What follows belongs to an exercise in optimizing a design on an open flow for small area; a production flow would make more cautious choices. The RTL was checked by simulation tests, not by an equivalence proof against the original design. Not every run is shown, and edits may drop behaviour that the tests do not exercise.

[design/flow/design.v]
module prbs#(parameter N=14)(
    input logic clk,
    input logic rst,
    output logic [N-1:0] rnd
    );
    parameter START = {{(N-1){1'b0}}, 1'b1};
    logic [N-1:0]count;
    logic [N-1:0]ncount;
    logic feedback;
    always_ff @(posedge(clk), posedge(rst))
        if(rst)
            count <= START;
        else
            count <= ncount;
    assign feedback = count[13]^count[4]^count[2]^count[0];
    assign ncount = {count[N-2:0], feedback};
    assign rnd = count;
endmodule
module sseg (
    input logic clk, 
    input logic clear,
    input logic [15:0] display_data,
    output logic [7:0]  sseg,
    output logic [7:0]  an
);
    parameter N = 5;
    logic [N-1:0] count;
    always_ff @(posedge(clk), posedge(clear)) begin
        if (clear)
            count <= 0;
        else
            count <= count + 1;
    end
    logic [1:0] digit_sel;
    assign digit_sel = count[N-1 -: 2];
    logic [3:0] digit_data;
    always_comb begin
        case (digit_sel)
            2'd0: digit_data = display_data[3:0];
            2'd1: digit_data = display_data[7:4];
            2'd2: digit_data = display_data[11:8];
            2'd3: digit_data = display_data[15:12];
            default: digit_data = 4'hF;
        endcase
    end
    logic [7:0] seg_lut;
    always_comb begin
        case (digit_data)
            4'h0: seg_lut = 8'hC0;  
            4'h1: seg_lut = 8'hF9;  
            4'h2: seg_lut = 8'hA4;  
            4'h3: seg_lut = 8'hB0;  
            4'h4: seg_lut = 8'h99;  
            4'h5: seg_lut = 8'h92;  
            4'h6: seg_lut = 8'h82;  
            4'h7: seg_lut = 8'hF8;  
            4'h8: seg_lut = 8'h80;  
            4'h9: seg_lut = 8'h90;  
            4'hA: seg_lut = 8'h88;  
            4'hB: seg_lut = 8'hFF;  
            4'hC: seg_lut = 8'h89;  
            4'hD: seg_lut = 8'hFF;  
            4'hE: seg_lut = 8'hCF;  
            default: seg_lut = 8'hFF;  
        endcase
    end
    always_comb begin 
        sseg = seg_lut; 
        an = ~(8'b00000001 << digit_sel); 
    end
endmodule
module timer (
    input  logic clk,
    input  logic clear,
    input  logic start,
    input  logic stop,
    output logic led,
    output logic [7:0] sseg,
    output logic [7:0] an
);
    typedef enum{initialize, pause, random, reset_ms, led_on, thousands, nines, fin} state_type;
    state_type current_state, next_state;
    logic [16:0] elapsed_ms;
    logic [3:0] ms_count;
    logic [15:0] display_data;
    parameter N_random = 14;
    logic [N_random-1:0] random_ms, random_ms_new;
    prbs#(N_random) lfsr(
        .clk(clk),
        .rst(clear),
        .rnd(random_ms)
    );
    sseg ss(
        .clk(clk),
        .clear(clear),
        .display_data(display_data),
        .sseg(sseg),
        .an(an)
    );
    always_ff @(posedge(clk), posedge(clear)) begin
        if (clear) begin
            current_state <= initialize;
            elapsed_ms <= 0;
            ms_count <= 0;
            random_ms_new <= 0;
        end else begin
            current_state <= next_state;
            if (current_state != fin) begin
                if (ms_count == 9) begin
                    ms_count <= 0;
                    elapsed_ms <= elapsed_ms + 1;
                end else begin
                    ms_count <= ms_count + 1;
                end
            end
            case (current_state)
                random: begin
                    elapsed_ms <= 0;
                    random_ms_new <= 14'd2000 + (random_ms % 14'd13001);
                end
                reset_ms:
                    elapsed_ms <= 0;
                default: ;
            endcase
        end
    end
    always_comb begin
    next_state = current_state;
    led = 1'b0;
    display_data = 16'hBBBB;
    case (current_state)
        initialize: begin
            display_data = 16'hBCEB;
            if (start)
                next_state = random;
        end
        random: begin
            next_state = pause;
        end
        pause: begin
            if (elapsed_ms == random_ms_new)
                next_state = reset_ms;
            else if (stop)
                next_state = nines;
        end
        reset_ms: begin
            next_state = led_on;
        end
        led_on: begin
            led = 1'b1;
            display_data[3:0] = elapsed_ms % 10;
            display_data[7:4] = (elapsed_ms / 10) % 10;
            display_data[11:8] = (elapsed_ms / 100) % 10;
            display_data[15:12] = (elapsed_ms / 1000) % 10;
            if (stop)
                next_state = fin;
            else if (elapsed_ms >= 1000)
                next_state = thousands;
        end
        nines: begin
            display_data = 16'h9999;
        end
        thousands: begin
            display_data = 16'h1000;
        end
        fin: begin
            display_data[3:0] = elapsed_ms % 10;
            display_data[7:4] = (elapsed_ms / 10) % 10;
            display_data[11:8] = (elapsed_ms / 100) % 10;
            display_data[15:12] = (elapsed_ms / 1000) % 10;
        end
        default: begin
            next_state = initialize;
        end
    endcase
end
endmodule
[design/flow/run.sh]
#!/bin/bash
# synth_recipe.tcl (not shown) runs the flow's synth.tcl, then flattens the netlist and writes it again
# the make line also repeats each setting of config.mk as NAME=value (left out here)
make -C /OpenROAD-flow-scripts/flow DESIGN_CONFIG=/design/flow/config.mk WORK_HOME=/design/flow/orfs CLKGATE_MAP_FILE= SYNTH_SCRIPT=/design/flow/synth_recipe.tcl finish
[design/flow/config.mk]
export PLATFORM = sky130hd
export DESIGN_NAME = timer
export DESIGN_NICKNAME = timer
export VERILOG_FILES = /design/flow/design.v
export SDC_FILE = /design/flow/constraint.sdc
export NUM_CORES = 4
export LEC_CHECK = 0
export CAP_MARGIN = 20
export CORE_MARGIN = 2
export CORE_UTILIZATION = 40
export SLEW_MARGIN = 20
[design/flow/constraint.sdc]
create_clock -name core_clock -period 13.0 [get_ports {clk}]
set_input_delay 2.6000 -clock core_clock [delete_from_list [all_inputs] [get_ports {clk}]]
set_output_delay 2.6000 -clock core_clock [all_outputs]
set_load 0.01 [all_outputs]
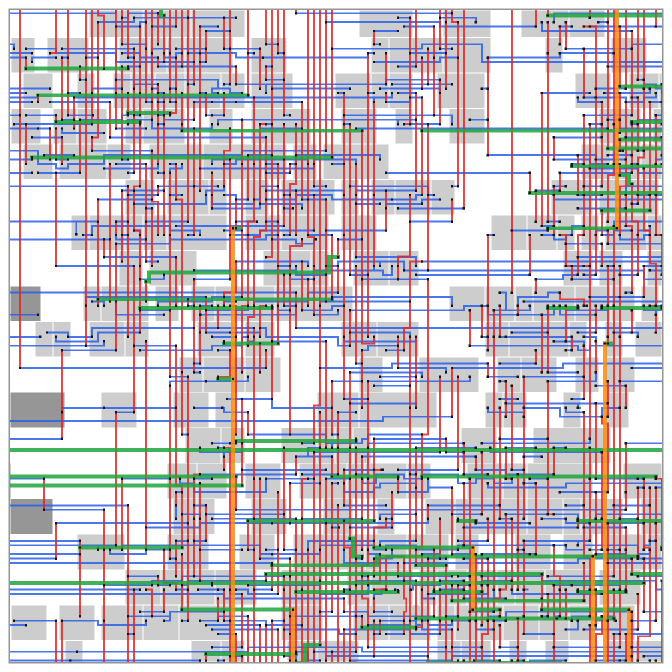
run_1/zoom.png
Window x 68 to 118, y 31 to 81 microns. Cells in grey, sequential cells in the stronger grey; small squares are vias.
- blue: met1
- orange: met4
- green: met3
- red: met2
- cells with their middle in the window: 215
- sequential cells in the window: 0
- most frequent: nor2_1 (22), buf_4 (22), nand2_1 (15)

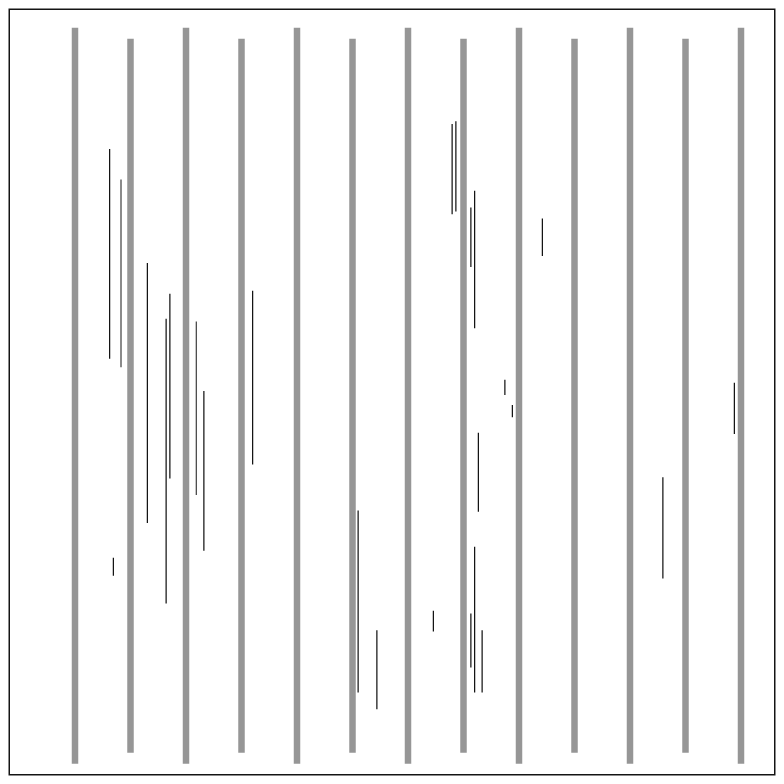
run_1/met4.png
Supply wires on this layer in grey.
- main direction: vertical
- nets with wire on the layer: 24
- longest straight run: 69.4 microns

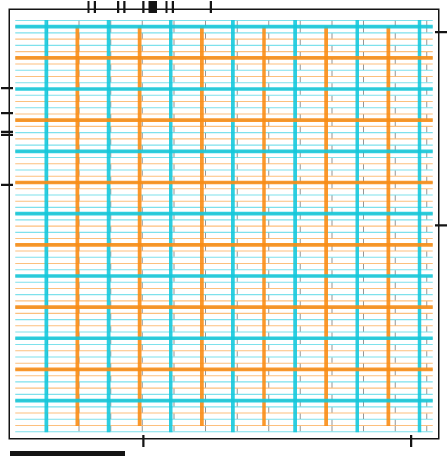
run_1/pdn.png
Scale bar: 50 microns. Pins as bars on the die edge. Tap cells in grey.
- cyan: VSS
- orange: VDD
- tap cells: 442
- met4 straps: 13
- met1 rails: 67
- met5 straps: 13

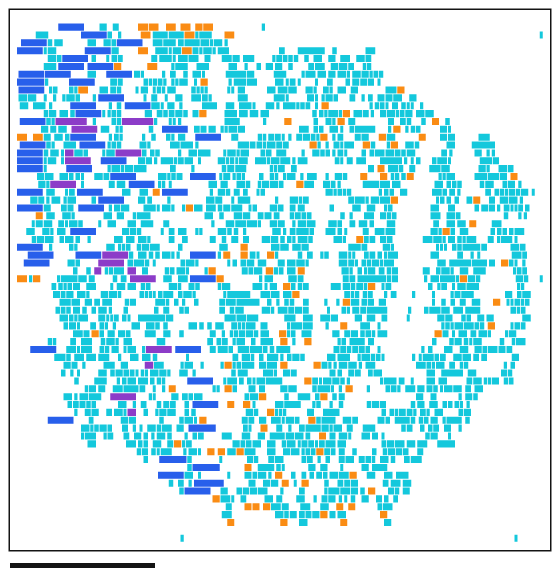
run_1/cell_classes.png
Scale bar: 50 microns.
- cyan: all other logic (cells 1734)
- purple: clock drivers and dummy loads (cells 16)
- orange: other buffers and delay cells (cells 107)
- blue: flip-flops (cells 57)

==> run 1: worst max-delay path by stage <==
stage | to | depth (start not counted) | slack (ns)
CTS | sseg[6] | 34 | 0.001
detailed placement | sseg[6] | 34 | 0.31
global route | sseg[6] | 42 | -0.04
floorplan | sseg[6] | 46 | 1.71
finish | sseg[1] | 43 | 0.54
global placement | sseg[6] | 37 | 0.48
==> run 1: cell usage after synthesis, types with 16 or more instances <==
cell and instances:
o21ai_0 116, o31ai_1 19, o221ai_1 21, nand2_1 201
a31oi_1 33, ha_1 24, a211oi_1 32, nor3_1 66
o211ai_1 31, o21a_1 34, nor2b_1 20, nand2b_1 25
buf_4 18, and2_1 28, a21oi_1 126, o22ai_1 25
buf_2 34, or3_1 16, clkbuf_1 57, o21ai_1 23
xnor2_1 81, a21o_1 24, dfrtp_1 56, xor2_1 25
nand3_1 71, nor2_1 178, inv_1 50, nand4_1 27
and3_1 25, mux2i_1 36
==> run 1: logic make-up (layout without fill, tap and decap cells) <==
family          count (synthesis)  in the layout  share of synthesized area (%)
buf+inv                       188            177                           7.00
other cells                     1              5                         0.0281
compound gates                722            722                           39.5
fa+ha+maj                      32             32                           2.86
mux                            54             54                           4.47
xor+xnor                      107            107                           7.07
simple gates                  760            760                           28.4
flops                          57             57                           10.7
==> run 1: per-layer routing <==
metal | share of wire [%] | wire, microns | vias up
met4 | 1.6 | 694 | 0
met3 | 6.4 | 2800 | 54
met1 | 45 | 19700 | 7247
li1 | - | - | 7298
met5 | 0 | 0 | -
met2 | 47 | 20500 | 630
==> run 1: critical path, delay by kind of cell (launching register included) <==
family                     cells  cell delay [ns]
AOI/OAI and AO/OA             15             3.23
buffers and inverters          9             1.70
xor gates and xnor gates       1             0.17
and+or+nand+nor               11             2.03
muxes                          4             1.21
adders and majority gates      3             0.59
DFF                            1             0.59
==> run 1: metrics by stage <==
stage	TNS (ns)	cell area, sq um	hold slack [ns]
2_1_floorplan	0	13400	0.374
3_3_place_gp	0	14000	0.387
3_5_place_dp	0	14000	0.389
4_1_cts	0	14300	0.402
5_1_grt	-0.0970	14600	0.420
6_report	0	14600	0.405
==> run 1: repair_timing <==
item / 4_1_cts / 5_1_grt
gates resized for setup: 2 / 42
endpoints found under the setup margin: 3 / 7
pin swaps: 0 / 5
hold buffers: 0 / 0
buffers inserted: 0 / 10
hold endpoints to repair: 0 / 0
==> run 1: flip-flops by register name (all words and copies together), names as in the netlist <==
register / count
lfsr.count: 14
ss.count: 5
elapsed_ms: 17
current_state: 3
random_ms_new: 14
ms_count: 4
==> run 1: final cells by class <==
type                    instances  share of cell area, %
well taps                     442                   3.80
inverters                      54                   1.41
clock inverters                 7                  0.705
multi-input cells            1680                   76.9
clock buffers                   9                   1.55
repair buffers                107                   5.78
flip-flops and latches         57                   9.86
==> out/metrics.cfg, run 1 <==
[run_status]
status = timing/DRC/antenna clean

[die]
die_y_microns = 187
die-width_microns = 187
die_area_sq_um = 34900
row_count = 66

[cells_and_area]
n_antenna_cell = 0
finalNetCount = 1937
multiInputGateArea_sq_um = 11200
final_core_util_pct = 44.5
drive_gt1_share_pct = 13.5
layout_commonest_cell = nand2_1

[yosys]
ys_ff_latch = 57
synth-edff-count = 0
ys_warn_count = 3
avgSynthCellArea_sq_um = 6.96
ys_seq_area_share_pct = 10.7

[clocking]
ctsRootBufferMaster = clkbuf_16
clock-sinks = 57
htreeDepth = 3
cts_tree = built
clkTransAtPathRegs_ns = 0.06
cts_buffers = 9
clockBufferDepth = 2

[critical_path]
ff2ff_path_depth = 17
max_stage_delay_ns = 0.59
rr_startpoint = lfsr.count[0]$_DFF_PP1_
endpoint_kind = output port
worstPathRequired_ns = 10.40

[timing]
slew_viol_final = 0
final-hold-violation-count = 0
fmax_ghz = 0.0803
min_period_over_period_pct = 95.8

[global_route]
grt_pass1_vias = 13751
grt_pass1_wl_microns = 70500
grtUsageTotal_pct = 23.8
grt_max_degree = 58
grt_util_met2_pct = 39.9
use_met1_pct = 33.0
grt_overflow = 0

[min_path]
min_to = lfsr.count[2]$_DFF_PP0_

[route]
wl_per_cell_microns = 18.5
vias = 15229
antenna_left = 0
wirelength_microns = 43700

[placed_design]
dp_cells = 2330
gp_congestion = 0.964

==> run 2, diff against run 1 <==
==> design/flow/design.v (replaced) <==
module prbs #(parameter N = 14) (
    input  logic [N-1:0] cur,
    output logic [N-1:0] nxt
);
    assign nxt = {cur[N-2:0], cur[13] ^ cur[4] ^ cur[2] ^ cur[0]};
endmodule
module sseg (
    input  logic        clk,
    input  logic        clear,
    input  logic [15:0] display_data,
    output logic        phase,
    output logic [7:0]  sseg,
    output logic [7:0]  an
);
    logic [4:0] count;
    always_ff @(posedge clk, posedge clear)
        if (clear) count <= 5'd0;
        else       count <= count + 5'd1;
    assign phase = count[0];
    logic [1:0] digit_sel;
    assign digit_sel = count[4:3];
    logic [3:0] code;
    always_comb
        case (digit_sel)
            2'd0: code = display_data[3:0];
            2'd1: code = display_data[7:4];
            2'd2: code = display_data[11:8];
            default: code = display_data[15:12];
        endcase
    always_comb
        case (code)
            4'd0:  sseg = 8'h90;  
            4'd1:  sseg = 8'h80;  
            4'd2:  sseg = 8'hF8;  
            4'd3:  sseg = 8'h82;  
            4'd4:  sseg = 8'h92;  
            4'd5:  sseg = 8'h99;  
            4'd6:  sseg = 8'hB0;  
            4'd7:  sseg = 8'hA4;  
            4'd8:  sseg = 8'hF9;  
            4'd9:  sseg = 8'hC0;  
            4'd13: sseg = 8'h89;  
            4'd14: sseg = 8'hCF;  
            default: sseg = 8'hFF;
        endcase
    assign an = ~(8'b00000001 << digit_sel);
endmodule
module timer (
    input  logic clk,
    input  logic clear,
    input  logic start,
    input  logic stop,
    output logic led,
    output logic [7:0] sseg,
    output logic [7:0] an
);
    localparam logic [2:0] S_INIT  = 3'd0,
                           S_RAND  = 3'd1,
                           S_PA    = 3'd2,
                           S_PB    = 3'd3,
                           S_RST   = 3'd4,
                           S_LED   = 3'd5,
                           S_FIN   = 3'd6,
                           S_NINE  = 3'd7;
    logic [2:0]  st, nst;
    logic [13:0] r, r_n, r_step;
    logic [2:0]  q;
    logic        phase, tick;
    logic [15:0] display_data;
    prbs #(14) lfsr (.cur(r), .nxt(r_step));
    sseg ss (
        .clk(clk), .clear(clear), .display_data(display_data),
        .phase(phase), .sseg(sseg), .an(an)
    );
    always_ff @(posedge clk, posedge clear)
        if (clear) q <= 3'b000;
        else       q <= {q[1] & ~q[0] & ~q[2], (q[0] | q[1]) & ~q[2], ~q[1]};
    assign tick = phase & q[2];
    logic [14:0] b;
    logic [13:0] dec;
    logic        bcd;
    assign bcd = (st == S_LED);
    always_comb begin
        b[0] = 1'b1;
        for (int i = 0; i < 14; i++) b[i+1] = b[i] & ~r[i];
        for (int i = 0; i < 14; i++) dec[i] = r[i] ^ b[i];
        for (int k = 0; k < 3; k++) begin
            dec[4*k+1] = dec[4*k+1] & ~(bcd & b[4*k+4]);
            dec[4*k+2] = dec[4*k+2] & ~(bcd & b[4*k+4]);
        end
    end
    logic done;
    assign done = (st == S_PA) ? (r == 14'd14384) : (r == 14'd11001);
    always_comb begin
        r_n = r;
        case (st)
            S_INIT:             r_n = r_step;
            S_PA, S_PB, S_LED:  if (tick) r_n = dec;
            S_RST:              r_n = 14'h1999;
            default: ;
        endcase
    end
    always_ff @(posedge clk, posedge clear)
        if (clear) r <= 14'd1;
        else       r <= r_n;
    always_comb begin
        nst = st;
        case (st)
            S_INIT: if (start) nst = S_RAND;
            S_RAND: nst = (r >= 14'd13001) ? S_PB : S_PA;
            S_PA, S_PB:
                if (done)      nst = S_RST;
                else if (stop) nst = S_NINE;
            S_RST:  nst = S_LED;
            S_LED:  if (stop || !r[12]) nst = S_FIN;
            default: ;
        endcase
    end
    always_ff @(posedge clk, posedge clear)
        if (clear) st <= S_INIT;
        else       st <= nst;
    assign led = (st == S_LED);
    always_comb
        case (st)
            S_INIT:       display_data = 16'hFDEF;
            S_LED, S_FIN: display_data = {3'b100, r[12], r[11:0]};
            S_NINE:       display_data = 16'h0000;
            default:      display_data = 16'hFFFF;
        endcase
endmodule
--- a/design/flow/config.mk
+++ b/design/flow/config.mk
@@ -5,6 +5,7 @@
 export SDC_FILE = /design/flow/constraint.sdc
 export NUM_CORES = 4
 export LEC_CHECK = 0
+export ABC_AREA = 1
 export CAP_MARGIN = 20
 export CORE_MARGIN = 2
 export CORE_UTILIZATION = 40
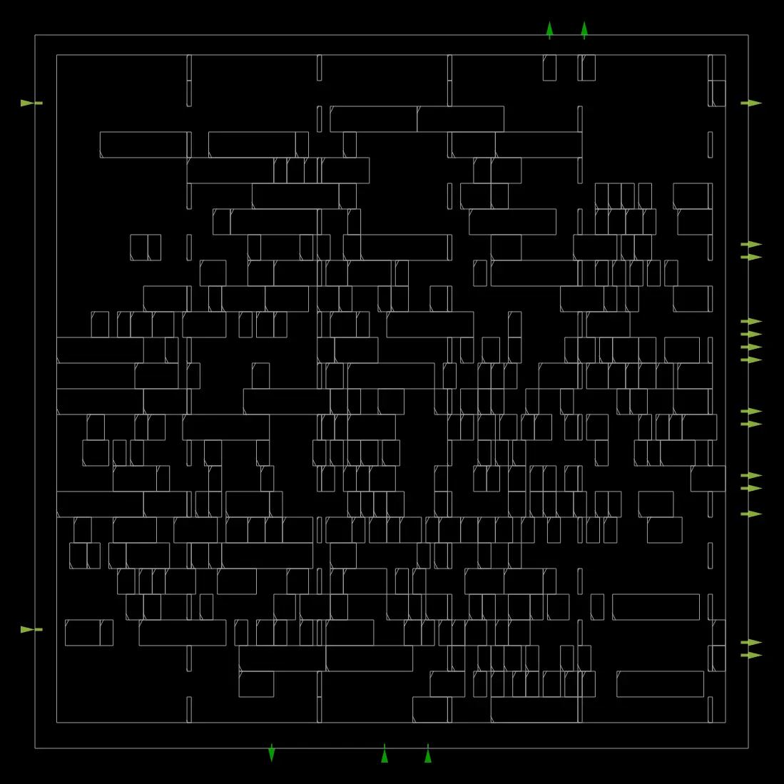
run_2/final_placement.png
Core Footprint: 5010 sq um
filler instances: 540
Cell Count, Final, Fillers Out: 372

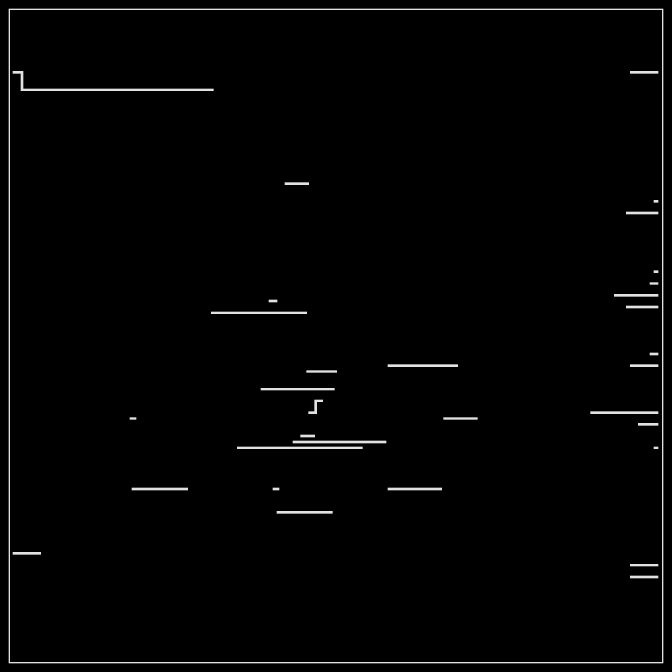
run_2/met3.png
- longest straight run: 22.1 microns
- main direction: horizontal
- nets with wire on the layer: 27
- share of all routed wire: 3.3%

==> out/metrics.cfg, run 2 <==
[die]
die_area_sq_um = 5710  ; -84%
die_y_microns = 75.6  ; -60%
die-width_microns = 75.6  ; -60%

[yosys]
synth-edff-count = 0  ; unchanged
ys_warn_count = 2  ; -1
ys_ff_latch = 25  ; -56%
yosys.area_share.simple_pct = 31.3  ; +2.9 points
synth_common_cells = nand2_1, inv_1, nand3_1
avgSynthCellArea_sq_um = 7.04  ; +1.2%
muxShareOfSynthArea_pct = 0  ; -4.5 points
synth-xor-area-share_pct = 2.14  ; -4.9 points
ys_seq_area_share_pct = 30.6  ; +20 points
synth_top_family_by_area = simple AND/OR/NAND/NOR gates

[cells_and_area]
largest_reg_flops = 14  ; -3
multiInputGateArea_sq_um = 1170  ; -90%
finalNetCount = 325  ; -83%
n_antenna_cell = 0  ; unchanged
regMostFlops = r
layout_commonest_cell = nand2_1
reg.largest.list = r: 14 flops, ss.count: 5 flops
drive_gt1_share_pct = 7.95  ; -5.5 points

[run_status]
status = timing/DRC/antenna clean

[clocking]
htreeDepth = 1  ; -2
cts_setup_buffers = 0  ; unchanged
ctsRootBufferMaster = clkbuf_8
post_cts_resized = 0  ; -2
clockBufferDepth = 2  ; unchanged
clkTransAtPathRegs_ns = 0.10  ; +0.04 ns
clock-sinks = 25  ; -56%
cts_buffers = 3  ; -6

[route]
wl_per_cell_microns = 12.2  ; -34%
vias = 1858  ; -88%
avgViaCountPerCell = 4.99
antenna_left = 0  ; unchanged
wirelength_microns = 4530  ; -90%

[critical_path]
crit_family = buffers and inverters
max_stage_delay_ns = 0.55  ; -0.04 ns
worstPathRequired_ns = 10.40  ; about the same

[global_route]
grt_max_degree = 29  ; -50%
grt_pass1_wl_microns = 8040  ; -89%
grt_pass1_vias = 1727  ; -87%
grt_overflow = 0  ; unchanged
grtUsageTotal_pct = 18.6  ; -5.2 points

[timing]
finalSetupTns_ns = 0  ; unchanged
fmax_ghz = 0.184  ; +130%

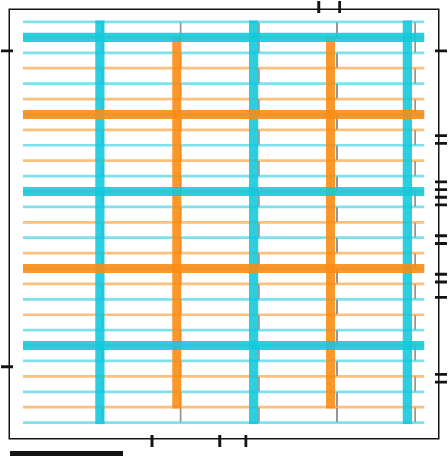
run_2/pdn.png
Scale bar: 20 microns. Pins as bars on the die edge. Tap cells in grey.
- orange: VDD
- cyan: VSS
- signal pins: 21
- tap cells: 70
- met1 rails: 27
- rows: 26

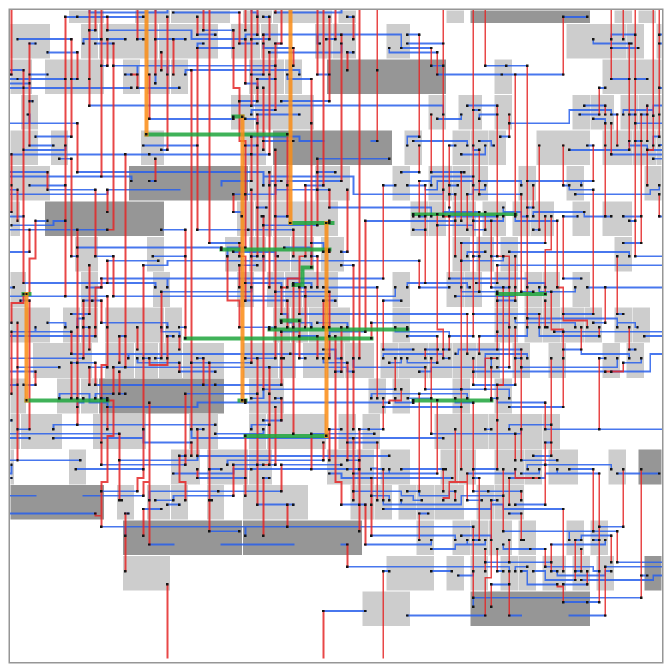
run_2/zoom.png
Window x 13 to 63, y 0 to 50 microns. Cells in grey, sequential cells in the stronger grey; small squares are vias.
- green: met3
- red: met2
- orange: met4
- blue: met1
- sequential cells in the window: 9
- cells with their middle in the window: 192
- netlist names of flops here include: r (8), st (1)
- most frequent: nand2_1 (58), inv_1 (27), nor2_1 (18)

-- run 2: cell count changes in the layout (fill, tap and decap cells not counted), sizes merged, moves of 34 or more --
cell / delta
mux2i: -38
nand2: -120
nor2: -158
nand3: -48
a21oi: -126
o21ai: -124
nor3: -64
xnor2: -80
buf: -92
a31oi: -34
o21a: -34
a211oi: -36
-- run 2: logic make-up after synthesis --
group,count (synthesis)
adder cells (fa/ha/maj),18
AO/OA/AOI/OAI,41
XOR/XNOR,5
AND/OR/NAND/NOR,144
buffers and inverters,57
other,1
flip-flops,25
-- run 2: area by class of cell --
cell class                 instances  share of cell area [%]
multi-input combinational        213                    51.9
tap                               70                    3.88
inverter                          45                    7.70
clock inverter                     1                   0.332
clock buffer                       3                    1.83
timing repair buffer              15                    6.64
sequential                        25                    27.7
-- run 2: final timing paths --
check,startpoint,end,slack [ns],depth (start not counted)
max,st[1]$_DFFE_PP0P_,sseg[5],7.57,14
min,q[0]$_DFF_PP0_,q[2]$_DFF_PP0_,0.43,1
max reg2reg,r[0]$_DFFE_PP1P_,r[13]$_DFFE_PP0P_,9.47,17
min reg2reg,q[0]$_DFF_PP0_,q[2]$_DFF_PP0_,0.43,1
max in group asynchronous,clear,r[0]$_DFFE_PP1P_,9.98,2
min in group asynchronous,clear,r[1]$_DFFE_PP0P_,2.66,2
-- run 2: metrics by stage --
step                      area, sq um  util [%]  hold slack [ns]  instances
after floorplan                  2060         -            0.407        295
after global placement           2210      44.1            0.412        368
after detailed placement         2210      44.1            0.418        368
after CTS                        2260      45.1            0.432        372
after global routing             2260      45.1            0.462        372
final                            2260      45.1            0.429        372
-- run 2: per-layer routing --
layer	up-vias	wire length, microns	GRT usage (%)	share of wire, %
li1	949	-	-	-
met1	858	2230	24.9	49
met2	41	2050	30.2	45
met3	10	148	1.98	3.3
met4	0	93	8.19	2.1
met5	-	0	0	0
-- run 2: worst reg2reg max path, stage by stage (launching register included) --
cell     delay [ns]
dfstp_2        0.59
inv_1          0.13
ha_1           0.23
ha_1           0.18
ha_1           0.19
ha_1           0.19
ha_1           0.18
ha_1           0.18
ha_1           0.19
ha_1           0.18
ha_1           0.18
ha_1           0.19
ha_1           0.21
ha_1           0.21
xnor2_1        0.13
o22ai_1        0.16
nand2_1        0.06
o21ai_1        0.08
==> run 3, diff against run 2 <==
==> design/flow/flow/run.sh (new file) <==
#!/bin/bash
# Own layout flow: the standard flow (standard.sh) with three changes:
#  * ABC maps the logic with an area-only script (flow/abc_area_only.script)
#    instead of ORFS's, which buffers and upsizes for delay;
#  * no half/full-adder extraction before ABC and no buffers on pass-through
#    wires (ADDER_MAP_FILE empty, SYNTH_INSBUF 0);
#  * the port buffers are buf_1 cells.
# Synthesis is otherwise the standard flow's own (synth_recipe.tcl: no fsm/share passes,
# flattened, same register names). Each tool's output goes to a log here.
set -euo pipefail
W=$(pwd)
{
  echo 'proc abc {args} {'
  echo '  set i [lsearch -exact $args -script]'
  echo '  if {$i >= 0} { lset args [expr {$i + 1}] $::env(OWN_ABC_SCRIPT) }'
  echo '  yosys abc {*}$args'
  echo '}'
  cat "$W/synth_recipe.tcl"
} > "$W/own_synth.tcl"
export OWN_ABC_SCRIPT="$W/flow/abc_area_only.script"
sed -e "s|SYNTH_SCRIPT=[^ ]*synth_recipe.tcl|SYNTH_SCRIPT=$W/own_synth.tcl ADDER_MAP_FILE= SYNTH_INSBUF=0 'BUFFER_PORTS_ARGS=-buffer_cell sky130_fd_sc_hd__buf_1'|" \
  "$W/standard.sh" > "$W/own_standard.sh"
grep -q own_synth.tcl "$W/own_standard.sh"
bash "$W/own_standard.sh" > "$W/orfs_make.log" 2>&1
test -s "$W/out/final.def"
==> design/flow/flow/abc_area_only.script (new file) <==
strash
dch
map -a
topo
==> design/flow/standard.sh (new file) <==
#!/bin/bash
# synth_recipe.tcl (not shown) runs the flow's synth.tcl, then flattens the netlist and writes it again
# the make line also repeats each setting of config.mk as NAME=value (left out here)
make -C /OpenROAD-flow-scripts/flow DESIGN_CONFIG=/design/flow/config.mk WORK_HOME=/design/flow/orfs CLKGATE_MAP_FILE= SYNTH_SCRIPT=/design/flow/synth_recipe.tcl "${@:-finish}"
removed: design/flow/run.sh
==> out/metrics.cfg, run 3 <==
[route]
vias = 1739  ; -6.4%
wl_per_cell_microns = 13.1  ; +7.9%

[cells_and_area]
finalNetCount = 280  ; -14%
largest_reg_flops = 14  ; unchanged
reg.largest.list = r: 14 flops, ss.count: 5 flops
stdcell_count = 325  ; -13%

[global_route]
grt_pass1_vias = 1571  ; -9.0%
grt_util_met2_pct = 30.7  ; +0.42 points
use_met1_pct = 26.1  ; +1.2 points
top_usage_layer = met2
grtUsageTotal_pct = 18.5  ; -0.056 points

[clocking]
ctsRootBufferMaster = clkbuf_8
cts_buffers = 3  ; unchanged

[yosys]
ys_seq_area_share_pct = 36.8  ; +6.2 points
ys_warn_count = 2  ; unchanged

[die]
die-width_microns = 69.3  ; -8.3%
die_area_sq_um = 4800  ; -16%
die_y_microns = 69.3  ; -8.3%

[critical_path]
rr_endpoint = r[13]$_DFFE_PP0P_
max_stage_delay_ns = 0.50  ; -0.05 ns
ff2ff_path_depth = 19  ; +2

[placed_design]
dp_cells = 321  ; -13%

[timing]
finalSetupTns_ns = 0  ; unchanged
fmax_ghz = 0.177  ; -3.8%
hold_ws_ns = 0.429  ; +0.000292 ns

[run_status]
status = timing/DRC/antenna clean

[min_path]
min_to = q[2]$_DFF_PP0_

==> run 3: layer usage <==
metal,vias to the layer above,wire [microns]
li1,913,-
met1,764,2010
met2,58,1940
met3,4,291
met4,0,27
met5,-,0
==> run 3: critical path: cells and delay by family (launching register included) <==
family / cells / cell delay, ns
and+or+nand+nor: 7 / 1.18
DFF: 1 / 0.40
AOI/OAI and AO/OA: 3 / 0.51
buffers and inverters: 5 / 0.69
==> run 3: how the worst max path moves through the flow <==
stage | from | endpoint | slack [ns] | cells past startpoint
finish | st[2]$_DFFE_PP0P_ | sseg[2] | 7.35 | 15
global route | st[2]$_DFFE_PP0P_ | sseg[2] | 7.05 | 15
CTS | st[2]$_DFFE_PP0P_ | sseg[2] | 7.39 | 15
detailed placement | st[2]$_DFFE_PP0P_ | sseg[2] | 7.71 | 15
global placement | st[2]$_DFFE_PP0P_ | sseg[2] | 7.62 | 15
floorplan | st[2]$_DFFE_PP0P_ | sseg[2] | 8.15 | 14
==> run 3: cell type report <==
| class | instances | share of cell area [%] |
|---|---|---|
| clock inverter | 1 | 0.266 |
| tap | 50 | 3.32 |
| timing repair buffer | 15 | 2.99 |
| multi-input combinational | 184 | 48.6 |
| clock buffer | 3 | 2.19 |
| sequential | 25 | 33.3 |
| inverter | 47 | 9.36 |
==> run 3: per-stage QoR <==
stage	utilization (%)	instance area (sq um)
floorplan	-	1720
global placement	45.3	1840
detailed placement	45.3	1840
CTS	46.4	1880
global route	46.4	1880
finish	46.4	1880
==> run 3: cell families after synthesis <==
| logic type | synth area share, % |
|---|---|
| compound gates | 26.8 |
| simple gates | 24.3 |
| buf+inv | 10.4 |
| other cells | 0.220 |
| flops | 36.8 |
| xor+xnor | 1.54 |
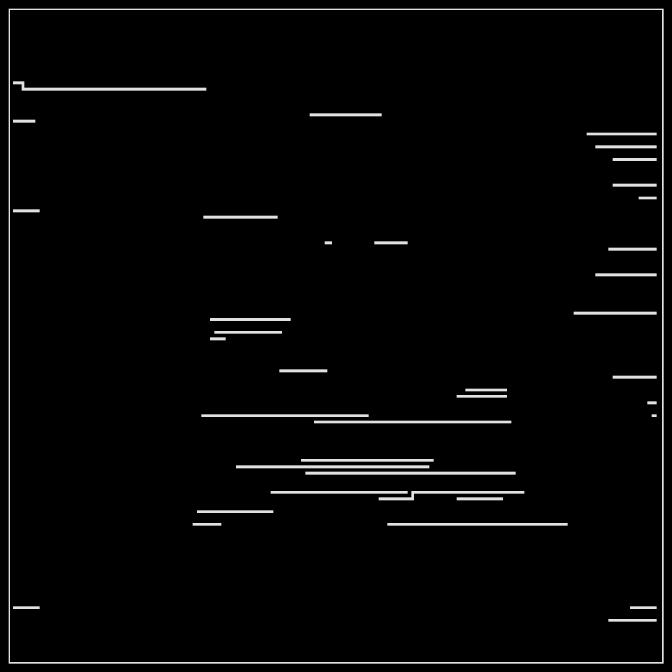
run_3/met3.png
- main direction: horizontal
- longest straight run: 22.1 microns

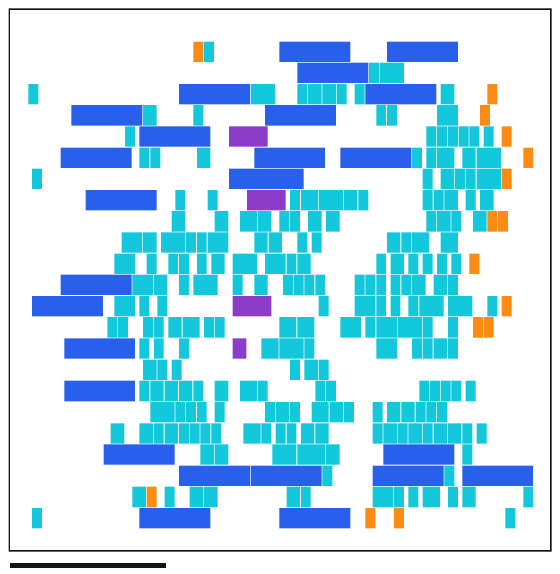
run_3/cell_classes.png
Scale bar: 20 microns.
- purple: clock drivers and dummy loads (cells 4)
- orange: other buffers and delay cells (cells 15)
- cyan: all other logic (cells 231)
- blue: flip-flops (cells 25)

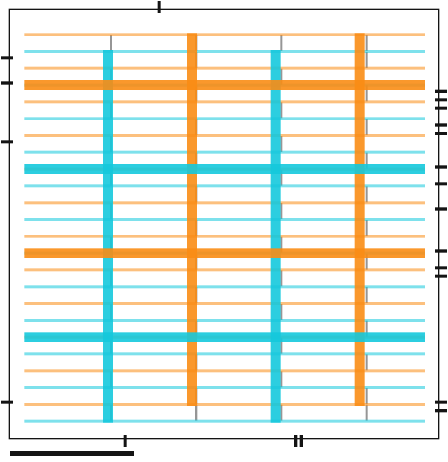
run_3/pdn.png
Scale bar: 20 microns. Pins as bars on the die edge. Tap cells in grey.
- orange: VDD
- cyan: VSS
- tap cells: 50
- met5 straps: 4
- rows: 23
- signal pins: 21
- met4 straps: 4

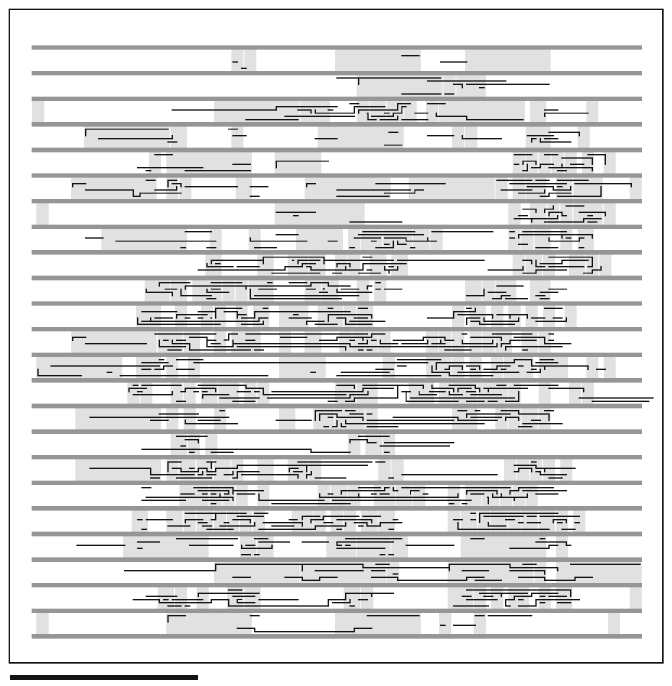
run_3/met1.png
Scale bar: 20 microns. Supply wires on this layer in grey.
- longest straight run: 24.8 microns
- main direction: horizontal
- nets with wire on the layer: 256

run_3/final_placement.png
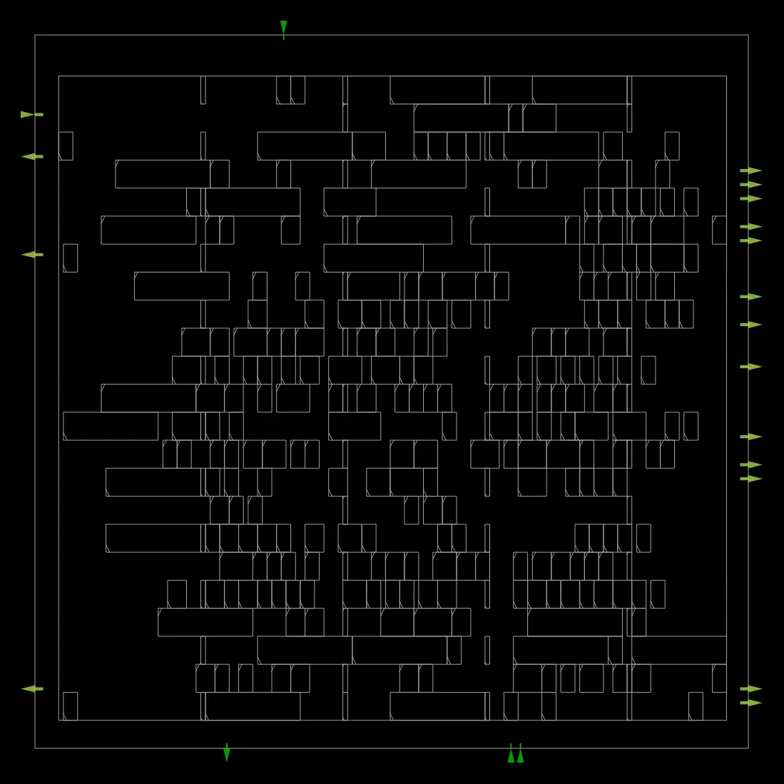

==> run 4, diff against run 3 <==
==> design/flow/design.v (replaced) <==
module prbs #(parameter N = 14) (
    input  logic [N-1:0] cur,
    output logic [N-1:0] nxt
);
    assign nxt = {cur[N-2:0], cur[13] ^ cur[4] ^ cur[2] ^ cur[0]};
endmodule
module sseg (
    input  logic        clk,
    input  logic        clear,
    input  logic [12:0] r,
    input  logic        show_r,    
    input  logic        show_hi,   
    input  logic        show_9,    
    output logic        phase,
    output logic [7:0]  sseg,
    output logic [7:0]  an
);
    logic [4:0] count;
    always_ff @(posedge clk, posedge clear)
        if (clear) count <= 5'd0;
        else       count <= count + 5'd1;
    assign phase = count[0];
    logic [1:0] digit_sel;
    assign digit_sel = count[4:3];
    logic [3:0] code;
    always_comb
        case (digit_sel)
            2'd0: code = r[3:0];
            2'd1: code = r[7:4];
            2'd2: code = r[11:8];
            default: code = {3'b100, r[12]};
        endcase
    logic [6:0] seg7;
    always_comb
        case (code)
            4'd0:  seg7 = 7'h10;  
            4'd1:  seg7 = 7'h00;  
            4'd2:  seg7 = 7'h78;  
            4'd3:  seg7 = 7'h02;  
            4'd4:  seg7 = 7'h12;  
            4'd5:  seg7 = 7'h19;  
            4'd6:  seg7 = 7'h30;  
            4'd7:  seg7 = 7'h24;  
            4'd8:  seg7 = 7'h79;  
            4'd9:  seg7 = 7'h40;  
            4'd10: seg7 = 7'h78;
            4'd11: seg7 = 7'h02;
            4'd12: seg7 = 7'h3B;
            4'd13: seg7 = 7'h38;
            4'd14: seg7 = 7'h30;
            default: seg7 = 7'h24;
        endcase
    always_comb begin
        if (show_r)                        sseg = {1'b1, seg7};
        else if (show_9)                   sseg = 8'h90;
        else if (show_hi && digit_sel == 2'd1) sseg = 8'hCF;  
        else if (show_hi && digit_sel == 2'd2) sseg = 8'h89;  
        else                               sseg = 8'hFF;
    end
    assign an = ~(8'b00000001 << digit_sel);
endmodule
module timer (
    input  logic clk,
    input  logic clear,
    input  logic start,
    input  logic stop,
    output logic led,
    output logic [7:0] sseg,
    output logic [7:0] an
);
    localparam logic [2:0] S_INIT  = 3'd0,
                           S_RAND  = 3'd1,
                           S_PA    = 3'd2,
                           S_PB    = 3'd3,
                           S_RST   = 3'd4,
                           S_LED   = 3'd5,
                           S_FIN   = 3'd6,
                           S_NINE  = 3'd7;
    logic [2:0]  st, nst;
    logic [13:0] r, r_n, r_step;
    logic [2:0]  q;
    logic        phase, tick;
    prbs #(14) lfsr (.cur(r), .nxt(r_step));
    sseg ss (
        .clk(clk), .clear(clear), .r(r[12:0]),
        .show_r(st == S_LED || st == S_FIN), .show_hi(st == S_INIT),
        .show_9(st == S_NINE), .phase(phase), .sseg(sseg), .an(an)
    );
    always_ff @(posedge clk, posedge clear)
        if (clear) q <= 3'b000;
        else       q <= {q[1] & ~q[0] & ~q[2], (q[0] | q[1]) & ~q[2], ~q[1]};
    assign tick = phase & q[2];
    logic        en, bcd;
    logic [14:0] b;
    logic [13:0] dec;
    assign bcd = (st == S_LED);
    assign en  = tick & (st == S_PA || st == S_PB || st == S_LED);
    always_comb begin
        b[0] = en;
        for (int i = 0; i < 14; i++) b[i+1] = b[i] & ~r[i];
        for (int i = 0; i < 14; i++) dec[i] = r[i] ^ b[i];
        for (int k = 0; k < 3; k++) begin
            dec[4*k+1] = dec[4*k+1] & ~(bcd & b[4*k+4]);
            dec[4*k+2] = dec[4*k+2] & ~(bcd & b[4*k+4]);
        end
    end
    logic done;
    assign done = (st == S_PA) ? (r[13:11] == 3'b111 && r[10:6] == 5'd0 && r[3:0] == 4'd0)
                               : (!r[12] && !r[10] && !r[8] && !r[2] && !r[1]);
    always_comb
        if (st == S_INIT)     r_n = r_step;
        else if (st == S_RST) r_n = (r | 14'h1189) & ~14'h0260;
        else                  r_n = dec;
    always_ff @(posedge clk, posedge clear)
        if (clear) r <= 14'd1;
        else       r <= r_n;
    logic ge13001;
    assign ge13001 = r[13] & r[12] & (r[11] | r[10] | (r[9] & (r[8] | (r[7] & r[6] &
                     (r[5] | r[4] | (r[3] & (r[2] | r[1] | r[0])))))));
    always_comb begin
        nst = st;
        case (st)
            S_INIT: if (start) nst = S_RAND;
            S_RAND: nst = ge13001 ? S_PB : S_PA;
            S_PA, S_PB:
                if (done)      nst = S_RST;
                else if (stop) nst = S_NINE;
            S_RST:  nst = S_LED;
            S_LED:  if (stop || !r[12]) nst = S_FIN;
            default: ;
        endcase
    end
    always_ff @(posedge clk, posedge clear)
        if (clear) st <= S_INIT;
        else       st <= nst;
    assign led = (st == S_LED);
endmodule
==> design/flow/flow/abc_area_only.script (replaced) <==
strash
dch
amap
strash
dch
amap
topo
--- a/design/flow/config.mk
+++ b/design/flow/config.mk
@@ -9,4 +9,5 @@
 export CAP_MARGIN = 20
 export CORE_MARGIN = 2
 export CORE_UTILIZATION = 40
+export CTS_BUF_LIST = sky130_fd_sc_hd__clkbuf_8
 export SLEW_MARGIN = 20
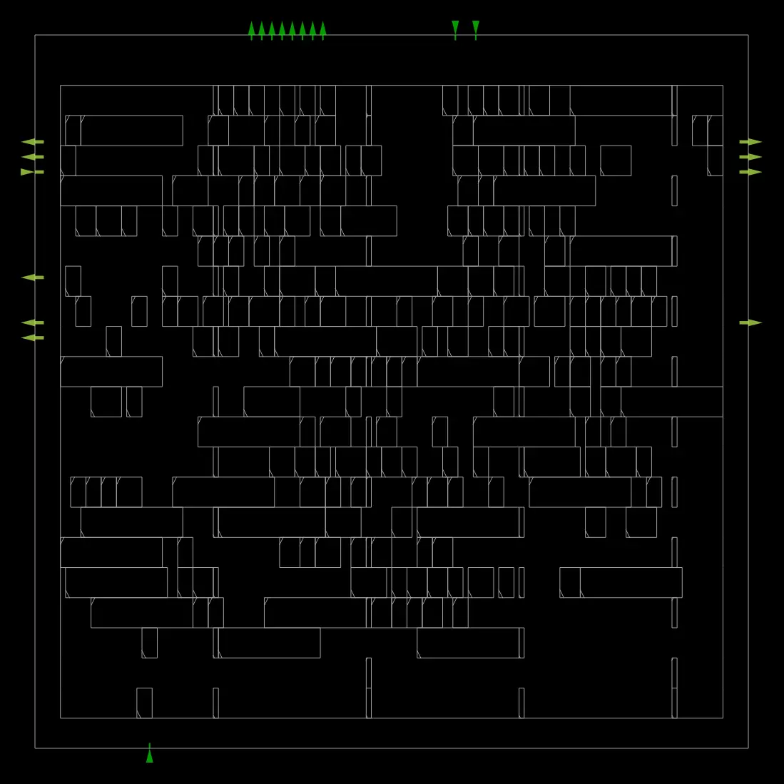
run_4/final_placement.png
Core Footprint: 3420 sq um
Final Util: 48.0%
filler instances: 350

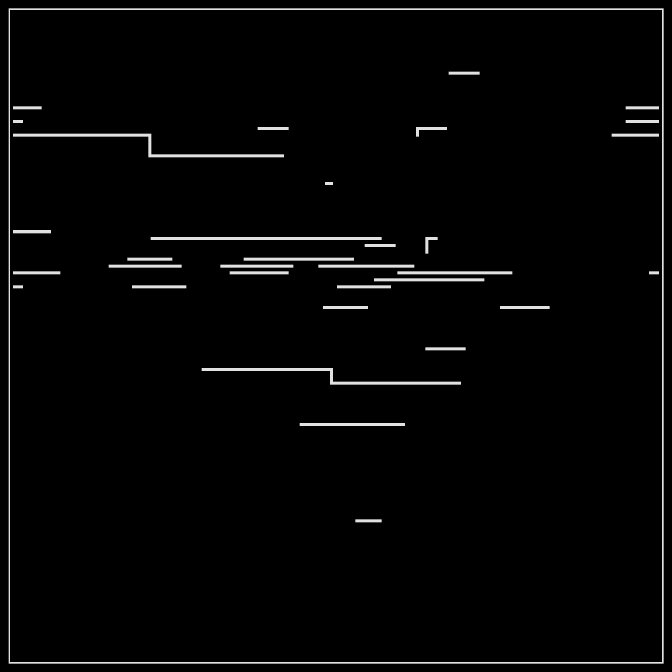
run_4/met3.png
- share of all routed wire: 5.9%
- wire length on this layer: 215 microns

==> out/metrics.cfg, run 4 <==
[run_status]
status = timing/DRC/antenna clean

[clocking]
ctsRootBufferMaster = clkbuf_8
cts_hold_buf = 0
cts_buffers = 3  ; unchanged

[yosys]
synth_most_common_cell = clkinv_1
synth_fa_ha_area_share_pct = 0  ; unchanged
ys_seq_area_share_pct = 43.0  ; +6.2 points
yosys.area_share.simple_pct = 18.8  ; -5.5 points
synth-compound-area-share_pct = 28.7  ; +1.9 points
synth_top_cells_by_area = dfrtp_1, clkinv_1, nor2_1
synth_top_family_by_area = compound AO/OA/AOI/OAI gates
ys_warn_count = 2  ; unchanged
muxShareOfSynthArea_pct = 0  ; unchanged
synth-xor-area-share_pct = 0  ; -1.5 points

[cells_and_area]
finalNetCount = 229  ; -18%
largest_reg_flops = 14  ; unchanged
drive_gt1_share_pct = 2.68
reg.largest.list = r: 14 flops, ss.count: 5 flops

[timing]
clock_skew_ns = 0.00997
hold_ws_ns = 0.450  ; +0.0210 ns
fmax_ghz = 0.185  ; +4.7%
finalSetupTns_ns = 0  ; unchanged
min_period_over_period_pct = 41.5

[route]
first_iter_violations = 122
vias = 1472  ; -15%
wl_per_cell_microns = 13.3  ; +1.6%

[global_route]
grtUsageTotal_pct = 19.3  ; +0.79 points
grt_pass1_vias = 1387  ; -12%

[die]
die-width_microns = 64.4  ; -7.0%
die_y_microns = 64.4  ; -7.0%
die_area_sq_um = 4150  ; -14%

[placed_design]
portBuffers = 15

[critical_path]
ff2ff_path_depth = 22  ; +3
crit_type = reg2out
worstPathRequired_ns = 10.40

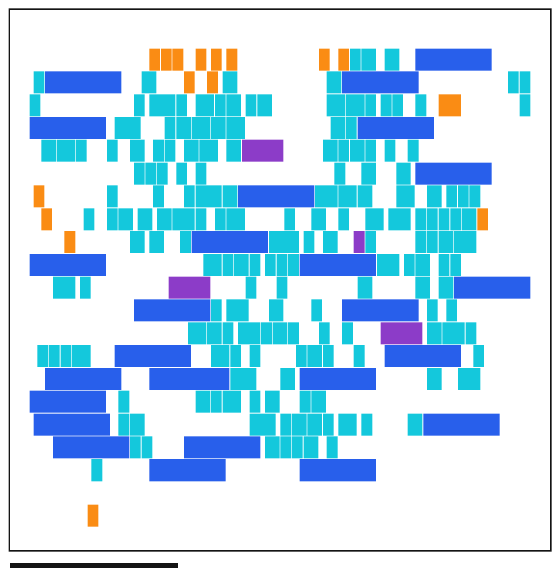
run_4/cell_classes.png
Scale bar: 20 microns.
- orange: other buffers and delay cells (cells 16)
- blue: flip-flops (cells 25)
- cyan: all other logic (cells 179)
- purple: clock drivers and dummy loads (cells 4)

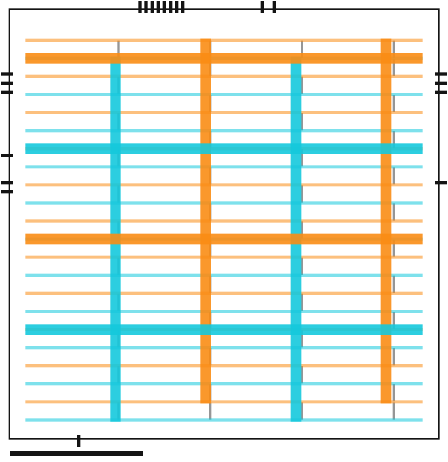
run_4/pdn.png
Scale bar: 20 microns. Pins as bars on the die edge. Tap cells in grey.
- orange: VDD
- cyan: VSS
- met5 straps: 4
- rows: 21
- signal pins: 21
- met1 rails: 22
- met4 straps: 4

==> run 4: cell types whose count changed in the layout (fill, tap and decap cells not counted), sizes merged, moves of 4 or more <==
cell    previous run  this run
clkinv            48        35
a211oi             0         4
nor2              47        35
o21a               0         4
nand4              5         1
nand2             35        19
o211ai             7         0
nand3              6         0
o22ai              6        10
a22oi              4         0
==> run 4: cells by family (layout without fill, tap and decap cells) <==
family | Yosys count | count (layout)
other | 1 | 5
AO/OA/AOI/OAI | 71 | 71
buffers and inverters | 36 | 56
flip-flops | 25 | 25
AND/OR/NAND/NOR | 67 | 67
==> run 4: critical path, cell delays in order (launching register included) <==
cell,delay [ns]
dfrtp_1,0.44
nor2_1,0.10
buf_4,0.21
clkinv_1,0.15
nor2_1,0.59
clkinv_1,0.43
o22ai_1,0.31
o21ai_0,0.13
buf_1,0.16
==> run 4: area by class of cell <==
type / count / area (sq um) / share of cell area (%)
repair buffers: 16 / 63.8 / 3.89
well taps: 46 / 57.6 / 3.51
clock buffers: 3 / 41.3 / 2.52
clock inverters: 1 / 3.75 / 0.229
inverters: 36 / 135 / 8.24
multi-input cells: 143 / 712 / 43.4
flip-flops and latches: 25 / 627 / 38.2
==> run 4: per-stage QoR <==
step	instances	cell area (sq um)
3_5_place_dp	266	1600
2_1_floorplan	204	1470
4_1_cts	270	1640
5_1_grt	270	1640
3_3_place_gp	266	1600
6_report	270	1640
==> run 4: path summary, 6_finish.rpt <==
path | startpoint | slack (ns) | to
max | st[1]$_DFFE_PP0P_ | 7.61 | sseg[2]
min | q[2]$_DFF_PP0_ | 0.45 | q[1]$_DFF_PP0_
max reg2reg | st[0]$_DFFE_PP0P_ | 9.73 | r[13]$_DFFE_PP0P_
min reg2reg | q[2]$_DFF_PP0_ | 0.45 | q[1]$_DFF_PP0_
max in group asynchronous | clear | 10.27 | r[6]$_DFF_PP0_
min in group asynchronous | clear | 2.35 | r[9]$_DFF_PP0_
==> run 4: layer usage <==
layer / up-vias / global-route usage [%] / share of wire, %
met1: 675 / 26.2 / 48
met2: 58 / 31.4 / 46
met4: 0 / 4.52 / 0.50
met3: 2 / 4.23 / 5.9
met5: - / 0 / 0
li1: 737 / - / -
==> run 5, diff against run 4 <==
--- a/design/flow/config.mk
+++ b/design/flow/config.mk
@@ -9,5 +9,5 @@
 export CAP_MARGIN = 20
 export CORE_MARGIN = 2
 export CORE_UTILIZATION = 40
-export CTS_BUF_LIST = sky130_fd_sc_hd__clkbuf_8
+export CTS_BUF_LIST = sky130_fd_sc_hd__clkbuf_16
 export SLEW_MARGIN = 20
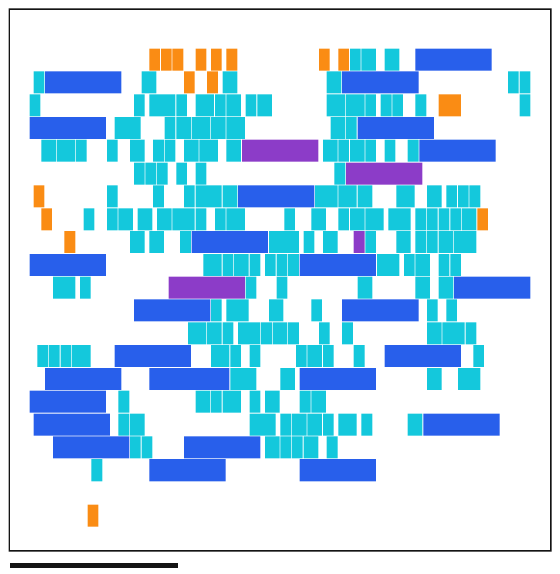
run_5/cell_classes.png
Scale bar: 20 microns.
- purple: clock drivers and dummy loads (cells 4)
- orange: other buffers and delay cells (cells 16)
- cyan: all other logic (cells 179)
- blue: flip-flops (cells 25)

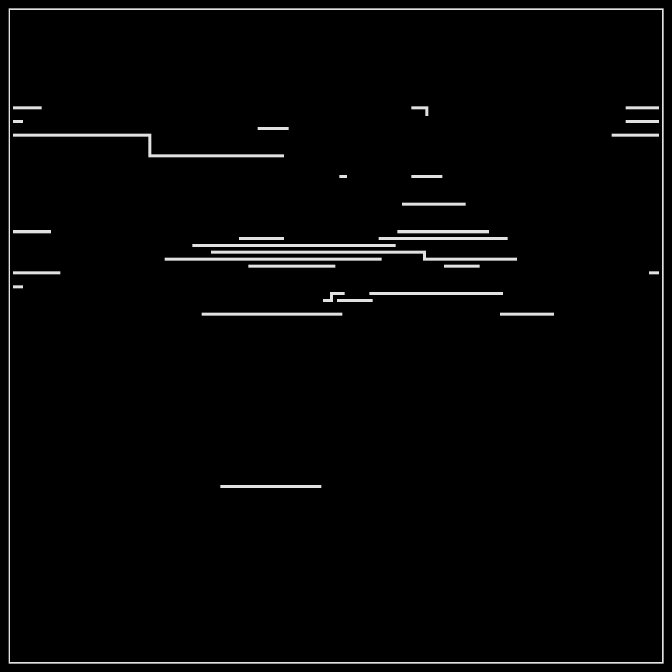
run_5/met3.png
- share of all routed wire: 6.1%
- wire length on this layer: 220 microns

==> out/metrics.cfg, run 5 <==
[critical_path]
rr_endpoint = r[13]$_DFFE_PP0P_
rr_startpoint = st[0]$_DFFE_PP0P_
worstPathRequired_ns = 10.40  ; about the same
crit_type = reg2out
r2r_setup_slack_ns = 9.71  ; -0.02 ns
ff2ff_path_depth = 22  ; unchanged
max_stage_delay_ns = 0.58  ; about the same
slowest_stage = nor2_1
path_cells = nor2_1 -> buf_4 -> clkinv_1 -> nor2_1 -> clkinv_1 -> o22ai_1 -> o21ai_0 -> buf_1
crit_family = buffers and inverters

[yosys]
synth-compound-area-share_pct = 28.7  ; unchanged
synth_top_cells_by_area = dfrtp_1, clkinv_1, nor2_1
muxShareOfSynthArea_pct = 0  ; unchanged
ys_warn_count = 2  ; unchanged
ys_seq_area_share_pct = 43.0  ; unchanged
synth_top_family_by_area = compound AO/OA/AOI/OAI gates
yosys.area_share.simple_pct = 18.8  ; unchanged
synth-edff-count = 0

[min_path]
worstHoldStart = q[2]$_DFF_PP0_
min_to = q[1]$_DFF_PP0_

[die]
initial_core_util_pct = 42.7
die_area_sq_um = 4150  ; unchanged
die_y_microns = 64.4  ; unchanged
core_area_sq_um = 3420  ; unchanged

[placed_design]
portBuffers = 15  ; unchanged
postPlaceCellArea_sq_um = 1600  ; unchanged

[route]
first_iter_violations = 97  ; -20%
vias = 1467  ; -0.34%
wl_per_cell_microns = 13.4  ; +0.69%
wirelength_microns = 3630

[timing]
fmax_ghz = 0.186  ; +0.46%
min_period_over_period_pct = 41.3  ; -0.19 points
clock_skew_ns = 0.00580  ; -0.00418 ns
finalSetupTns_ns = 0  ; unchanged
hold_ws_ns = 0.448  ; -0.00282 ns

[cells_and_area]
postLayoutCellArea_sq_um = 1670  ; +2.1%
largest_reg_flops = 14  ; unchanged
drive_gt1_share_pct = 2.68  ; unchanged
finalNetCount = 229  ; unchanged

[clocking]
ctsRootBufferMaster = clkbuf_16
cts_buffers = 3  ; unchanged

[global_route]
antenna_found_initial = 0
grtUsageTotal_pct = 19.2  ; -0.11 points

[run_status]
status = timing/DRC/antenna clean

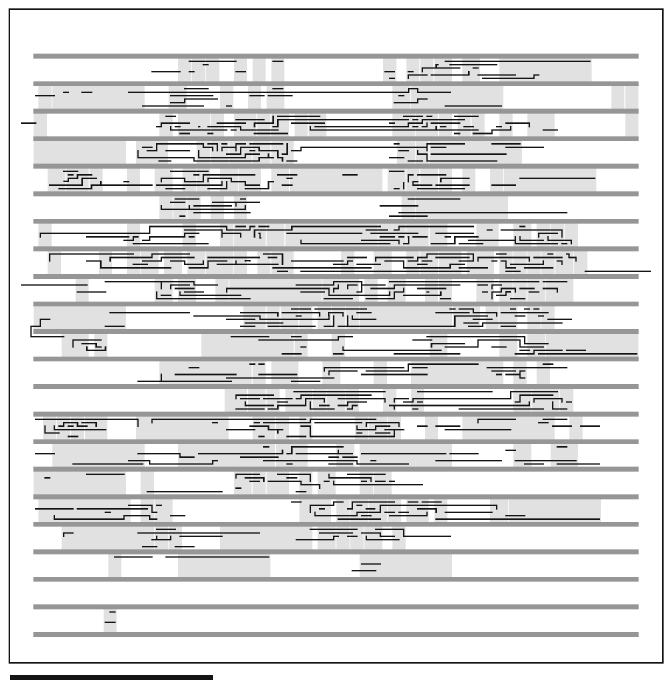
run_5/met1.png
Scale bar: 20 microns. Supply wires on this layer in grey.
- main direction: horizontal
- wire length on this layer: 1730 microns
- share of all routed wire: 48%
- nets with wire on the layer: 210
- longest straight run: 27.6 microns

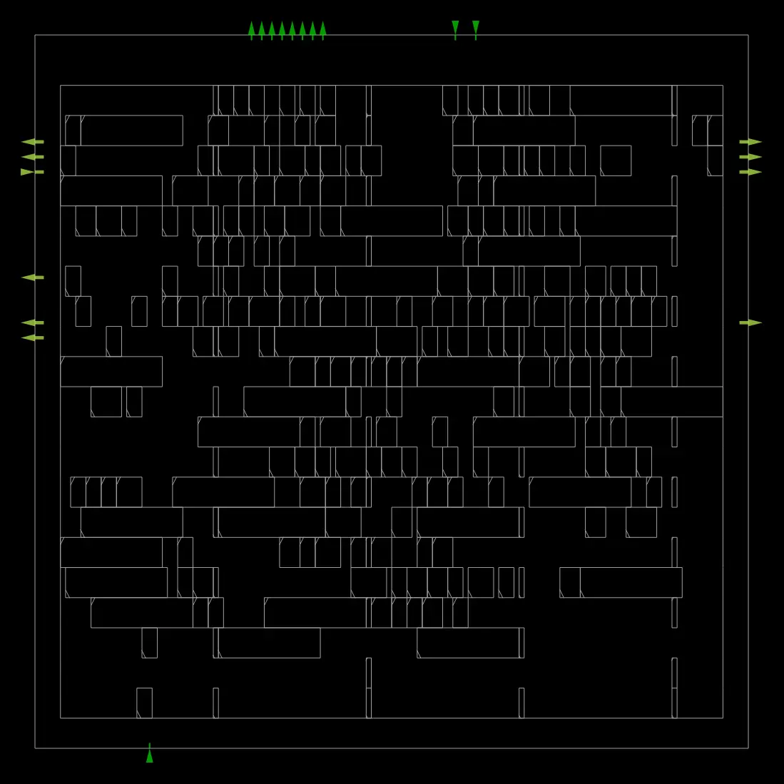
run_5/final_placement.png
Cell Count, Final, Fillers Out: 270
filler instances: 343

[run 5: worst max path at each step]
| stage | end | slack [ns] |
|---|---|---|
| after floorplan | sseg[2] | 8.23 |
| after global placement | sseg[6] | 8.10 |
| after detailed placement | sseg[2] | 7.97 |
| after CTS | sseg[2] | 7.71 |
| after global routing | sseg[2] | 7.44 |
| final | sseg[2] | 7.63 |
[run 5: cell families after synthesis]
family,after synthesis
other,1
flip-flops,25
buffers and inverters,36
AO/OA/AOI/OAI,71
AND/OR/NAND/NOR,67
[run 5: cell type report]
type	count	area, sq um
flip-flops and latches	25	627
clock buffers	3	75.1
well taps	46	57.6
repair buffers	16	63.8
inverters	36	135
fillers	343	1740
clock inverters	1	3.75
multi-input cells	143	712
[run 5: metal layers]
| layer | vias up | track usage [%] | wire length (microns) |
|---|---|---|---|
| li1 | 740 | - | - |
| met2 | 46 | 31.9 | 1670 |
| met1 | 679 | 26.1 | 1730 |
| met5 | - | 0 | 0 |
| met3 | 2 | 4.05 | 220 |
| met4 | 0 | 3.19 | 13 |
[run 5: per-stage QoR]
step	utilization, %	instances
floorplan	-	204
global placement	46.7	266
detailed placement	46.7	266
CTS	49.0	270
global route	49.0	270
finish	49.0	270
==> run 6, diff against run 5 <==
--- a/design/flow/config.mk
+++ b/design/flow/config.mk
@@ -10,4 +10,6 @@
 export CORE_MARGIN = 2
 export CORE_UTILIZATION = 40
 export CTS_BUF_LIST = sky130_fd_sc_hd__clkbuf_16
+export CTS_CLUSTER_DIAMETER = 500
+export CTS_CLUSTER_SIZE = 30
 export SLEW_MARGIN = 20
==> out/metrics.cfg, run 6 <==
[yosys]
synth-edff-count = 0  ; unchanged
ys_seq_area_share_pct = 43.0  ; unchanged
synth_top_cells_by_area = dfrtp_1, clkinv_1, nor2_1
ys_warn_count = 2  ; unchanged
synth_top_area_share_pct = 41.2
yosysTopAreaCell = dfrtp_1

[die]
die_y_microns = 64.4  ; unchanged
row_count = 21
core_area_sq_um = 3420  ; unchanged
initial_core_util_pct = 42.7  ; unchanged
die_area_sq_um = 4150  ; unchanged

[cells_and_area]
drive_gt1_share_pct = 2.68  ; unchanged
finalNetCount = 229  ; unchanged
largest_reg_flops = 14  ; unchanged
stdcell_count = 270  ; unchanged
n_fill_cell = 343  ; unchanged

[route]
first_iter_violations = 97  ; unchanged
wl_per_cell_microns = 13.4  ; unchanged
wirelength_microns = 3630  ; unchanged
vias = 1467  ; unchanged

[timing]
finalSetupViolations = 0
clock_skew_ns = 0.00580  ; unchanged
min_period_over_period_pct = 41.3  ; unchanged
hold_ws_ns = 0.448  ; unchanged
worst_pin_slew_ns = 0.726
fmax_ghz = 0.186  ; unchanged
finalSetupTns_ns = 0  ; unchanged

[critical_path]
slowest_stage = nor2_1
max_stage_delay_ns = 0.58  ; about the same
path_cells = nor2_1 -> buf_4 -> clkinv_1 -> nor2_1 -> clkinv_1 -> o22ai_1 -> o21ai_0 -> buf_1
worstPathRequired_ns = 10.40  ; about the same
crit_type = reg2out

[placed_design]
dp_hpwl_microns = 2760
portBuffers = 15  ; unchanged
dp_cells = 266  ; unchanged

[run_status]
status = timing/DRC/antenna clean

[global_route]
antenna_found_initial = 0  ; unchanged
grtUsageTotal_pct = 19.2  ; unchanged

[clocking]
cts_buffers = 3  ; unchanged
ctsRootBufferMaster = clkbuf_16

## run 6: cell counts in the layout (fill, tap and decap cells not counted)
Identical to the previous run, type by type.
## run 6: metal layers
| metal | share of wire [%] | wire length, microns | global-route usage [%] | vias up |
|---|---|---|---|---|
| met5 | 0 | 0 | 0 | - |
| met4 | 0.36 | 13 | 3.19 | 0 |
| met3 | 6.1 | 220 | 4.05 | 2 |
| met2 | 46 | 1670 | 31.9 | 46 |
| met1 | 48 | 1730 | 26.1 | 679 |
| li1 | - | - | - | 740 |
## run 6: path summary, 6_finish.rpt
path / startpoint / endpoint / slack, ns / cells past startpoint
max: st[1]$_DFFE_PP0P_ / sseg[2] / 7.63 / 8
min: q[2]$_DFF_PP0_ / q[1]$_DFF_PP0_ / 0.45 / 1
max reg2reg: st[0]$_DFFE_PP0P_ / r[13]$_DFFE_PP0P_ / 9.71 / 22
min reg2reg: q[2]$_DFF_PP0_ / q[1]$_DFF_PP0_ / 0.45 / 1
max in group asynchronous: clear / r[6]$_DFF_PP0_ / 10.26 / 2
min in group asynchronous: clear / q[1]$_DFF_PP0_ / 2.37 / 2
## run 6: final cells by class
type / instances / area [sq um] / share of cell area [%]
Multi-Input combinational cell: 143 / 712 / 42.5
Sequential cell: 25 / 627 / 37.4
Inverter: 36 / 135 / 8.07
Clock buffer: 3 / 75.1 / 4.48
Timing Repair Buffer: 16 / 63.8 / 3.81
Tap cell: 46 / 57.6 / 3.44
Clock inverter: 1 / 3.75 / 0.224
## run 6: logic make-up (layout without fill, tap and decap cells)
group                  Yosys count  count (layout)  synth area share, %
buffers and inverters           36              56                 9.26
AND/OR/NAND/NOR                 67              67                 18.8
AO/OA/AOI/OAI                   71              71                 28.7
flip-flops                      25              25                 43.0
other                            1               5                0.257
## run 6: metrics by stage
stage	cell area (sq um)	utilization [%]	setup slack [ns]
floorplan	1470	-	8.23
global placement	1600	46.7	8.10
detailed placement	1600	46.7	7.97
CTS	1670	49.0	7.71
global route	1670	49.0	7.44
finish	1670	49.0	7.63
## run 6: critical path, delay by kind of cell (launching register included)
family	cells	cell delay, ns
AOI/OAI and AO/OA	2	0.45
and+or+nand+nor	2	0.68
DFF	1	0.43
buffers and inverters	4	0.95
==> run 7, diff against run 6 <==
--- a/design/flow/config.mk
+++ b/design/flow/config.mk
@@ -9,7 +9,7 @@
 export CAP_MARGIN = 20
 export CORE_MARGIN = 2
 export CORE_UTILIZATION = 40
-export CTS_BUF_LIST = sky130_fd_sc_hd__clkbuf_16
+export CTS_BUF_LIST = sky130_fd_sc_hd__clkbuf_8
 export CTS_CLUSTER_DIAMETER = 500
 export CTS_CLUSTER_SIZE = 30
 export SLEW_MARGIN = 20
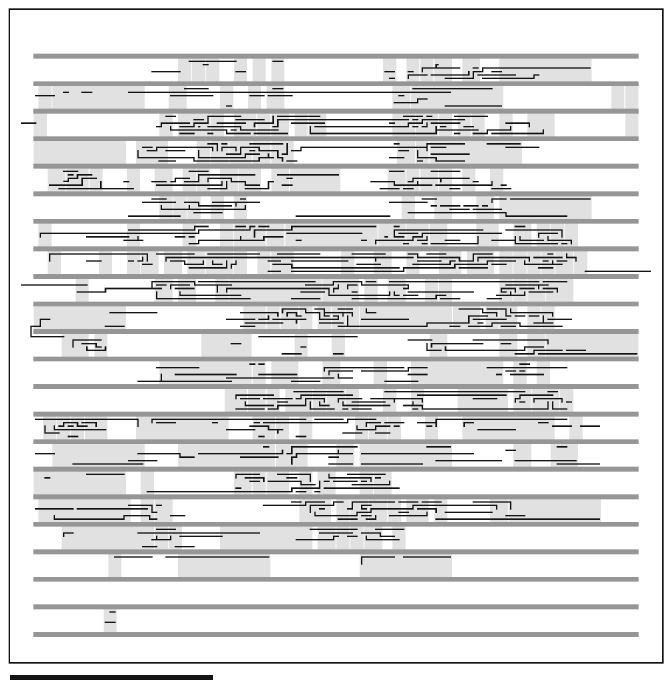
run_7/met1.png
Scale bar: 20 microns. Supply wires on this layer in grey.
- nets with wire on the layer: 208
- wire length on this layer: 1720 microns

==> out/metrics.cfg, run 7 <==
[run_status]
status = timing/DRC/antenna clean

[global_route]
antenna_found_initial = 0  ; unchanged

[yosys]
muxShareOfSynthArea_pct = 0  ; unchanged
ys_seq_area_share_pct = 43.0  ; unchanged
yosysTopAreaCell = dfrtp_1
synth_top_cells_by_area = dfrtp_1, clkinv_1, nor2_1
yosys.area_share.simple_pct = 18.8  ; unchanged

[timing]
fmax_ghz = 0.185  ; -0.46%
worst_pin_slew_ns = 0.734  ; +0.00768 ns
finalSetupTns_ns = 0  ; unchanged
hold_ws_ns = 0.450  ; +0.00282 ns
finalSetupViolations = 0  ; unchanged
setup_ws_ns = 7.61  ; -0.0246 ns

[critical_path]
crit_type = reg2out
worstPathRequired_ns = 10.40  ; about the same

[clocking]
cts_buffers = 3  ; unchanged
ctsRootBufferMaster = clkbuf_8

[cells_and_area]
finalNetCount = 229  ; unchanged
largest_reg_flops = 14  ; unchanged

[route]
vias = 1472  ; +0.34%
first_iter_violations = 122  ; +26%

[die]
die_area_sq_um = 4150  ; unchanged
core_area_sq_um = 3420  ; unchanged

==> run 7: cell type report <==
cell class | count | area [sq um]
clock buffer | 3 | 41.3
inverter | 36 | 135
sequential | 25 | 627
tap | 46 | 57.6
timing repair buffer | 16 | 63.8
fill | 350 | 1780
multi-input combinational | 143 | 712
clock inverter | 1 | 3.75
==> run 7: critical path, stage by stage (launching register included) <==
cell      delay (ns)
dfrtp_1         0.44
nor2_1          0.10
buf_4           0.21
clkinv_1        0.15
nor2_1          0.59
clkinv_1        0.43
o22ai_1         0.31
o21ai_0         0.13
buf_1           0.16
==> run 7: final timing paths <==
path	startpoint	slack [ns]	to	depth (start not counted)
max	st[1]$_DFFE_PP0P_	7.61	sseg[2]	8
min	q[2]$_DFF_PP0_	0.45	q[1]$_DFF_PP0_	1
max reg2reg	st[0]$_DFFE_PP0P_	9.73	r[13]$_DFFE_PP0P_	22
min reg2reg	q[2]$_DFF_PP0_	0.45	q[1]$_DFF_PP0_	1
max in group asynchronous	clear	10.27	r[6]$_DFF_PP0_	2
min in group asynchronous	clear	2.35	r[9]$_DFF_PP0_	2
==> run 7: kinds of logic after synthesis <==
kind of cell | count (synthesis)
buffers and inverters | 36
and+or+nand+nor | 67
DFF | 25
other | 1
AOI/OAI and AO/OA | 71
==> run 7: through the flow <==
step | cell area (sq um) | cells
after global routing | 1640 | 270
after CTS | 1640 | 270
after floorplan | 1470 | 204
final | 1640 | 270
after global placement | 1600 | 266
after detailed placement | 1600 | 266
==> run 7: routing by layer <==
metal  wire length [microns]  global-route usage (%)  vias up
met5                       0                       0        -
met4                      18                    4.52        0
met3                     214                    4.23        2
met2                    1650                    31.4       58
met1                    1720                    26.2      675
li1                        -                       -      737
==> run 8, diff against run 7 <==
==> design/flow/flow/abc_area_only.script (replaced) <==
strash
dch
map -a
topo
--- a/design/flow/config.mk
+++ b/design/flow/config.mk
@@ -9,7 +9,4 @@
 export CAP_MARGIN = 20
 export CORE_MARGIN = 2
 export CORE_UTILIZATION = 40
-export CTS_BUF_LIST = sky130_fd_sc_hd__clkbuf_8
-export CTS_CLUSTER_DIAMETER = 500
-export CTS_CLUSTER_SIZE = 30
 export SLEW_MARGIN = 20
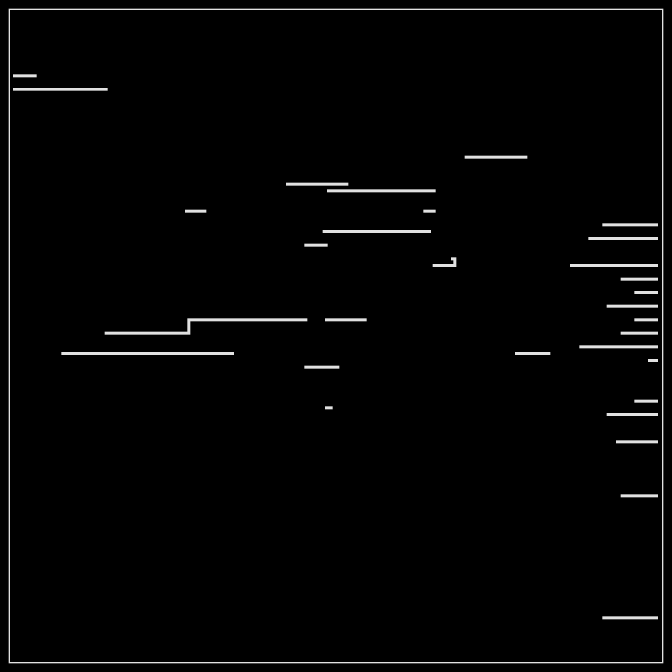
run_8/met3.png
- wire length on this layer: 165 microns
- nets with wire on the layer: 28
- longest straight run: 17.0 microns
- share of all routed wire: 4.5%

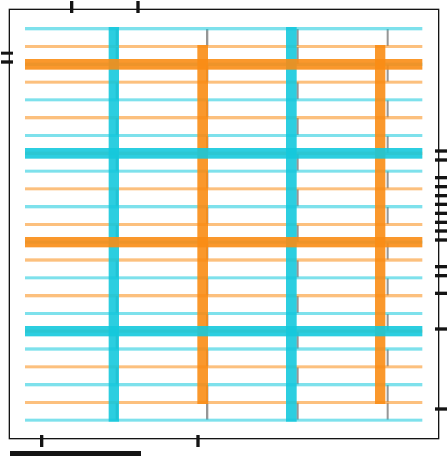
run_8/pdn.png
Scale bar: 20 microns. Pins as bars on the die edge. Tap cells in grey.
- cyan: VSS
- orange: VDD
- tap cells: 48
- rows: 22
- met1 rails: 23
- signal pins: 21

==> out/metrics.cfg, run 8 <==
[critical_path]
max_stage_delay_ns = 0.49  ; -0.10 ns
path_cells = nor2_1 -> clkinv_1 -> nor2_1 -> clkinv_1 -> o21ai_0 -> o31ai_1 -> buf_1
slowest_stage = nor2_1
arrival_ns = 3.03
r2r_setup_slack_ns = 8.97  ; -0.76 ns
rr_endpoint = r[13]$_DFFE_PP0P_
worstSetupStartpoint = st[0]$_DFFE_PP0P_
ff2ff_path_depth = 23  ; +4.5%
rr_startpoint = st[2]$_DFFE_PP0P_
worstPathRequired_ns = 10.40  ; about the same
critPathBufInv = 3  ; -1

[route]
vias = 1439  ; -2.2%
first_iter_violations = 108  ; -11%

[die]
initial_core_util_pct = 41.5
core_area_sq_um = 3630  ; +6.4%
die_area_sq_um = 4280  ; +3.2%

[clocking]
clock-sinks = 25
cts_buffers = 3  ; unchanged
cts_tree = built
ctsRootBufferMaster = clkbuf_8

[timing]
finalSetupTns_ns = 0  ; unchanged
finalSetupViolations = 0  ; unchanged
worst_pin_slew_ns = 0.901  ; +0.166 ns

[run_status]
status = timing/DRC/antenna clean

[placed_design]
postPlaceCellArea_sq_um = 1640  ; +2.8%
portBuffers = 15

[min_path]
worstHoldStart = q[0]$_DFF_PP0_
hold_depth = 1  ; unchanged
min_to = q[2]$_DFF_PP0_

[yosys]
ys_seq_area_share_pct = 41.5  ; -1.4 points
yosysTopAreaCell = dfrtp_1
synth_top_cells_by_area = dfrtp_1, clkinv_1, nor2_1

[global_route]
antenna_found_initial = 0  ; unchanged
grt_pass1_vias = 1341
grt_max_degree = 26

[cells_and_area]
postLayoutCellArea_sq_um = 1690  ; +2.8%
finalNetCount = 234  ; +2.2%

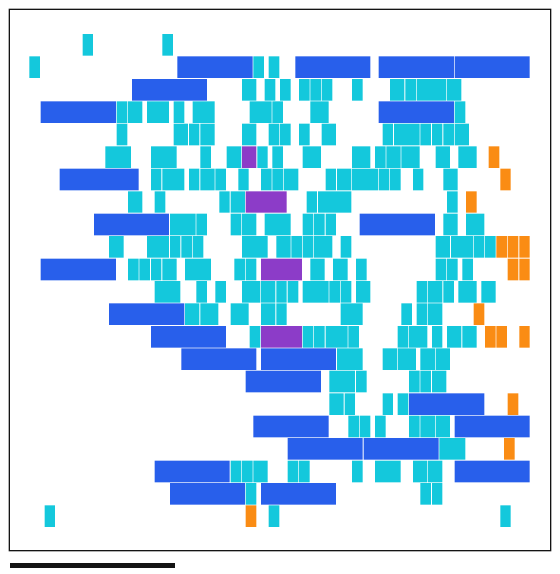
run_8/cell_classes.png
Scale bar: 20 microns.
- purple: clock drivers and dummy loads (cells 4)
- cyan: all other logic (cells 185)
- blue: flip-flops (cells 25)
- orange: other buffers and delay cells (cells 15)

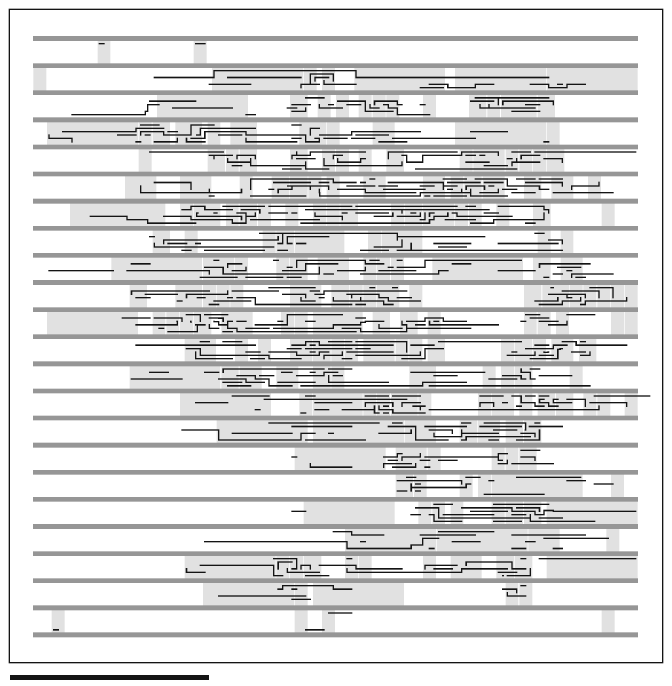
run_8/met1.png
Scale bar: 20 microns. Supply wires on this layer in grey.
- main direction: horizontal
- share of all routed wire: 50%
- longest straight run: 19.3 microns
- wire length on this layer: 1820 microns
- nets with wire on the layer: 209

-- run 8: worst max path at each step --
stage	endpoint	depth (start not counted)	slack, ns
after detailed placement	sseg[6]	7	7.72
after CTS	sseg[6]	7	7.42
after global routing	sseg[6]	7	7.13
final	sseg[6]	7	7.37
after global placement	sseg[6]	7	7.86
after floorplan	sseg[6]	6	8.38
-- run 8: area by class of cell --
| type | instances | area [sq um] |
|---|---|---|
| timing repair buffer | 15 | 56.3 |
| tap | 48 | 60.1 |
| clock buffer | 3 | 41.3 |
| multi-input combinational | 141 | 732 |
| clock inverter | 1 | 5.00 |
| fill | 380 | 1950 |
| inverter | 44 | 165 |
| sequential | 25 | 627 |
-- run 8: routing by layer --
metal / global-route usage, % / up-vias / share of wire (%)
li1: - / 755 / -
met1: 26.4 / 638 / 50
met2: 29.2 / 41 / 44
met3: 2.05 / 5 / 4.5
met4: 5.47 / 0 / 1.1
met5: 0 / - / 0
-- run 8: logic make-up after synthesis --
group                     synth area share (%)
DFF                                       41.5
and+or+nand+nor                           17.0
other                                    0.249
AOI/OAI and AO/OA                         26.1
xor gates and xnor gates                  3.48
muxes                                    0.663
buffers and inverters                     10.9
-- run 8: metrics by stage --
step	instances	setup slack [ns]	util [%]	hold WS [ns]
CTS	277	7.42	46.4	0.429
global placement	273	7.86	45.1	0.414
detailed placement	273	7.72	45.1	0.417
finish	277	7.37	46.4	0.431
global route	277	7.13	46.4	0.457
floorplan	210	8.38	-	0.406
==> run 9, diff against run 8 <==
--- a/design/flow/flow/run.sh
+++ b/design/flow/flow/run.sh
@@ -1,6 +1,6 @@
 #!/bin/bash
 # Own layout flow: the standard flow (standard.sh) with three changes:
-#  * ABC maps the logic with an area-only script (flow/abc_area_only.script)
+#  * ABC maps the logic with an area-only script (flow/abc_area_only.script,
 #    instead of ORFS's, which buffers and upsizes for delay;
 #  * no half/full-adder extraction before ABC and no buffers on pass-through
 #    wires (ADDER_MAP_FILE empty, SYNTH_INSBUF 0);
==> design/flow/flow/abc_area_only.script (replaced) <==
strash
dch
amap
strash
dch
amap
topo
--- a/design/flow/config.mk
+++ b/design/flow/config.mk
@@ -9,4 +9,5 @@
 export CAP_MARGIN = 20
 export CORE_MARGIN = 2
 export CORE_UTILIZATION = 40
+export CTS_BUF_LIST = sky130_fd_sc_hd__clkbuf_8
 export SLEW_MARGIN = 20
==> out/metrics.cfg, run 9 <==
[run_status]
status = timing/DRC/antenna clean

[critical_path]
worstPathRequired_ns = 10.40  ; about the same
path_cells = nor2_1 -> buf_4 -> clkinv_1 -> nor2_1 -> clkinv_1 -> o22ai_1 -> o21ai_0 -> buf_1
rr_startpoint = st[0]$_DFFE_PP0P_
max_stage_delay_ns = 0.59  ; +0.10 ns
r2r_setup_slack_ns = 9.73  ; +0.76 ns
ff2ff_path_depth = 22  ; -4.3%
rr_endpoint = r[13]$_DFFE_PP0P_
critPathBufInv = 4  ; +1
slowest_stage = nor2_1

[yosys]
yosysTopAreaCell = dfrtp_1
ys_seq_area_share_pct = 43.0  ; +1.4 points
synth_common_cells = clkinv_1, nor2_1, dfrtp_1

[placed_design]
postPlaceCellArea_sq_um = 1600  ; -2.7%
portBuffers = 15  ; unchanged
place_ws_ns = 7.97  ; +0.255 ns

[timing]
setup_ws_ns = 7.61  ; +0.237 ns
finalSetupTns_ns = 0  ; unchanged
worst_pin_slew_ns = 0.734  ; -0.166 ns
finalSetupViolations = 0  ; unchanged
hold_ws_ns = 0.450  ; +0.0192 ns

[route]
drt-met1-wl_microns = 1720  ; -5.5%
routed.top_layer = met4
first_iter_violations = 122  ; +13%
dr_wl_met2_microns = 1650  ; +2.1%
vias = 1472  ; +2.3%

[cells_and_area]
n_fill_cell = 350  ; -7.9%
finalNetCount = 229  ; -2.1%
postLayoutCellArea_sq_um = 1640  ; -2.7%

[min_path]
worstHoldStart = q[2]$_DFF_PP0_
min_to = q[1]$_DFF_PP0_
hold_depth = 1  ; unchanged

[clocking]
cts_buffers = 3  ; unchanged
clock-sinks = 25  ; unchanged
cts_setup_buffers = 0
ctsRootBufferMaster = clkbuf_8
cts_tree = built

[global_route]
grt_pass1_vias = 1387  ; +3.4%
grt_max_degree = 26  ; unchanged

[die]
initial_core_util_pct = 42.7  ; +1.2 points
core_area_sq_um = 3420  ; -6.0%

## run 9: cell types whose count changed after synthesis, sizes merged, moves of 6 or more
cell / change
nand2: +6
clkinv: -8
nor2: -6
a22oi: -6
## run 9: layout make-up
type	count	area, sq um	share of cell area [%]
multi-input cells	143	712	43.4
inverters	36	135	8.24
well taps	46	57.6	3.51
flip-flops and latches	25	627	38.2
clock inverters	1	3.75	0.229
clock buffers	3	41.3	2.52
repair buffers	16	63.8	3.89
## run 9: worst reg2reg max path: stages, from the launching register on
cell	delay, ns
dfrtp_1	0.39
clkinv_1	0.14
nor2_1	0.20
nand2_1	0.15
a21oi_1	0.19
nand2_1	0.11
nor2_1	0.14
clkinv_1	0.09
nor2_1	0.18
nand2_1	0.12
clkinv_1	0.09
nand2_1	0.08
nor2_1	0.17
nand2_1	0.14
nor2_1	0.18
nand2_1	0.11
clkinv_1	0.08
nand2_1	0.09
nor2_1	0.17
nor2_1	0.06
a211oi_1	0.18
a21oi_1	0.06
o21ai_0	0.09
## run 9: worst max-delay path by stage
| stage | slack [ns] | end | start | cells after the start |
|---|---|---|---|---|
| after floorplan | 8.23 | sseg[2] | st[1]$_DFFE_PP0P_ | 6 |
| after global placement | 8.10 | sseg[6] | st[1]$_DFFE_PP0P_ | 8 |
| after detailed placement | 7.97 | sseg[2] | st[1]$_DFFE_PP0P_ | 8 |
| after CTS | 7.67 | sseg[2] | st[1]$_DFFE_PP0P_ | 8 |
| after global routing | 7.40 | sseg[2] | st[1]$_DFFE_PP0P_ | 8 |
| final | 7.61 | sseg[2] | st[1]$_DFFE_PP0P_ | 8 |
## run 9: through the flow
| stage | utilization (%) | std cells |
|---|---|---|
| after CTS | 48.0 | 270 |
| final | 48.0 | 270 |
| after floorplan | - | 204 |
| after detailed placement | 46.7 | 266 |
| after global placement | 46.7 | 266 |
| after global routing | 48.0 | 270 |
## run 9: layer usage
| layer | vias up | global-route usage, % |
|---|---|---|
| li1 | 737 | - |
| met4 | 0 | 4.52 |
| met1 | 675 | 26.2 |
| met5 | - | 0 |
| met3 | 2 | 4.23 |
| met2 | 58 | 31.4 |
## run 9: cells by family after synthesis
family	count (synthesis)	synth area share, %
and+or+nand+nor	67	18.8
other	1	0.257
buffers and inverters	36	9.26
DFF	25	43.0
AOI/OAI and AO/OA	71	28.7
==> run 10, diff against run 9 <==
--- a/design/flow/flow/run.sh
+++ b/design/flow/flow/run.sh
@@ -18,7 +18,7 @@
   cat "$W/synth_recipe.tcl"
 } > "$W/own_synth.tcl"
 export OWN_ABC_SCRIPT="$W/flow/abc_area_only.script"
-sed -e "s|SYNTH_SCRIPT=[^ ]*synth_recipe.tcl|SYNTH_SCRIPT=$W/own_synth.tcl ADDER_MAP_FILE= SYNTH_INSBUF=0 'BUFFER_PORTS_ARGS=-buffer_cell sky130_fd_sc_hd__buf_1'|" \
+sed -e "s|SYNTH_SCRIPT=[^ ]*synth_recipe.tcl|SYNTH_SCRIPT=$W/own_synth.tcl ADDER_MAP_FILE= SYNTH_INSBUF=0 SKIP_REPAIR_TIE_FANOUT=1 'BUFFER_PORTS_ARGS=-buffer_cell sky130_fd_sc_hd__buf_1'|" \
   "$W/standard.sh" > "$W/own_standard.sh"
 grep -q own_synth.tcl "$W/own_standard.sh"
 bash "$W/own_standard.sh" > "$W/orfs_make.log" 2>&1
==> out/metrics.cfg, run 10 <==
[yosys]
synth-edff-count = 0
ys_seq_area_share_pct = 43.0  ; unchanged
async_flop_share_pct = 100
yosysTopAreaCell = dfrtp_1
ys_warn_count = 2
syn_inst = 200
ys_ff_latch = 25
synth_common_cells = clkinv_1, nor2_1, dfrtp_1
avgSynthCellArea_sq_um = 7.29

[global_route]
grt_max_degree = 26  ; unchanged
grt_pass1_vias = 1396  ; +0.65%
grtUsageTotal_pct = 20.1
grt_pass1_wl_microns = 6510

[cells_and_area]
layout_commonest_cell = clkinv_1
finalNetCount = 225  ; -1.7%

[die]
core_area_sq_um = 3420  ; unchanged
initial_core_util_pct = 42.7  ; unchanged

[route]
wl_per_cell_microns = 14.1
vias = 1471  ; -0.068%
first_iter_violations = 107  ; -12%

[clocking]
cts_tree = built
ctsRootBufferMaster = clkbuf_8
clkTransAtPathRegs_ns = 0.10
cts_setup_buffers = 0  ; unchanged
clock-sinks = 25  ; unchanged
cts_buffers = 3  ; unchanged

[timing]
finalSetupViolations = 0  ; unchanged
hold_ws_ns = 0.445  ; -0.00584 ns
finalSetupTns_ns = 0  ; unchanged
worst_pin_slew_ns = 0.901  ; +0.167 ns

[run_status]
status = timing/DRC/antenna clean

[placed_design]
portBuffers = 15  ; unchanged

[min_path]
min_path_type = reg2reg

[critical_path]
worstPathRequired_ns = 10.40  ; about the same
r2r_setup_slack_ns = 9.63  ; -0.10 ns

## run 10: changes by cell type in the layout (fill, tap and decap cells not counted)
cell | previous run | this run
conb_1 | 5 | 1
inv_1 | 1 | 0
inv_6 | 0 | 1
inv_2 | 1 | 0
clkinv_1 | 35 | 36
## run 10: layout make-up
cell class / count / area (sq um) / area share (%)
sequential: 25 / 627 / 38.4
clock buffer: 3 / 41.3 / 2.53
tap: 46 / 57.6 / 3.53
timing repair buffer: 16 / 63.8 / 3.91
multi-input combinational: 139 / 697 / 42.7
clock inverter: 1 / 8.76 / 0.537
inverter: 36 / 135 / 8.29
## run 10: worst paths after layout
kind,start,to,cells past startpoint
worst max-delay path,st[1]$_DFFE_PP0P_,sseg[2],8
worst min-delay path,q[0]$_DFF_PP0_,q[2]$_DFF_PP0_,1
worst max register to register,st[0]$_DFFE_PP0P_,r[13]$_DFFE_PP0P_,22
worst min register to register,q[0]$_DFF_PP0_,q[2]$_DFF_PP0_,1
max in group asynchronous,clear,st[1]$_DFFE_PP0P_,2
min in group asynchronous,clear,q[1]$_DFF_PP0_,2
## run 10: through the flow
stage / instances / instance area (sq um) / util [%] / setup WS (ns)
floorplan: 200 / 1460 / - / 8.23
CTS: 266 / 1630 / 47.7 / 7.73
global placement: 262 / 1580 / 46.3 / 8.16
global route: 266 / 1630 / 47.7 / 7.40
finish: 266 / 1630 / 47.7 / 7.67
detailed placement: 262 / 1580 / 46.3 / 8.06
## run 10: per-layer routing
layer	GRT usage (%)	share of wire [%]
met1	28.1	47
met2	33.5	47
met3	2.29	4.9
met4	5.05	1.1
met5	0	0
## run 10: cell families after synthesis
family / count (synthesis) / share of synthesized area (%)
other: 1 / 0.257
and+or+nand+nor: 67 / 18.8
buffers and inverters: 36 / 9.26
DFF: 25 / 43.0
AOI/OAI and AO/OA: 71 / 28.7
## run 10: critical path, cell delays in order, from the launching register on
cell and delay (ns):
dfrtp_1 0.43, nor2_1 0.10, buf_4 0.20, clkinv_1 0.13, nor2_1 0.56, clkinv_1 0.44, o22ai_1 0.28, o21ai_0 0.13
buf_1 0.17
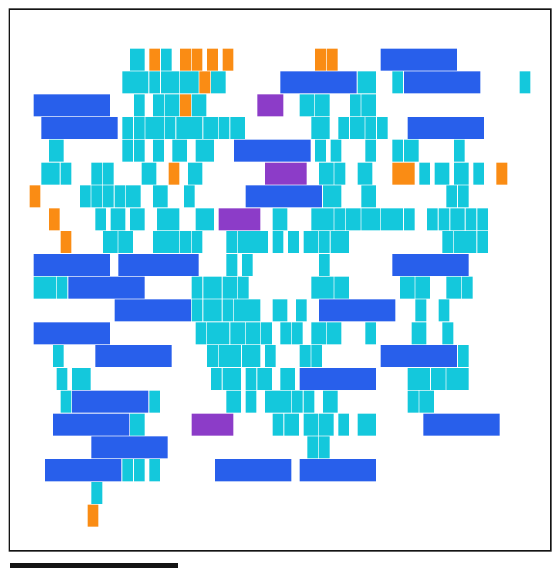
run_10/cell_classes.png
Scale bar: 20 microns.
- orange: other buffers and delay cells (cells 16)
- blue: flip-flops (cells 25)
- purple: clock drivers and dummy loads (cells 4)
- cyan: all other logic (cells 175)

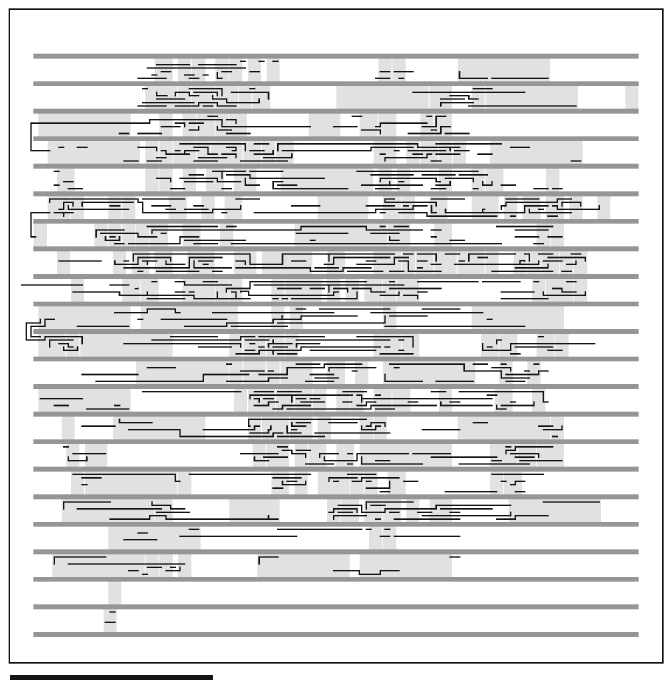
run_10/met1.png
Scale bar: 20 microns. Supply wires on this layer in grey.
- share of all routed wire: 47%
- nets with wire on the layer: 211
- main direction: horizontal
- longest straight run: 26.7 microns
- wire length on this layer: 1760 microns

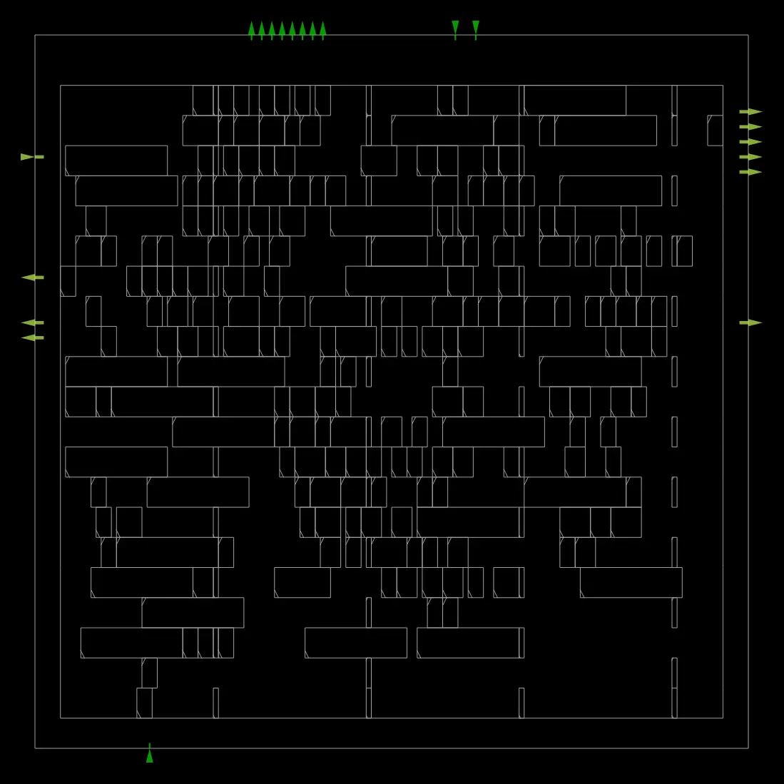
run_10/final_placement.png
filler instances: 354
Cell Rows: 21
# Taps: 46
num sequential: 25
Cell Count, Final, Fillers Out: 266

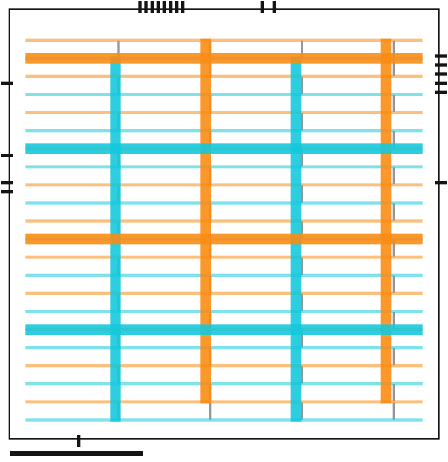
run_10/pdn.png
Scale bar: 20 microns. Pins as bars on the die edge. Tap cells in grey.
- cyan: VSS
- orange: VDD
- met1 rails: 22
- tap cells: 46
- met5 straps: 4
- signal pins: 21

==> run 11, diff against run 10 <==
--- a/design/flow/flow/run.sh
+++ b/design/flow/flow/run.sh
@@ -1,9 +1,11 @@
 #!/bin/bash
-# Own layout flow: the standard flow (standard.sh) with three changes:
-#  * ABC maps the logic with an area-only script (flow/abc_area_only.script,
+# Own layout flow: the standard flow (standard.sh) with these changes:
+#  * ABC maps the logic with an area-only script (flow/abc_area_only.script)
 #    instead of ORFS's, which buffers and upsizes for delay;
 #  * no half/full-adder extraction before ABC and no buffers on pass-through
 #    wires (ADDER_MAP_FILE empty, SYNTH_INSBUF 0);
+#  * the constant outputs share synthesis's one tie cell
+#    (SKIP_REPAIR_TIE_FANOUT 1);
 #  * the port buffers are buf_1 cells.
 # Synthesis is otherwise the standard flow's own (synth_recipe.tcl: no fsm/share passes,
 # flattened, same register names). Each tool's output goes to a log here.
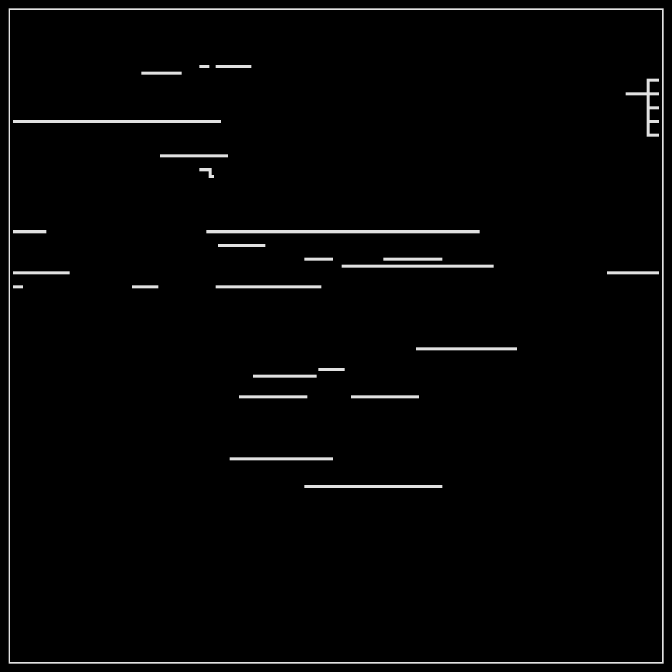
run_11/met3.png
- longest straight run: 26.7 microns
- wire length on this layer: 182 microns
- main direction: horizontal

==> out/metrics.cfg, run 11 <==
[cells_and_area]
stdcell_count = 266  ; unchanged
postLayoutCellArea_sq_um = 1630  ; unchanged
n_fill_cell = 354  ; unchanged
layout_commonest_cell = clkinv_1
finalNetCount = 225  ; unchanged

[timing]
finalSetupViolations = 0  ; unchanged
worst_pin_slew_ns = 0.901  ; unchanged
fmax_ghz = 0.188
hold_ws_ns = 0.445  ; unchanged
finalSetupTns_ns = 0  ; unchanged
setup_ws_ns = 7.67  ; unchanged

[critical_path]
arrival_ns = 2.73
max_stage_delay_ns = 0.56  ; about the same
path_cells = nor2_1 -> buf_4 -> clkinv_1 -> nor2_1 -> clkinv_1 -> o22ai_1 -> o21ai_0 -> buf_1
worstPathRequired_ns = 10.40  ; about the same
slowest_stage = nor2_1

[placed_design]
place_ws_ns = 8.06  ; unchanged
dp_cells = 262  ; unchanged
portBuffers = 15  ; unchanged
postPlaceCellArea_sq_um = 1580  ; unchanged

[clocking]
cts_tree = built
clkTransAtPathRegs_ns = 0.10  ; about the same
cts_buffers = 3  ; unchanged
ctsRootBufferMaster = clkbuf_8
clock-sinks = 25  ; unchanged
post_cts_resized = 0
cts_setup_buffers = 0  ; unchanged

[yosys]
synth_common_cells = clkinv_1, nor2_1, dfrtp_1
synth-edff-count = 0  ; unchanged
synth_top_cells_by_area = dfrtp_1, clkinv_1, nor2_1
async_flop_share_pct = 100  ; unchanged
ys_seq_area_share_pct = 43.0  ; unchanged
avgSynthCellArea_sq_um = 7.29  ; unchanged
ys_warn_count = 2  ; unchanged
ys_ff_latch = 25  ; unchanged
yosysTopAreaCell = dfrtp_1

[route]
vias = 1471  ; unchanged
first_iter_violations = 107  ; unchanged
wl_per_cell_microns = 14.1  ; unchanged

[global_route]
grt_pass1_vias = 1396  ; unchanged
grt_pass1_wl_microns = 6510  ; unchanged
grt_max_degree = 26  ; unchanged

[die]
core_area_sq_um = 3420  ; unchanged
initial_core_util_pct = 42.7  ; unchanged
row_count = 21  ; unchanged

[min_path]
min_path_type = reg2reg

[run_status]
status = timing/DRC/antenna clean

-- run 11: cell counts after synthesis --
Identical to the previous run, type by type.
-- run 11: cells by family (layout without fill, tap and decap cells) --
group                  count (synthesis)  count (layout)  synth area share, %
AO/OA/AOI/OAI                         71              71                 28.7
buffers and inverters                 36              56                 9.26
flip-flops                            25              25                 43.0
other                                  1               1                0.257
AND/OR/NAND/NOR                       67              67                 18.8
-- run 11: worst max-delay path: cells and delay by family, from the launching register on --
kind	cells	cell delay, ns
buffers and inverters	4	0.94
and+or+nand+nor	2	0.66
DFF	1	0.43
AOI/OAI and AO/OA	2	0.41
-- run 11: area by class of cell --
type	instances	area [sq um]	share of cell area (%)
timing repair buffer	16	63.8	3.91
inverter	36	135	8.29
sequential	25	627	38.4
clock inverter	1	8.76	0.537
clock buffer	3	41.3	2.53
tap	46	57.6	3.53
multi-input combinational	139	697	42.7
-- run 11: path summary, 6_finish.rpt --
kind | to | start | cells after the start | slack (ns)
max reg2reg | r[13]$_DFFE_PP0P_ | st[0]$_DFFE_PP0P_ | 22 | 9.63
min | q[2]$_DFF_PP0_ | q[0]$_DFF_PP0_ | 1 | 0.44
max in group asynchronous | st[1]$_DFFE_PP0P_ | clear | 2 | 10.22
max | sseg[2] | st[1]$_DFFE_PP0P_ | 8 | 7.67
min reg2reg | q[2]$_DFF_PP0_ | q[0]$_DFF_PP0_ | 1 | 0.44
min in group asynchronous | q[1]$_DFF_PP0_ | clear | 2 | 2.36
-- run 11: through the flow --
stage / utilization (%)
floorplan: -
global route: 47.7
detailed placement: 46.3
global placement: 46.3
finish: 47.7
CTS: 47.7
-- run 11: routing by layer --
layer  part of all wire [%]  wire [microns]  track usage [%]
met2                     47            1750             33.5
met1                     47            1760             28.1
met3                    4.9             182             2.29
met4                    1.1              42             5.05
met5                      0               0                0
==> run 12, diff against run 11 <==
--- a/design/flow/design.v
+++ b/design/flow/design.v
@@ -72,14 +72,13 @@
                            S_RAND  = 3'd1,
                            S_PA    = 3'd2,
                            S_PB    = 3'd3,
-                           S_RST   = 3'd4,
                            S_LED   = 3'd5,
                            S_FIN   = 3'd6,
                            S_NINE  = 3'd7;
     logic [2:0]  st, nst;
     logic [13:0] r, r_n, r_step;
     logic [2:0]  q;
-    logic        phase, tick;
+    logic        phase, tick, one;
     prbs #(14) lfsr (.cur(r), .nxt(r_step));
     sseg ss (
         .clk(clk), .clear(clear), .r(r[12:0]),
@@ -89,7 +88,8 @@
     always_ff @(posedge clk, posedge clear)
         if (clear) q <= 3'b000;
         else       q <= {q[1] & ~q[0] & ~q[2], (q[0] | q[1]) & ~q[2], ~q[1]};
-    assign tick = phase & q[2];
+    assign tick = phase & q[2];        
+    assign one  = phase & q[0] & ~q[1];  
     logic        en, bcd;
     logic [14:0] b;
     logic [13:0] dec;
@@ -107,9 +107,11 @@
     logic done;
     assign done = (st == S_PA) ? (r[13:11] == 3'b111 && r[10:6] == 5'd0 && r[3:0] == 4'd0)
                                : (!r[12] && !r[10] && !r[8] && !r[2] && !r[1]);
+    logic go_led;
+    assign go_led = (st == S_PA || st == S_PB) && done && one;
     always_comb
         if (st == S_INIT)     r_n = r_step;
-        else if (st == S_RST) r_n = (r | 14'h1189) & ~14'h0260;
+        else if (go_led)      r_n = (r | 14'h1189) & ~14'h0260;
         else                  r_n = dec;
     always_ff @(posedge clk, posedge clear)
         if (clear) r <= 14'd1;
@@ -123,9 +125,9 @@
             S_INIT: if (start) nst = S_RAND;
             S_RAND: nst = ge13001 ? S_PB : S_PA;
             S_PA, S_PB:
-                if (done)      nst = S_RST;
-                else if (stop) nst = S_NINE;
-            S_RST:  nst = S_LED;
+                if (done) begin
+                    if (go_led) nst = S_LED;
+                end else if (stop) nst = S_NINE;
             S_LED:  if (stop || !r[12]) nst = S_FIN;
             default: ;
         endcase
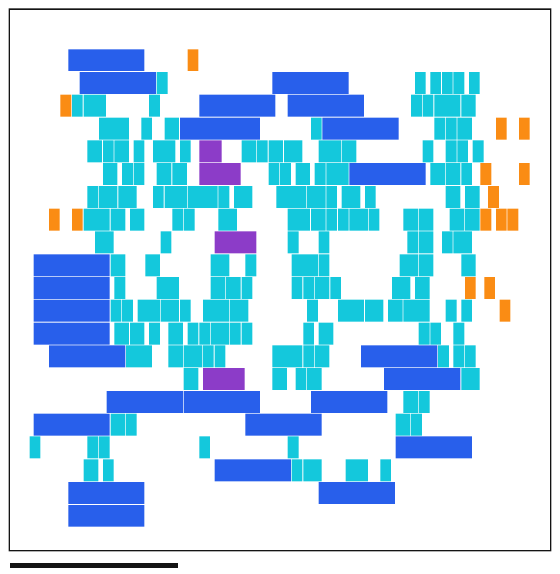
run_12/cell_classes.png
Scale bar: 20 microns.
- orange: other buffers and delay cells (cells 15)
- purple: clock drivers and dummy loads (cells 4)
- blue: flip-flops (cells 25)
- cyan: all other logic (cells 169)

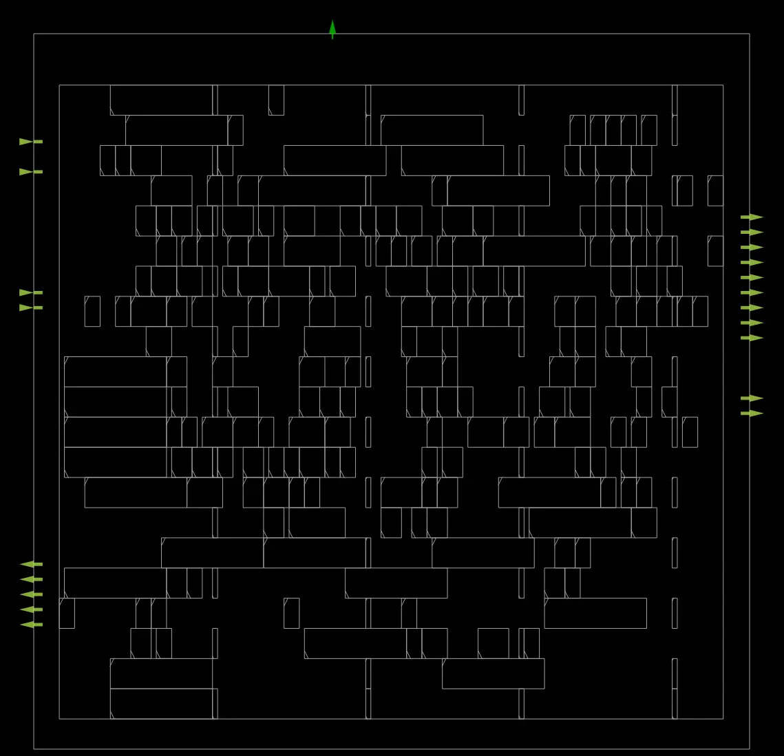
run_12/final_placement.png
Seq area share: 38.6%
filler instances: 359

==> out/metrics.cfg, run 12 <==
[clocking]
cts_buffers = 3  ; unchanged
cts_tree = built
clkTransAtPathRegs_ns = 0.09  ; about the same
post_cts_resized = 0  ; unchanged
ctsRootBufferMaster = clkbuf_8
clock-sinks = 25  ; unchanged
cts_setup_buffers = 0  ; unchanged

[placed_design]
dp_hpwl_microns = 2940
dp_cells = 255  ; -2.7%
place_ws_ns = 8.03  ; -0.0289 ns
portBuffers = 15  ; unchanged

[yosys]
ys_warn_count = 2  ; unchanged
synth_top_cells_by_area = dfrtp_1, nor2_1, o21ai_0
synth_most_common_cell = nor2_1
async_flop_share_pct = 100  ; unchanged
ys_seq_area_share_pct = 42.9  ; -0.11 points
ys_ff_latch = 25  ; unchanged
avgSynthCellArea_sq_um = 7.54  ; +3.4%
synth_common_cells = nor2_1, clkinv_1, dfrtp_1
yosysTopAreaCell = dfrtp_1
synth-edff-count = 0  ; unchanged

[global_route]
grt_max_degree = 26  ; unchanged
grt_pass1_vias = 1405  ; +0.64%
grt_pass1_wl_microns = 6350  ; -2.4%

[die]
initial_core_util_pct = 42.8  ; +0.11 points
row_count = 21  ; unchanged

[cells_and_area]
syn_to_final_growth_pct = 11.1
layout_commonest_cell = nor2_1
stdcell_count = 259  ; -2.6%
finalNetCount = 218  ; -3.1%

[timing]
min_period_ns = 5.30
finalSetupViolations = 0  ; unchanged
setup_ws_ns = 7.70  ; +0.0314 ns
worst_pin_slew_ns = 0.867  ; -0.0343 ns
slew_headroom_pct = 41.8
finalSetupTns_ns = 0  ; unchanged
fmax_ghz = 0.189  ; +0.59%
hold_ws_ns = 0.458  ; +0.0138 ns

[run_status]
status = timing/DRC/antenna clean

[critical_path]
arrival_ns = 2.70  ; -0.03 ns
ff2ff_path_depth = 17  ; -23%
endpoint_kind = output port
worstPathRequired_ns = 10.40  ; about the same

[min_path]
hold_depth = 1  ; unchanged
min_path_type = reg2reg

[route]
wl_per_cell_microns = 14.2  ; +0.73%
vias = 1479  ; +0.54%
antenna_left = 0

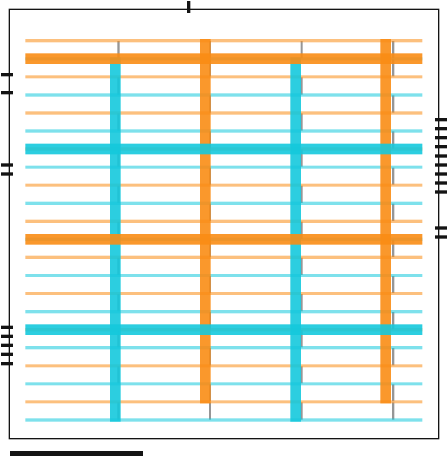
run_12/pdn.png
Scale bar: 20 microns. Pins as bars on the die edge. Tap cells in grey.
- orange: VDD
- cyan: VSS
- rows: 21
- tap cells: 46
- met5 straps: 4
- met4 straps: 4

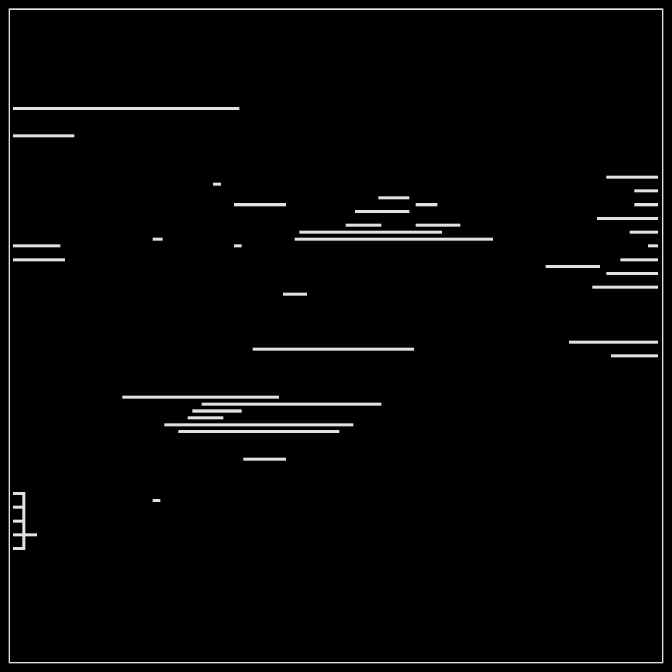
run_12/met3.png
- wire length on this layer: 251 microns
- nets with wire on the layer: 33
- longest straight run: 22.1 microns
- share of all routed wire: 6.8%

run 12: metal layers:
metal	up-vias	GRT usage, %	routed length (microns)	part of all wire (%)
li1	719	-	-	-
met1	695	27.7	1680	46
met2	56	31.9	1660	45
met3	9	2.08	251	6.8
met4	0	6.91	86	2.3
met5	-	0	0	0
run 12: worst paths after layout:
path / slack, ns / startpoint / end
setup reg to reg: 9.49 / st[1]$_DFFE_PP0P_ / r[13]$_DFFE_PP0P_
setup / recovery: 7.70 / st[2]$_DFFE_PP0P_ / sseg[2]
hold / removal: 0.46 / q[0]$_DFF_PP0_ / q[2]$_DFF_PP0_
hold reg to reg: 0.46 / q[0]$_DFF_PP0_ / q[2]$_DFF_PP0_
min in group asynchronous: 2.36 / clear / st[0]$_DFFE_PP0P_
max in group asynchronous: 10.24 / clear / r[7]$_DFF_PP0_
run 12: area by class of cell:
| cell class | instances | area [sq um] | share of cell area (%) |
|---|---|---|---|
| inverters | 29 | 109 | 6.70 |
| clock buffers | 3 | 41.3 | 2.54 |
| flip-flops and latches | 25 | 627 | 38.6 |
| clock inverters | 1 | 7.51 | 0.462 |
| multi-input cells | 140 | 727 | 44.7 |
| well taps | 46 | 57.6 | 3.54 |
| repair buffers | 15 | 56.3 | 3.46 |
run 12: kinds of logic after synthesis:
logic type	after synthesis	share of synthesized area, %
AO/OA/AOI/OAI	68	28.7
XOR/XNOR	1	0.599
buffers and inverters	29	7.44
flip-flops	25	42.9
other	1	0.256
AND/OR/NAND/NOR	70	20.1
run 12: critical path, stage by stage, from the launching register on:
cell,delay [ns]
dfrtp_1,0.47
nor3_1,0.69
clkinv_1,0.58
o21ai_0,0.38
o21ai_0,0.15
buf_1,0.15
run 12: metrics by stage:
step | cell area [sq um] | util (%)
6_report | 1630 | 47.6
2_1_floorplan | 1460 | -
4_1_cts | 1630 | 47.6
3_5_place_dp | 1580 | 46.2
5_1_grt | 1630 | 47.6
3_3_place_gp | 1580 | 46.2

## what the ideal ports hide
The flow's constraints put no driver on any port. The routed layouts listed below were extracted and timed again, unchanged, in two steps.
Step 1 assumes that a clkbuf_16 drives the clock port and a buf_2 every other input.
Step 2 times the ports against the registers' clock, not the clock port: input delays grow and output delays shrink by t, the midpoint of the rising clock arrivals with the driver on.
Three values: ideal, step 1, step 2; two values: the first two.
run | shift t [ns] | slack for setup (ns) | clock arrival spread, ns | cell pins on the clock port's net
run 1 | 0.364 | 0.542 / 0.506 / 0.870 | 0.009 / 0.009 | 1
run 2 | 0.312 | 7.567 / 7.539 / 7.852 | 0.005 / 0.005 | 1
run 3 | 0.289 | 7.354 / 7.331 / 7.620 | 0.005 / 0.004 | 1
run 4 | 0.294 | 7.608 / 7.586 / 7.880 | 0.010 / 0.010 | 1
run 5 | 0.283 | 7.633 / 7.606 / 7.889 | 0.006 / 0.006 | 1
run 6 | 0.283 | 7.633 / 7.606 / 7.889 | 0.006 / 0.006 | 1
run 7 | 0.294 | 7.608 / 7.586 / 7.880 | 0.010 / 0.010 | 1
run 8 | 0.292 | 7.371 / 7.345 / 7.637 | 0.006 / 0.006 | 1
run 9 | 0.294 | 7.608 / 7.586 / 7.880 | 0.010 / 0.010 | 1
run 10 | 0.304 | 7.673 / 7.649 / 7.953 | 0.008 / 0.008 | 1
run 11 | 0.304 | 7.673 / 7.649 / 7.953 | 0.008 / 0.008 | 1
run 12 | 0.294 | 7.705 / 7.681 / 7.975 | 0.002 / 0.003 | 1
After both steps setup and hold are still met in every run listed.
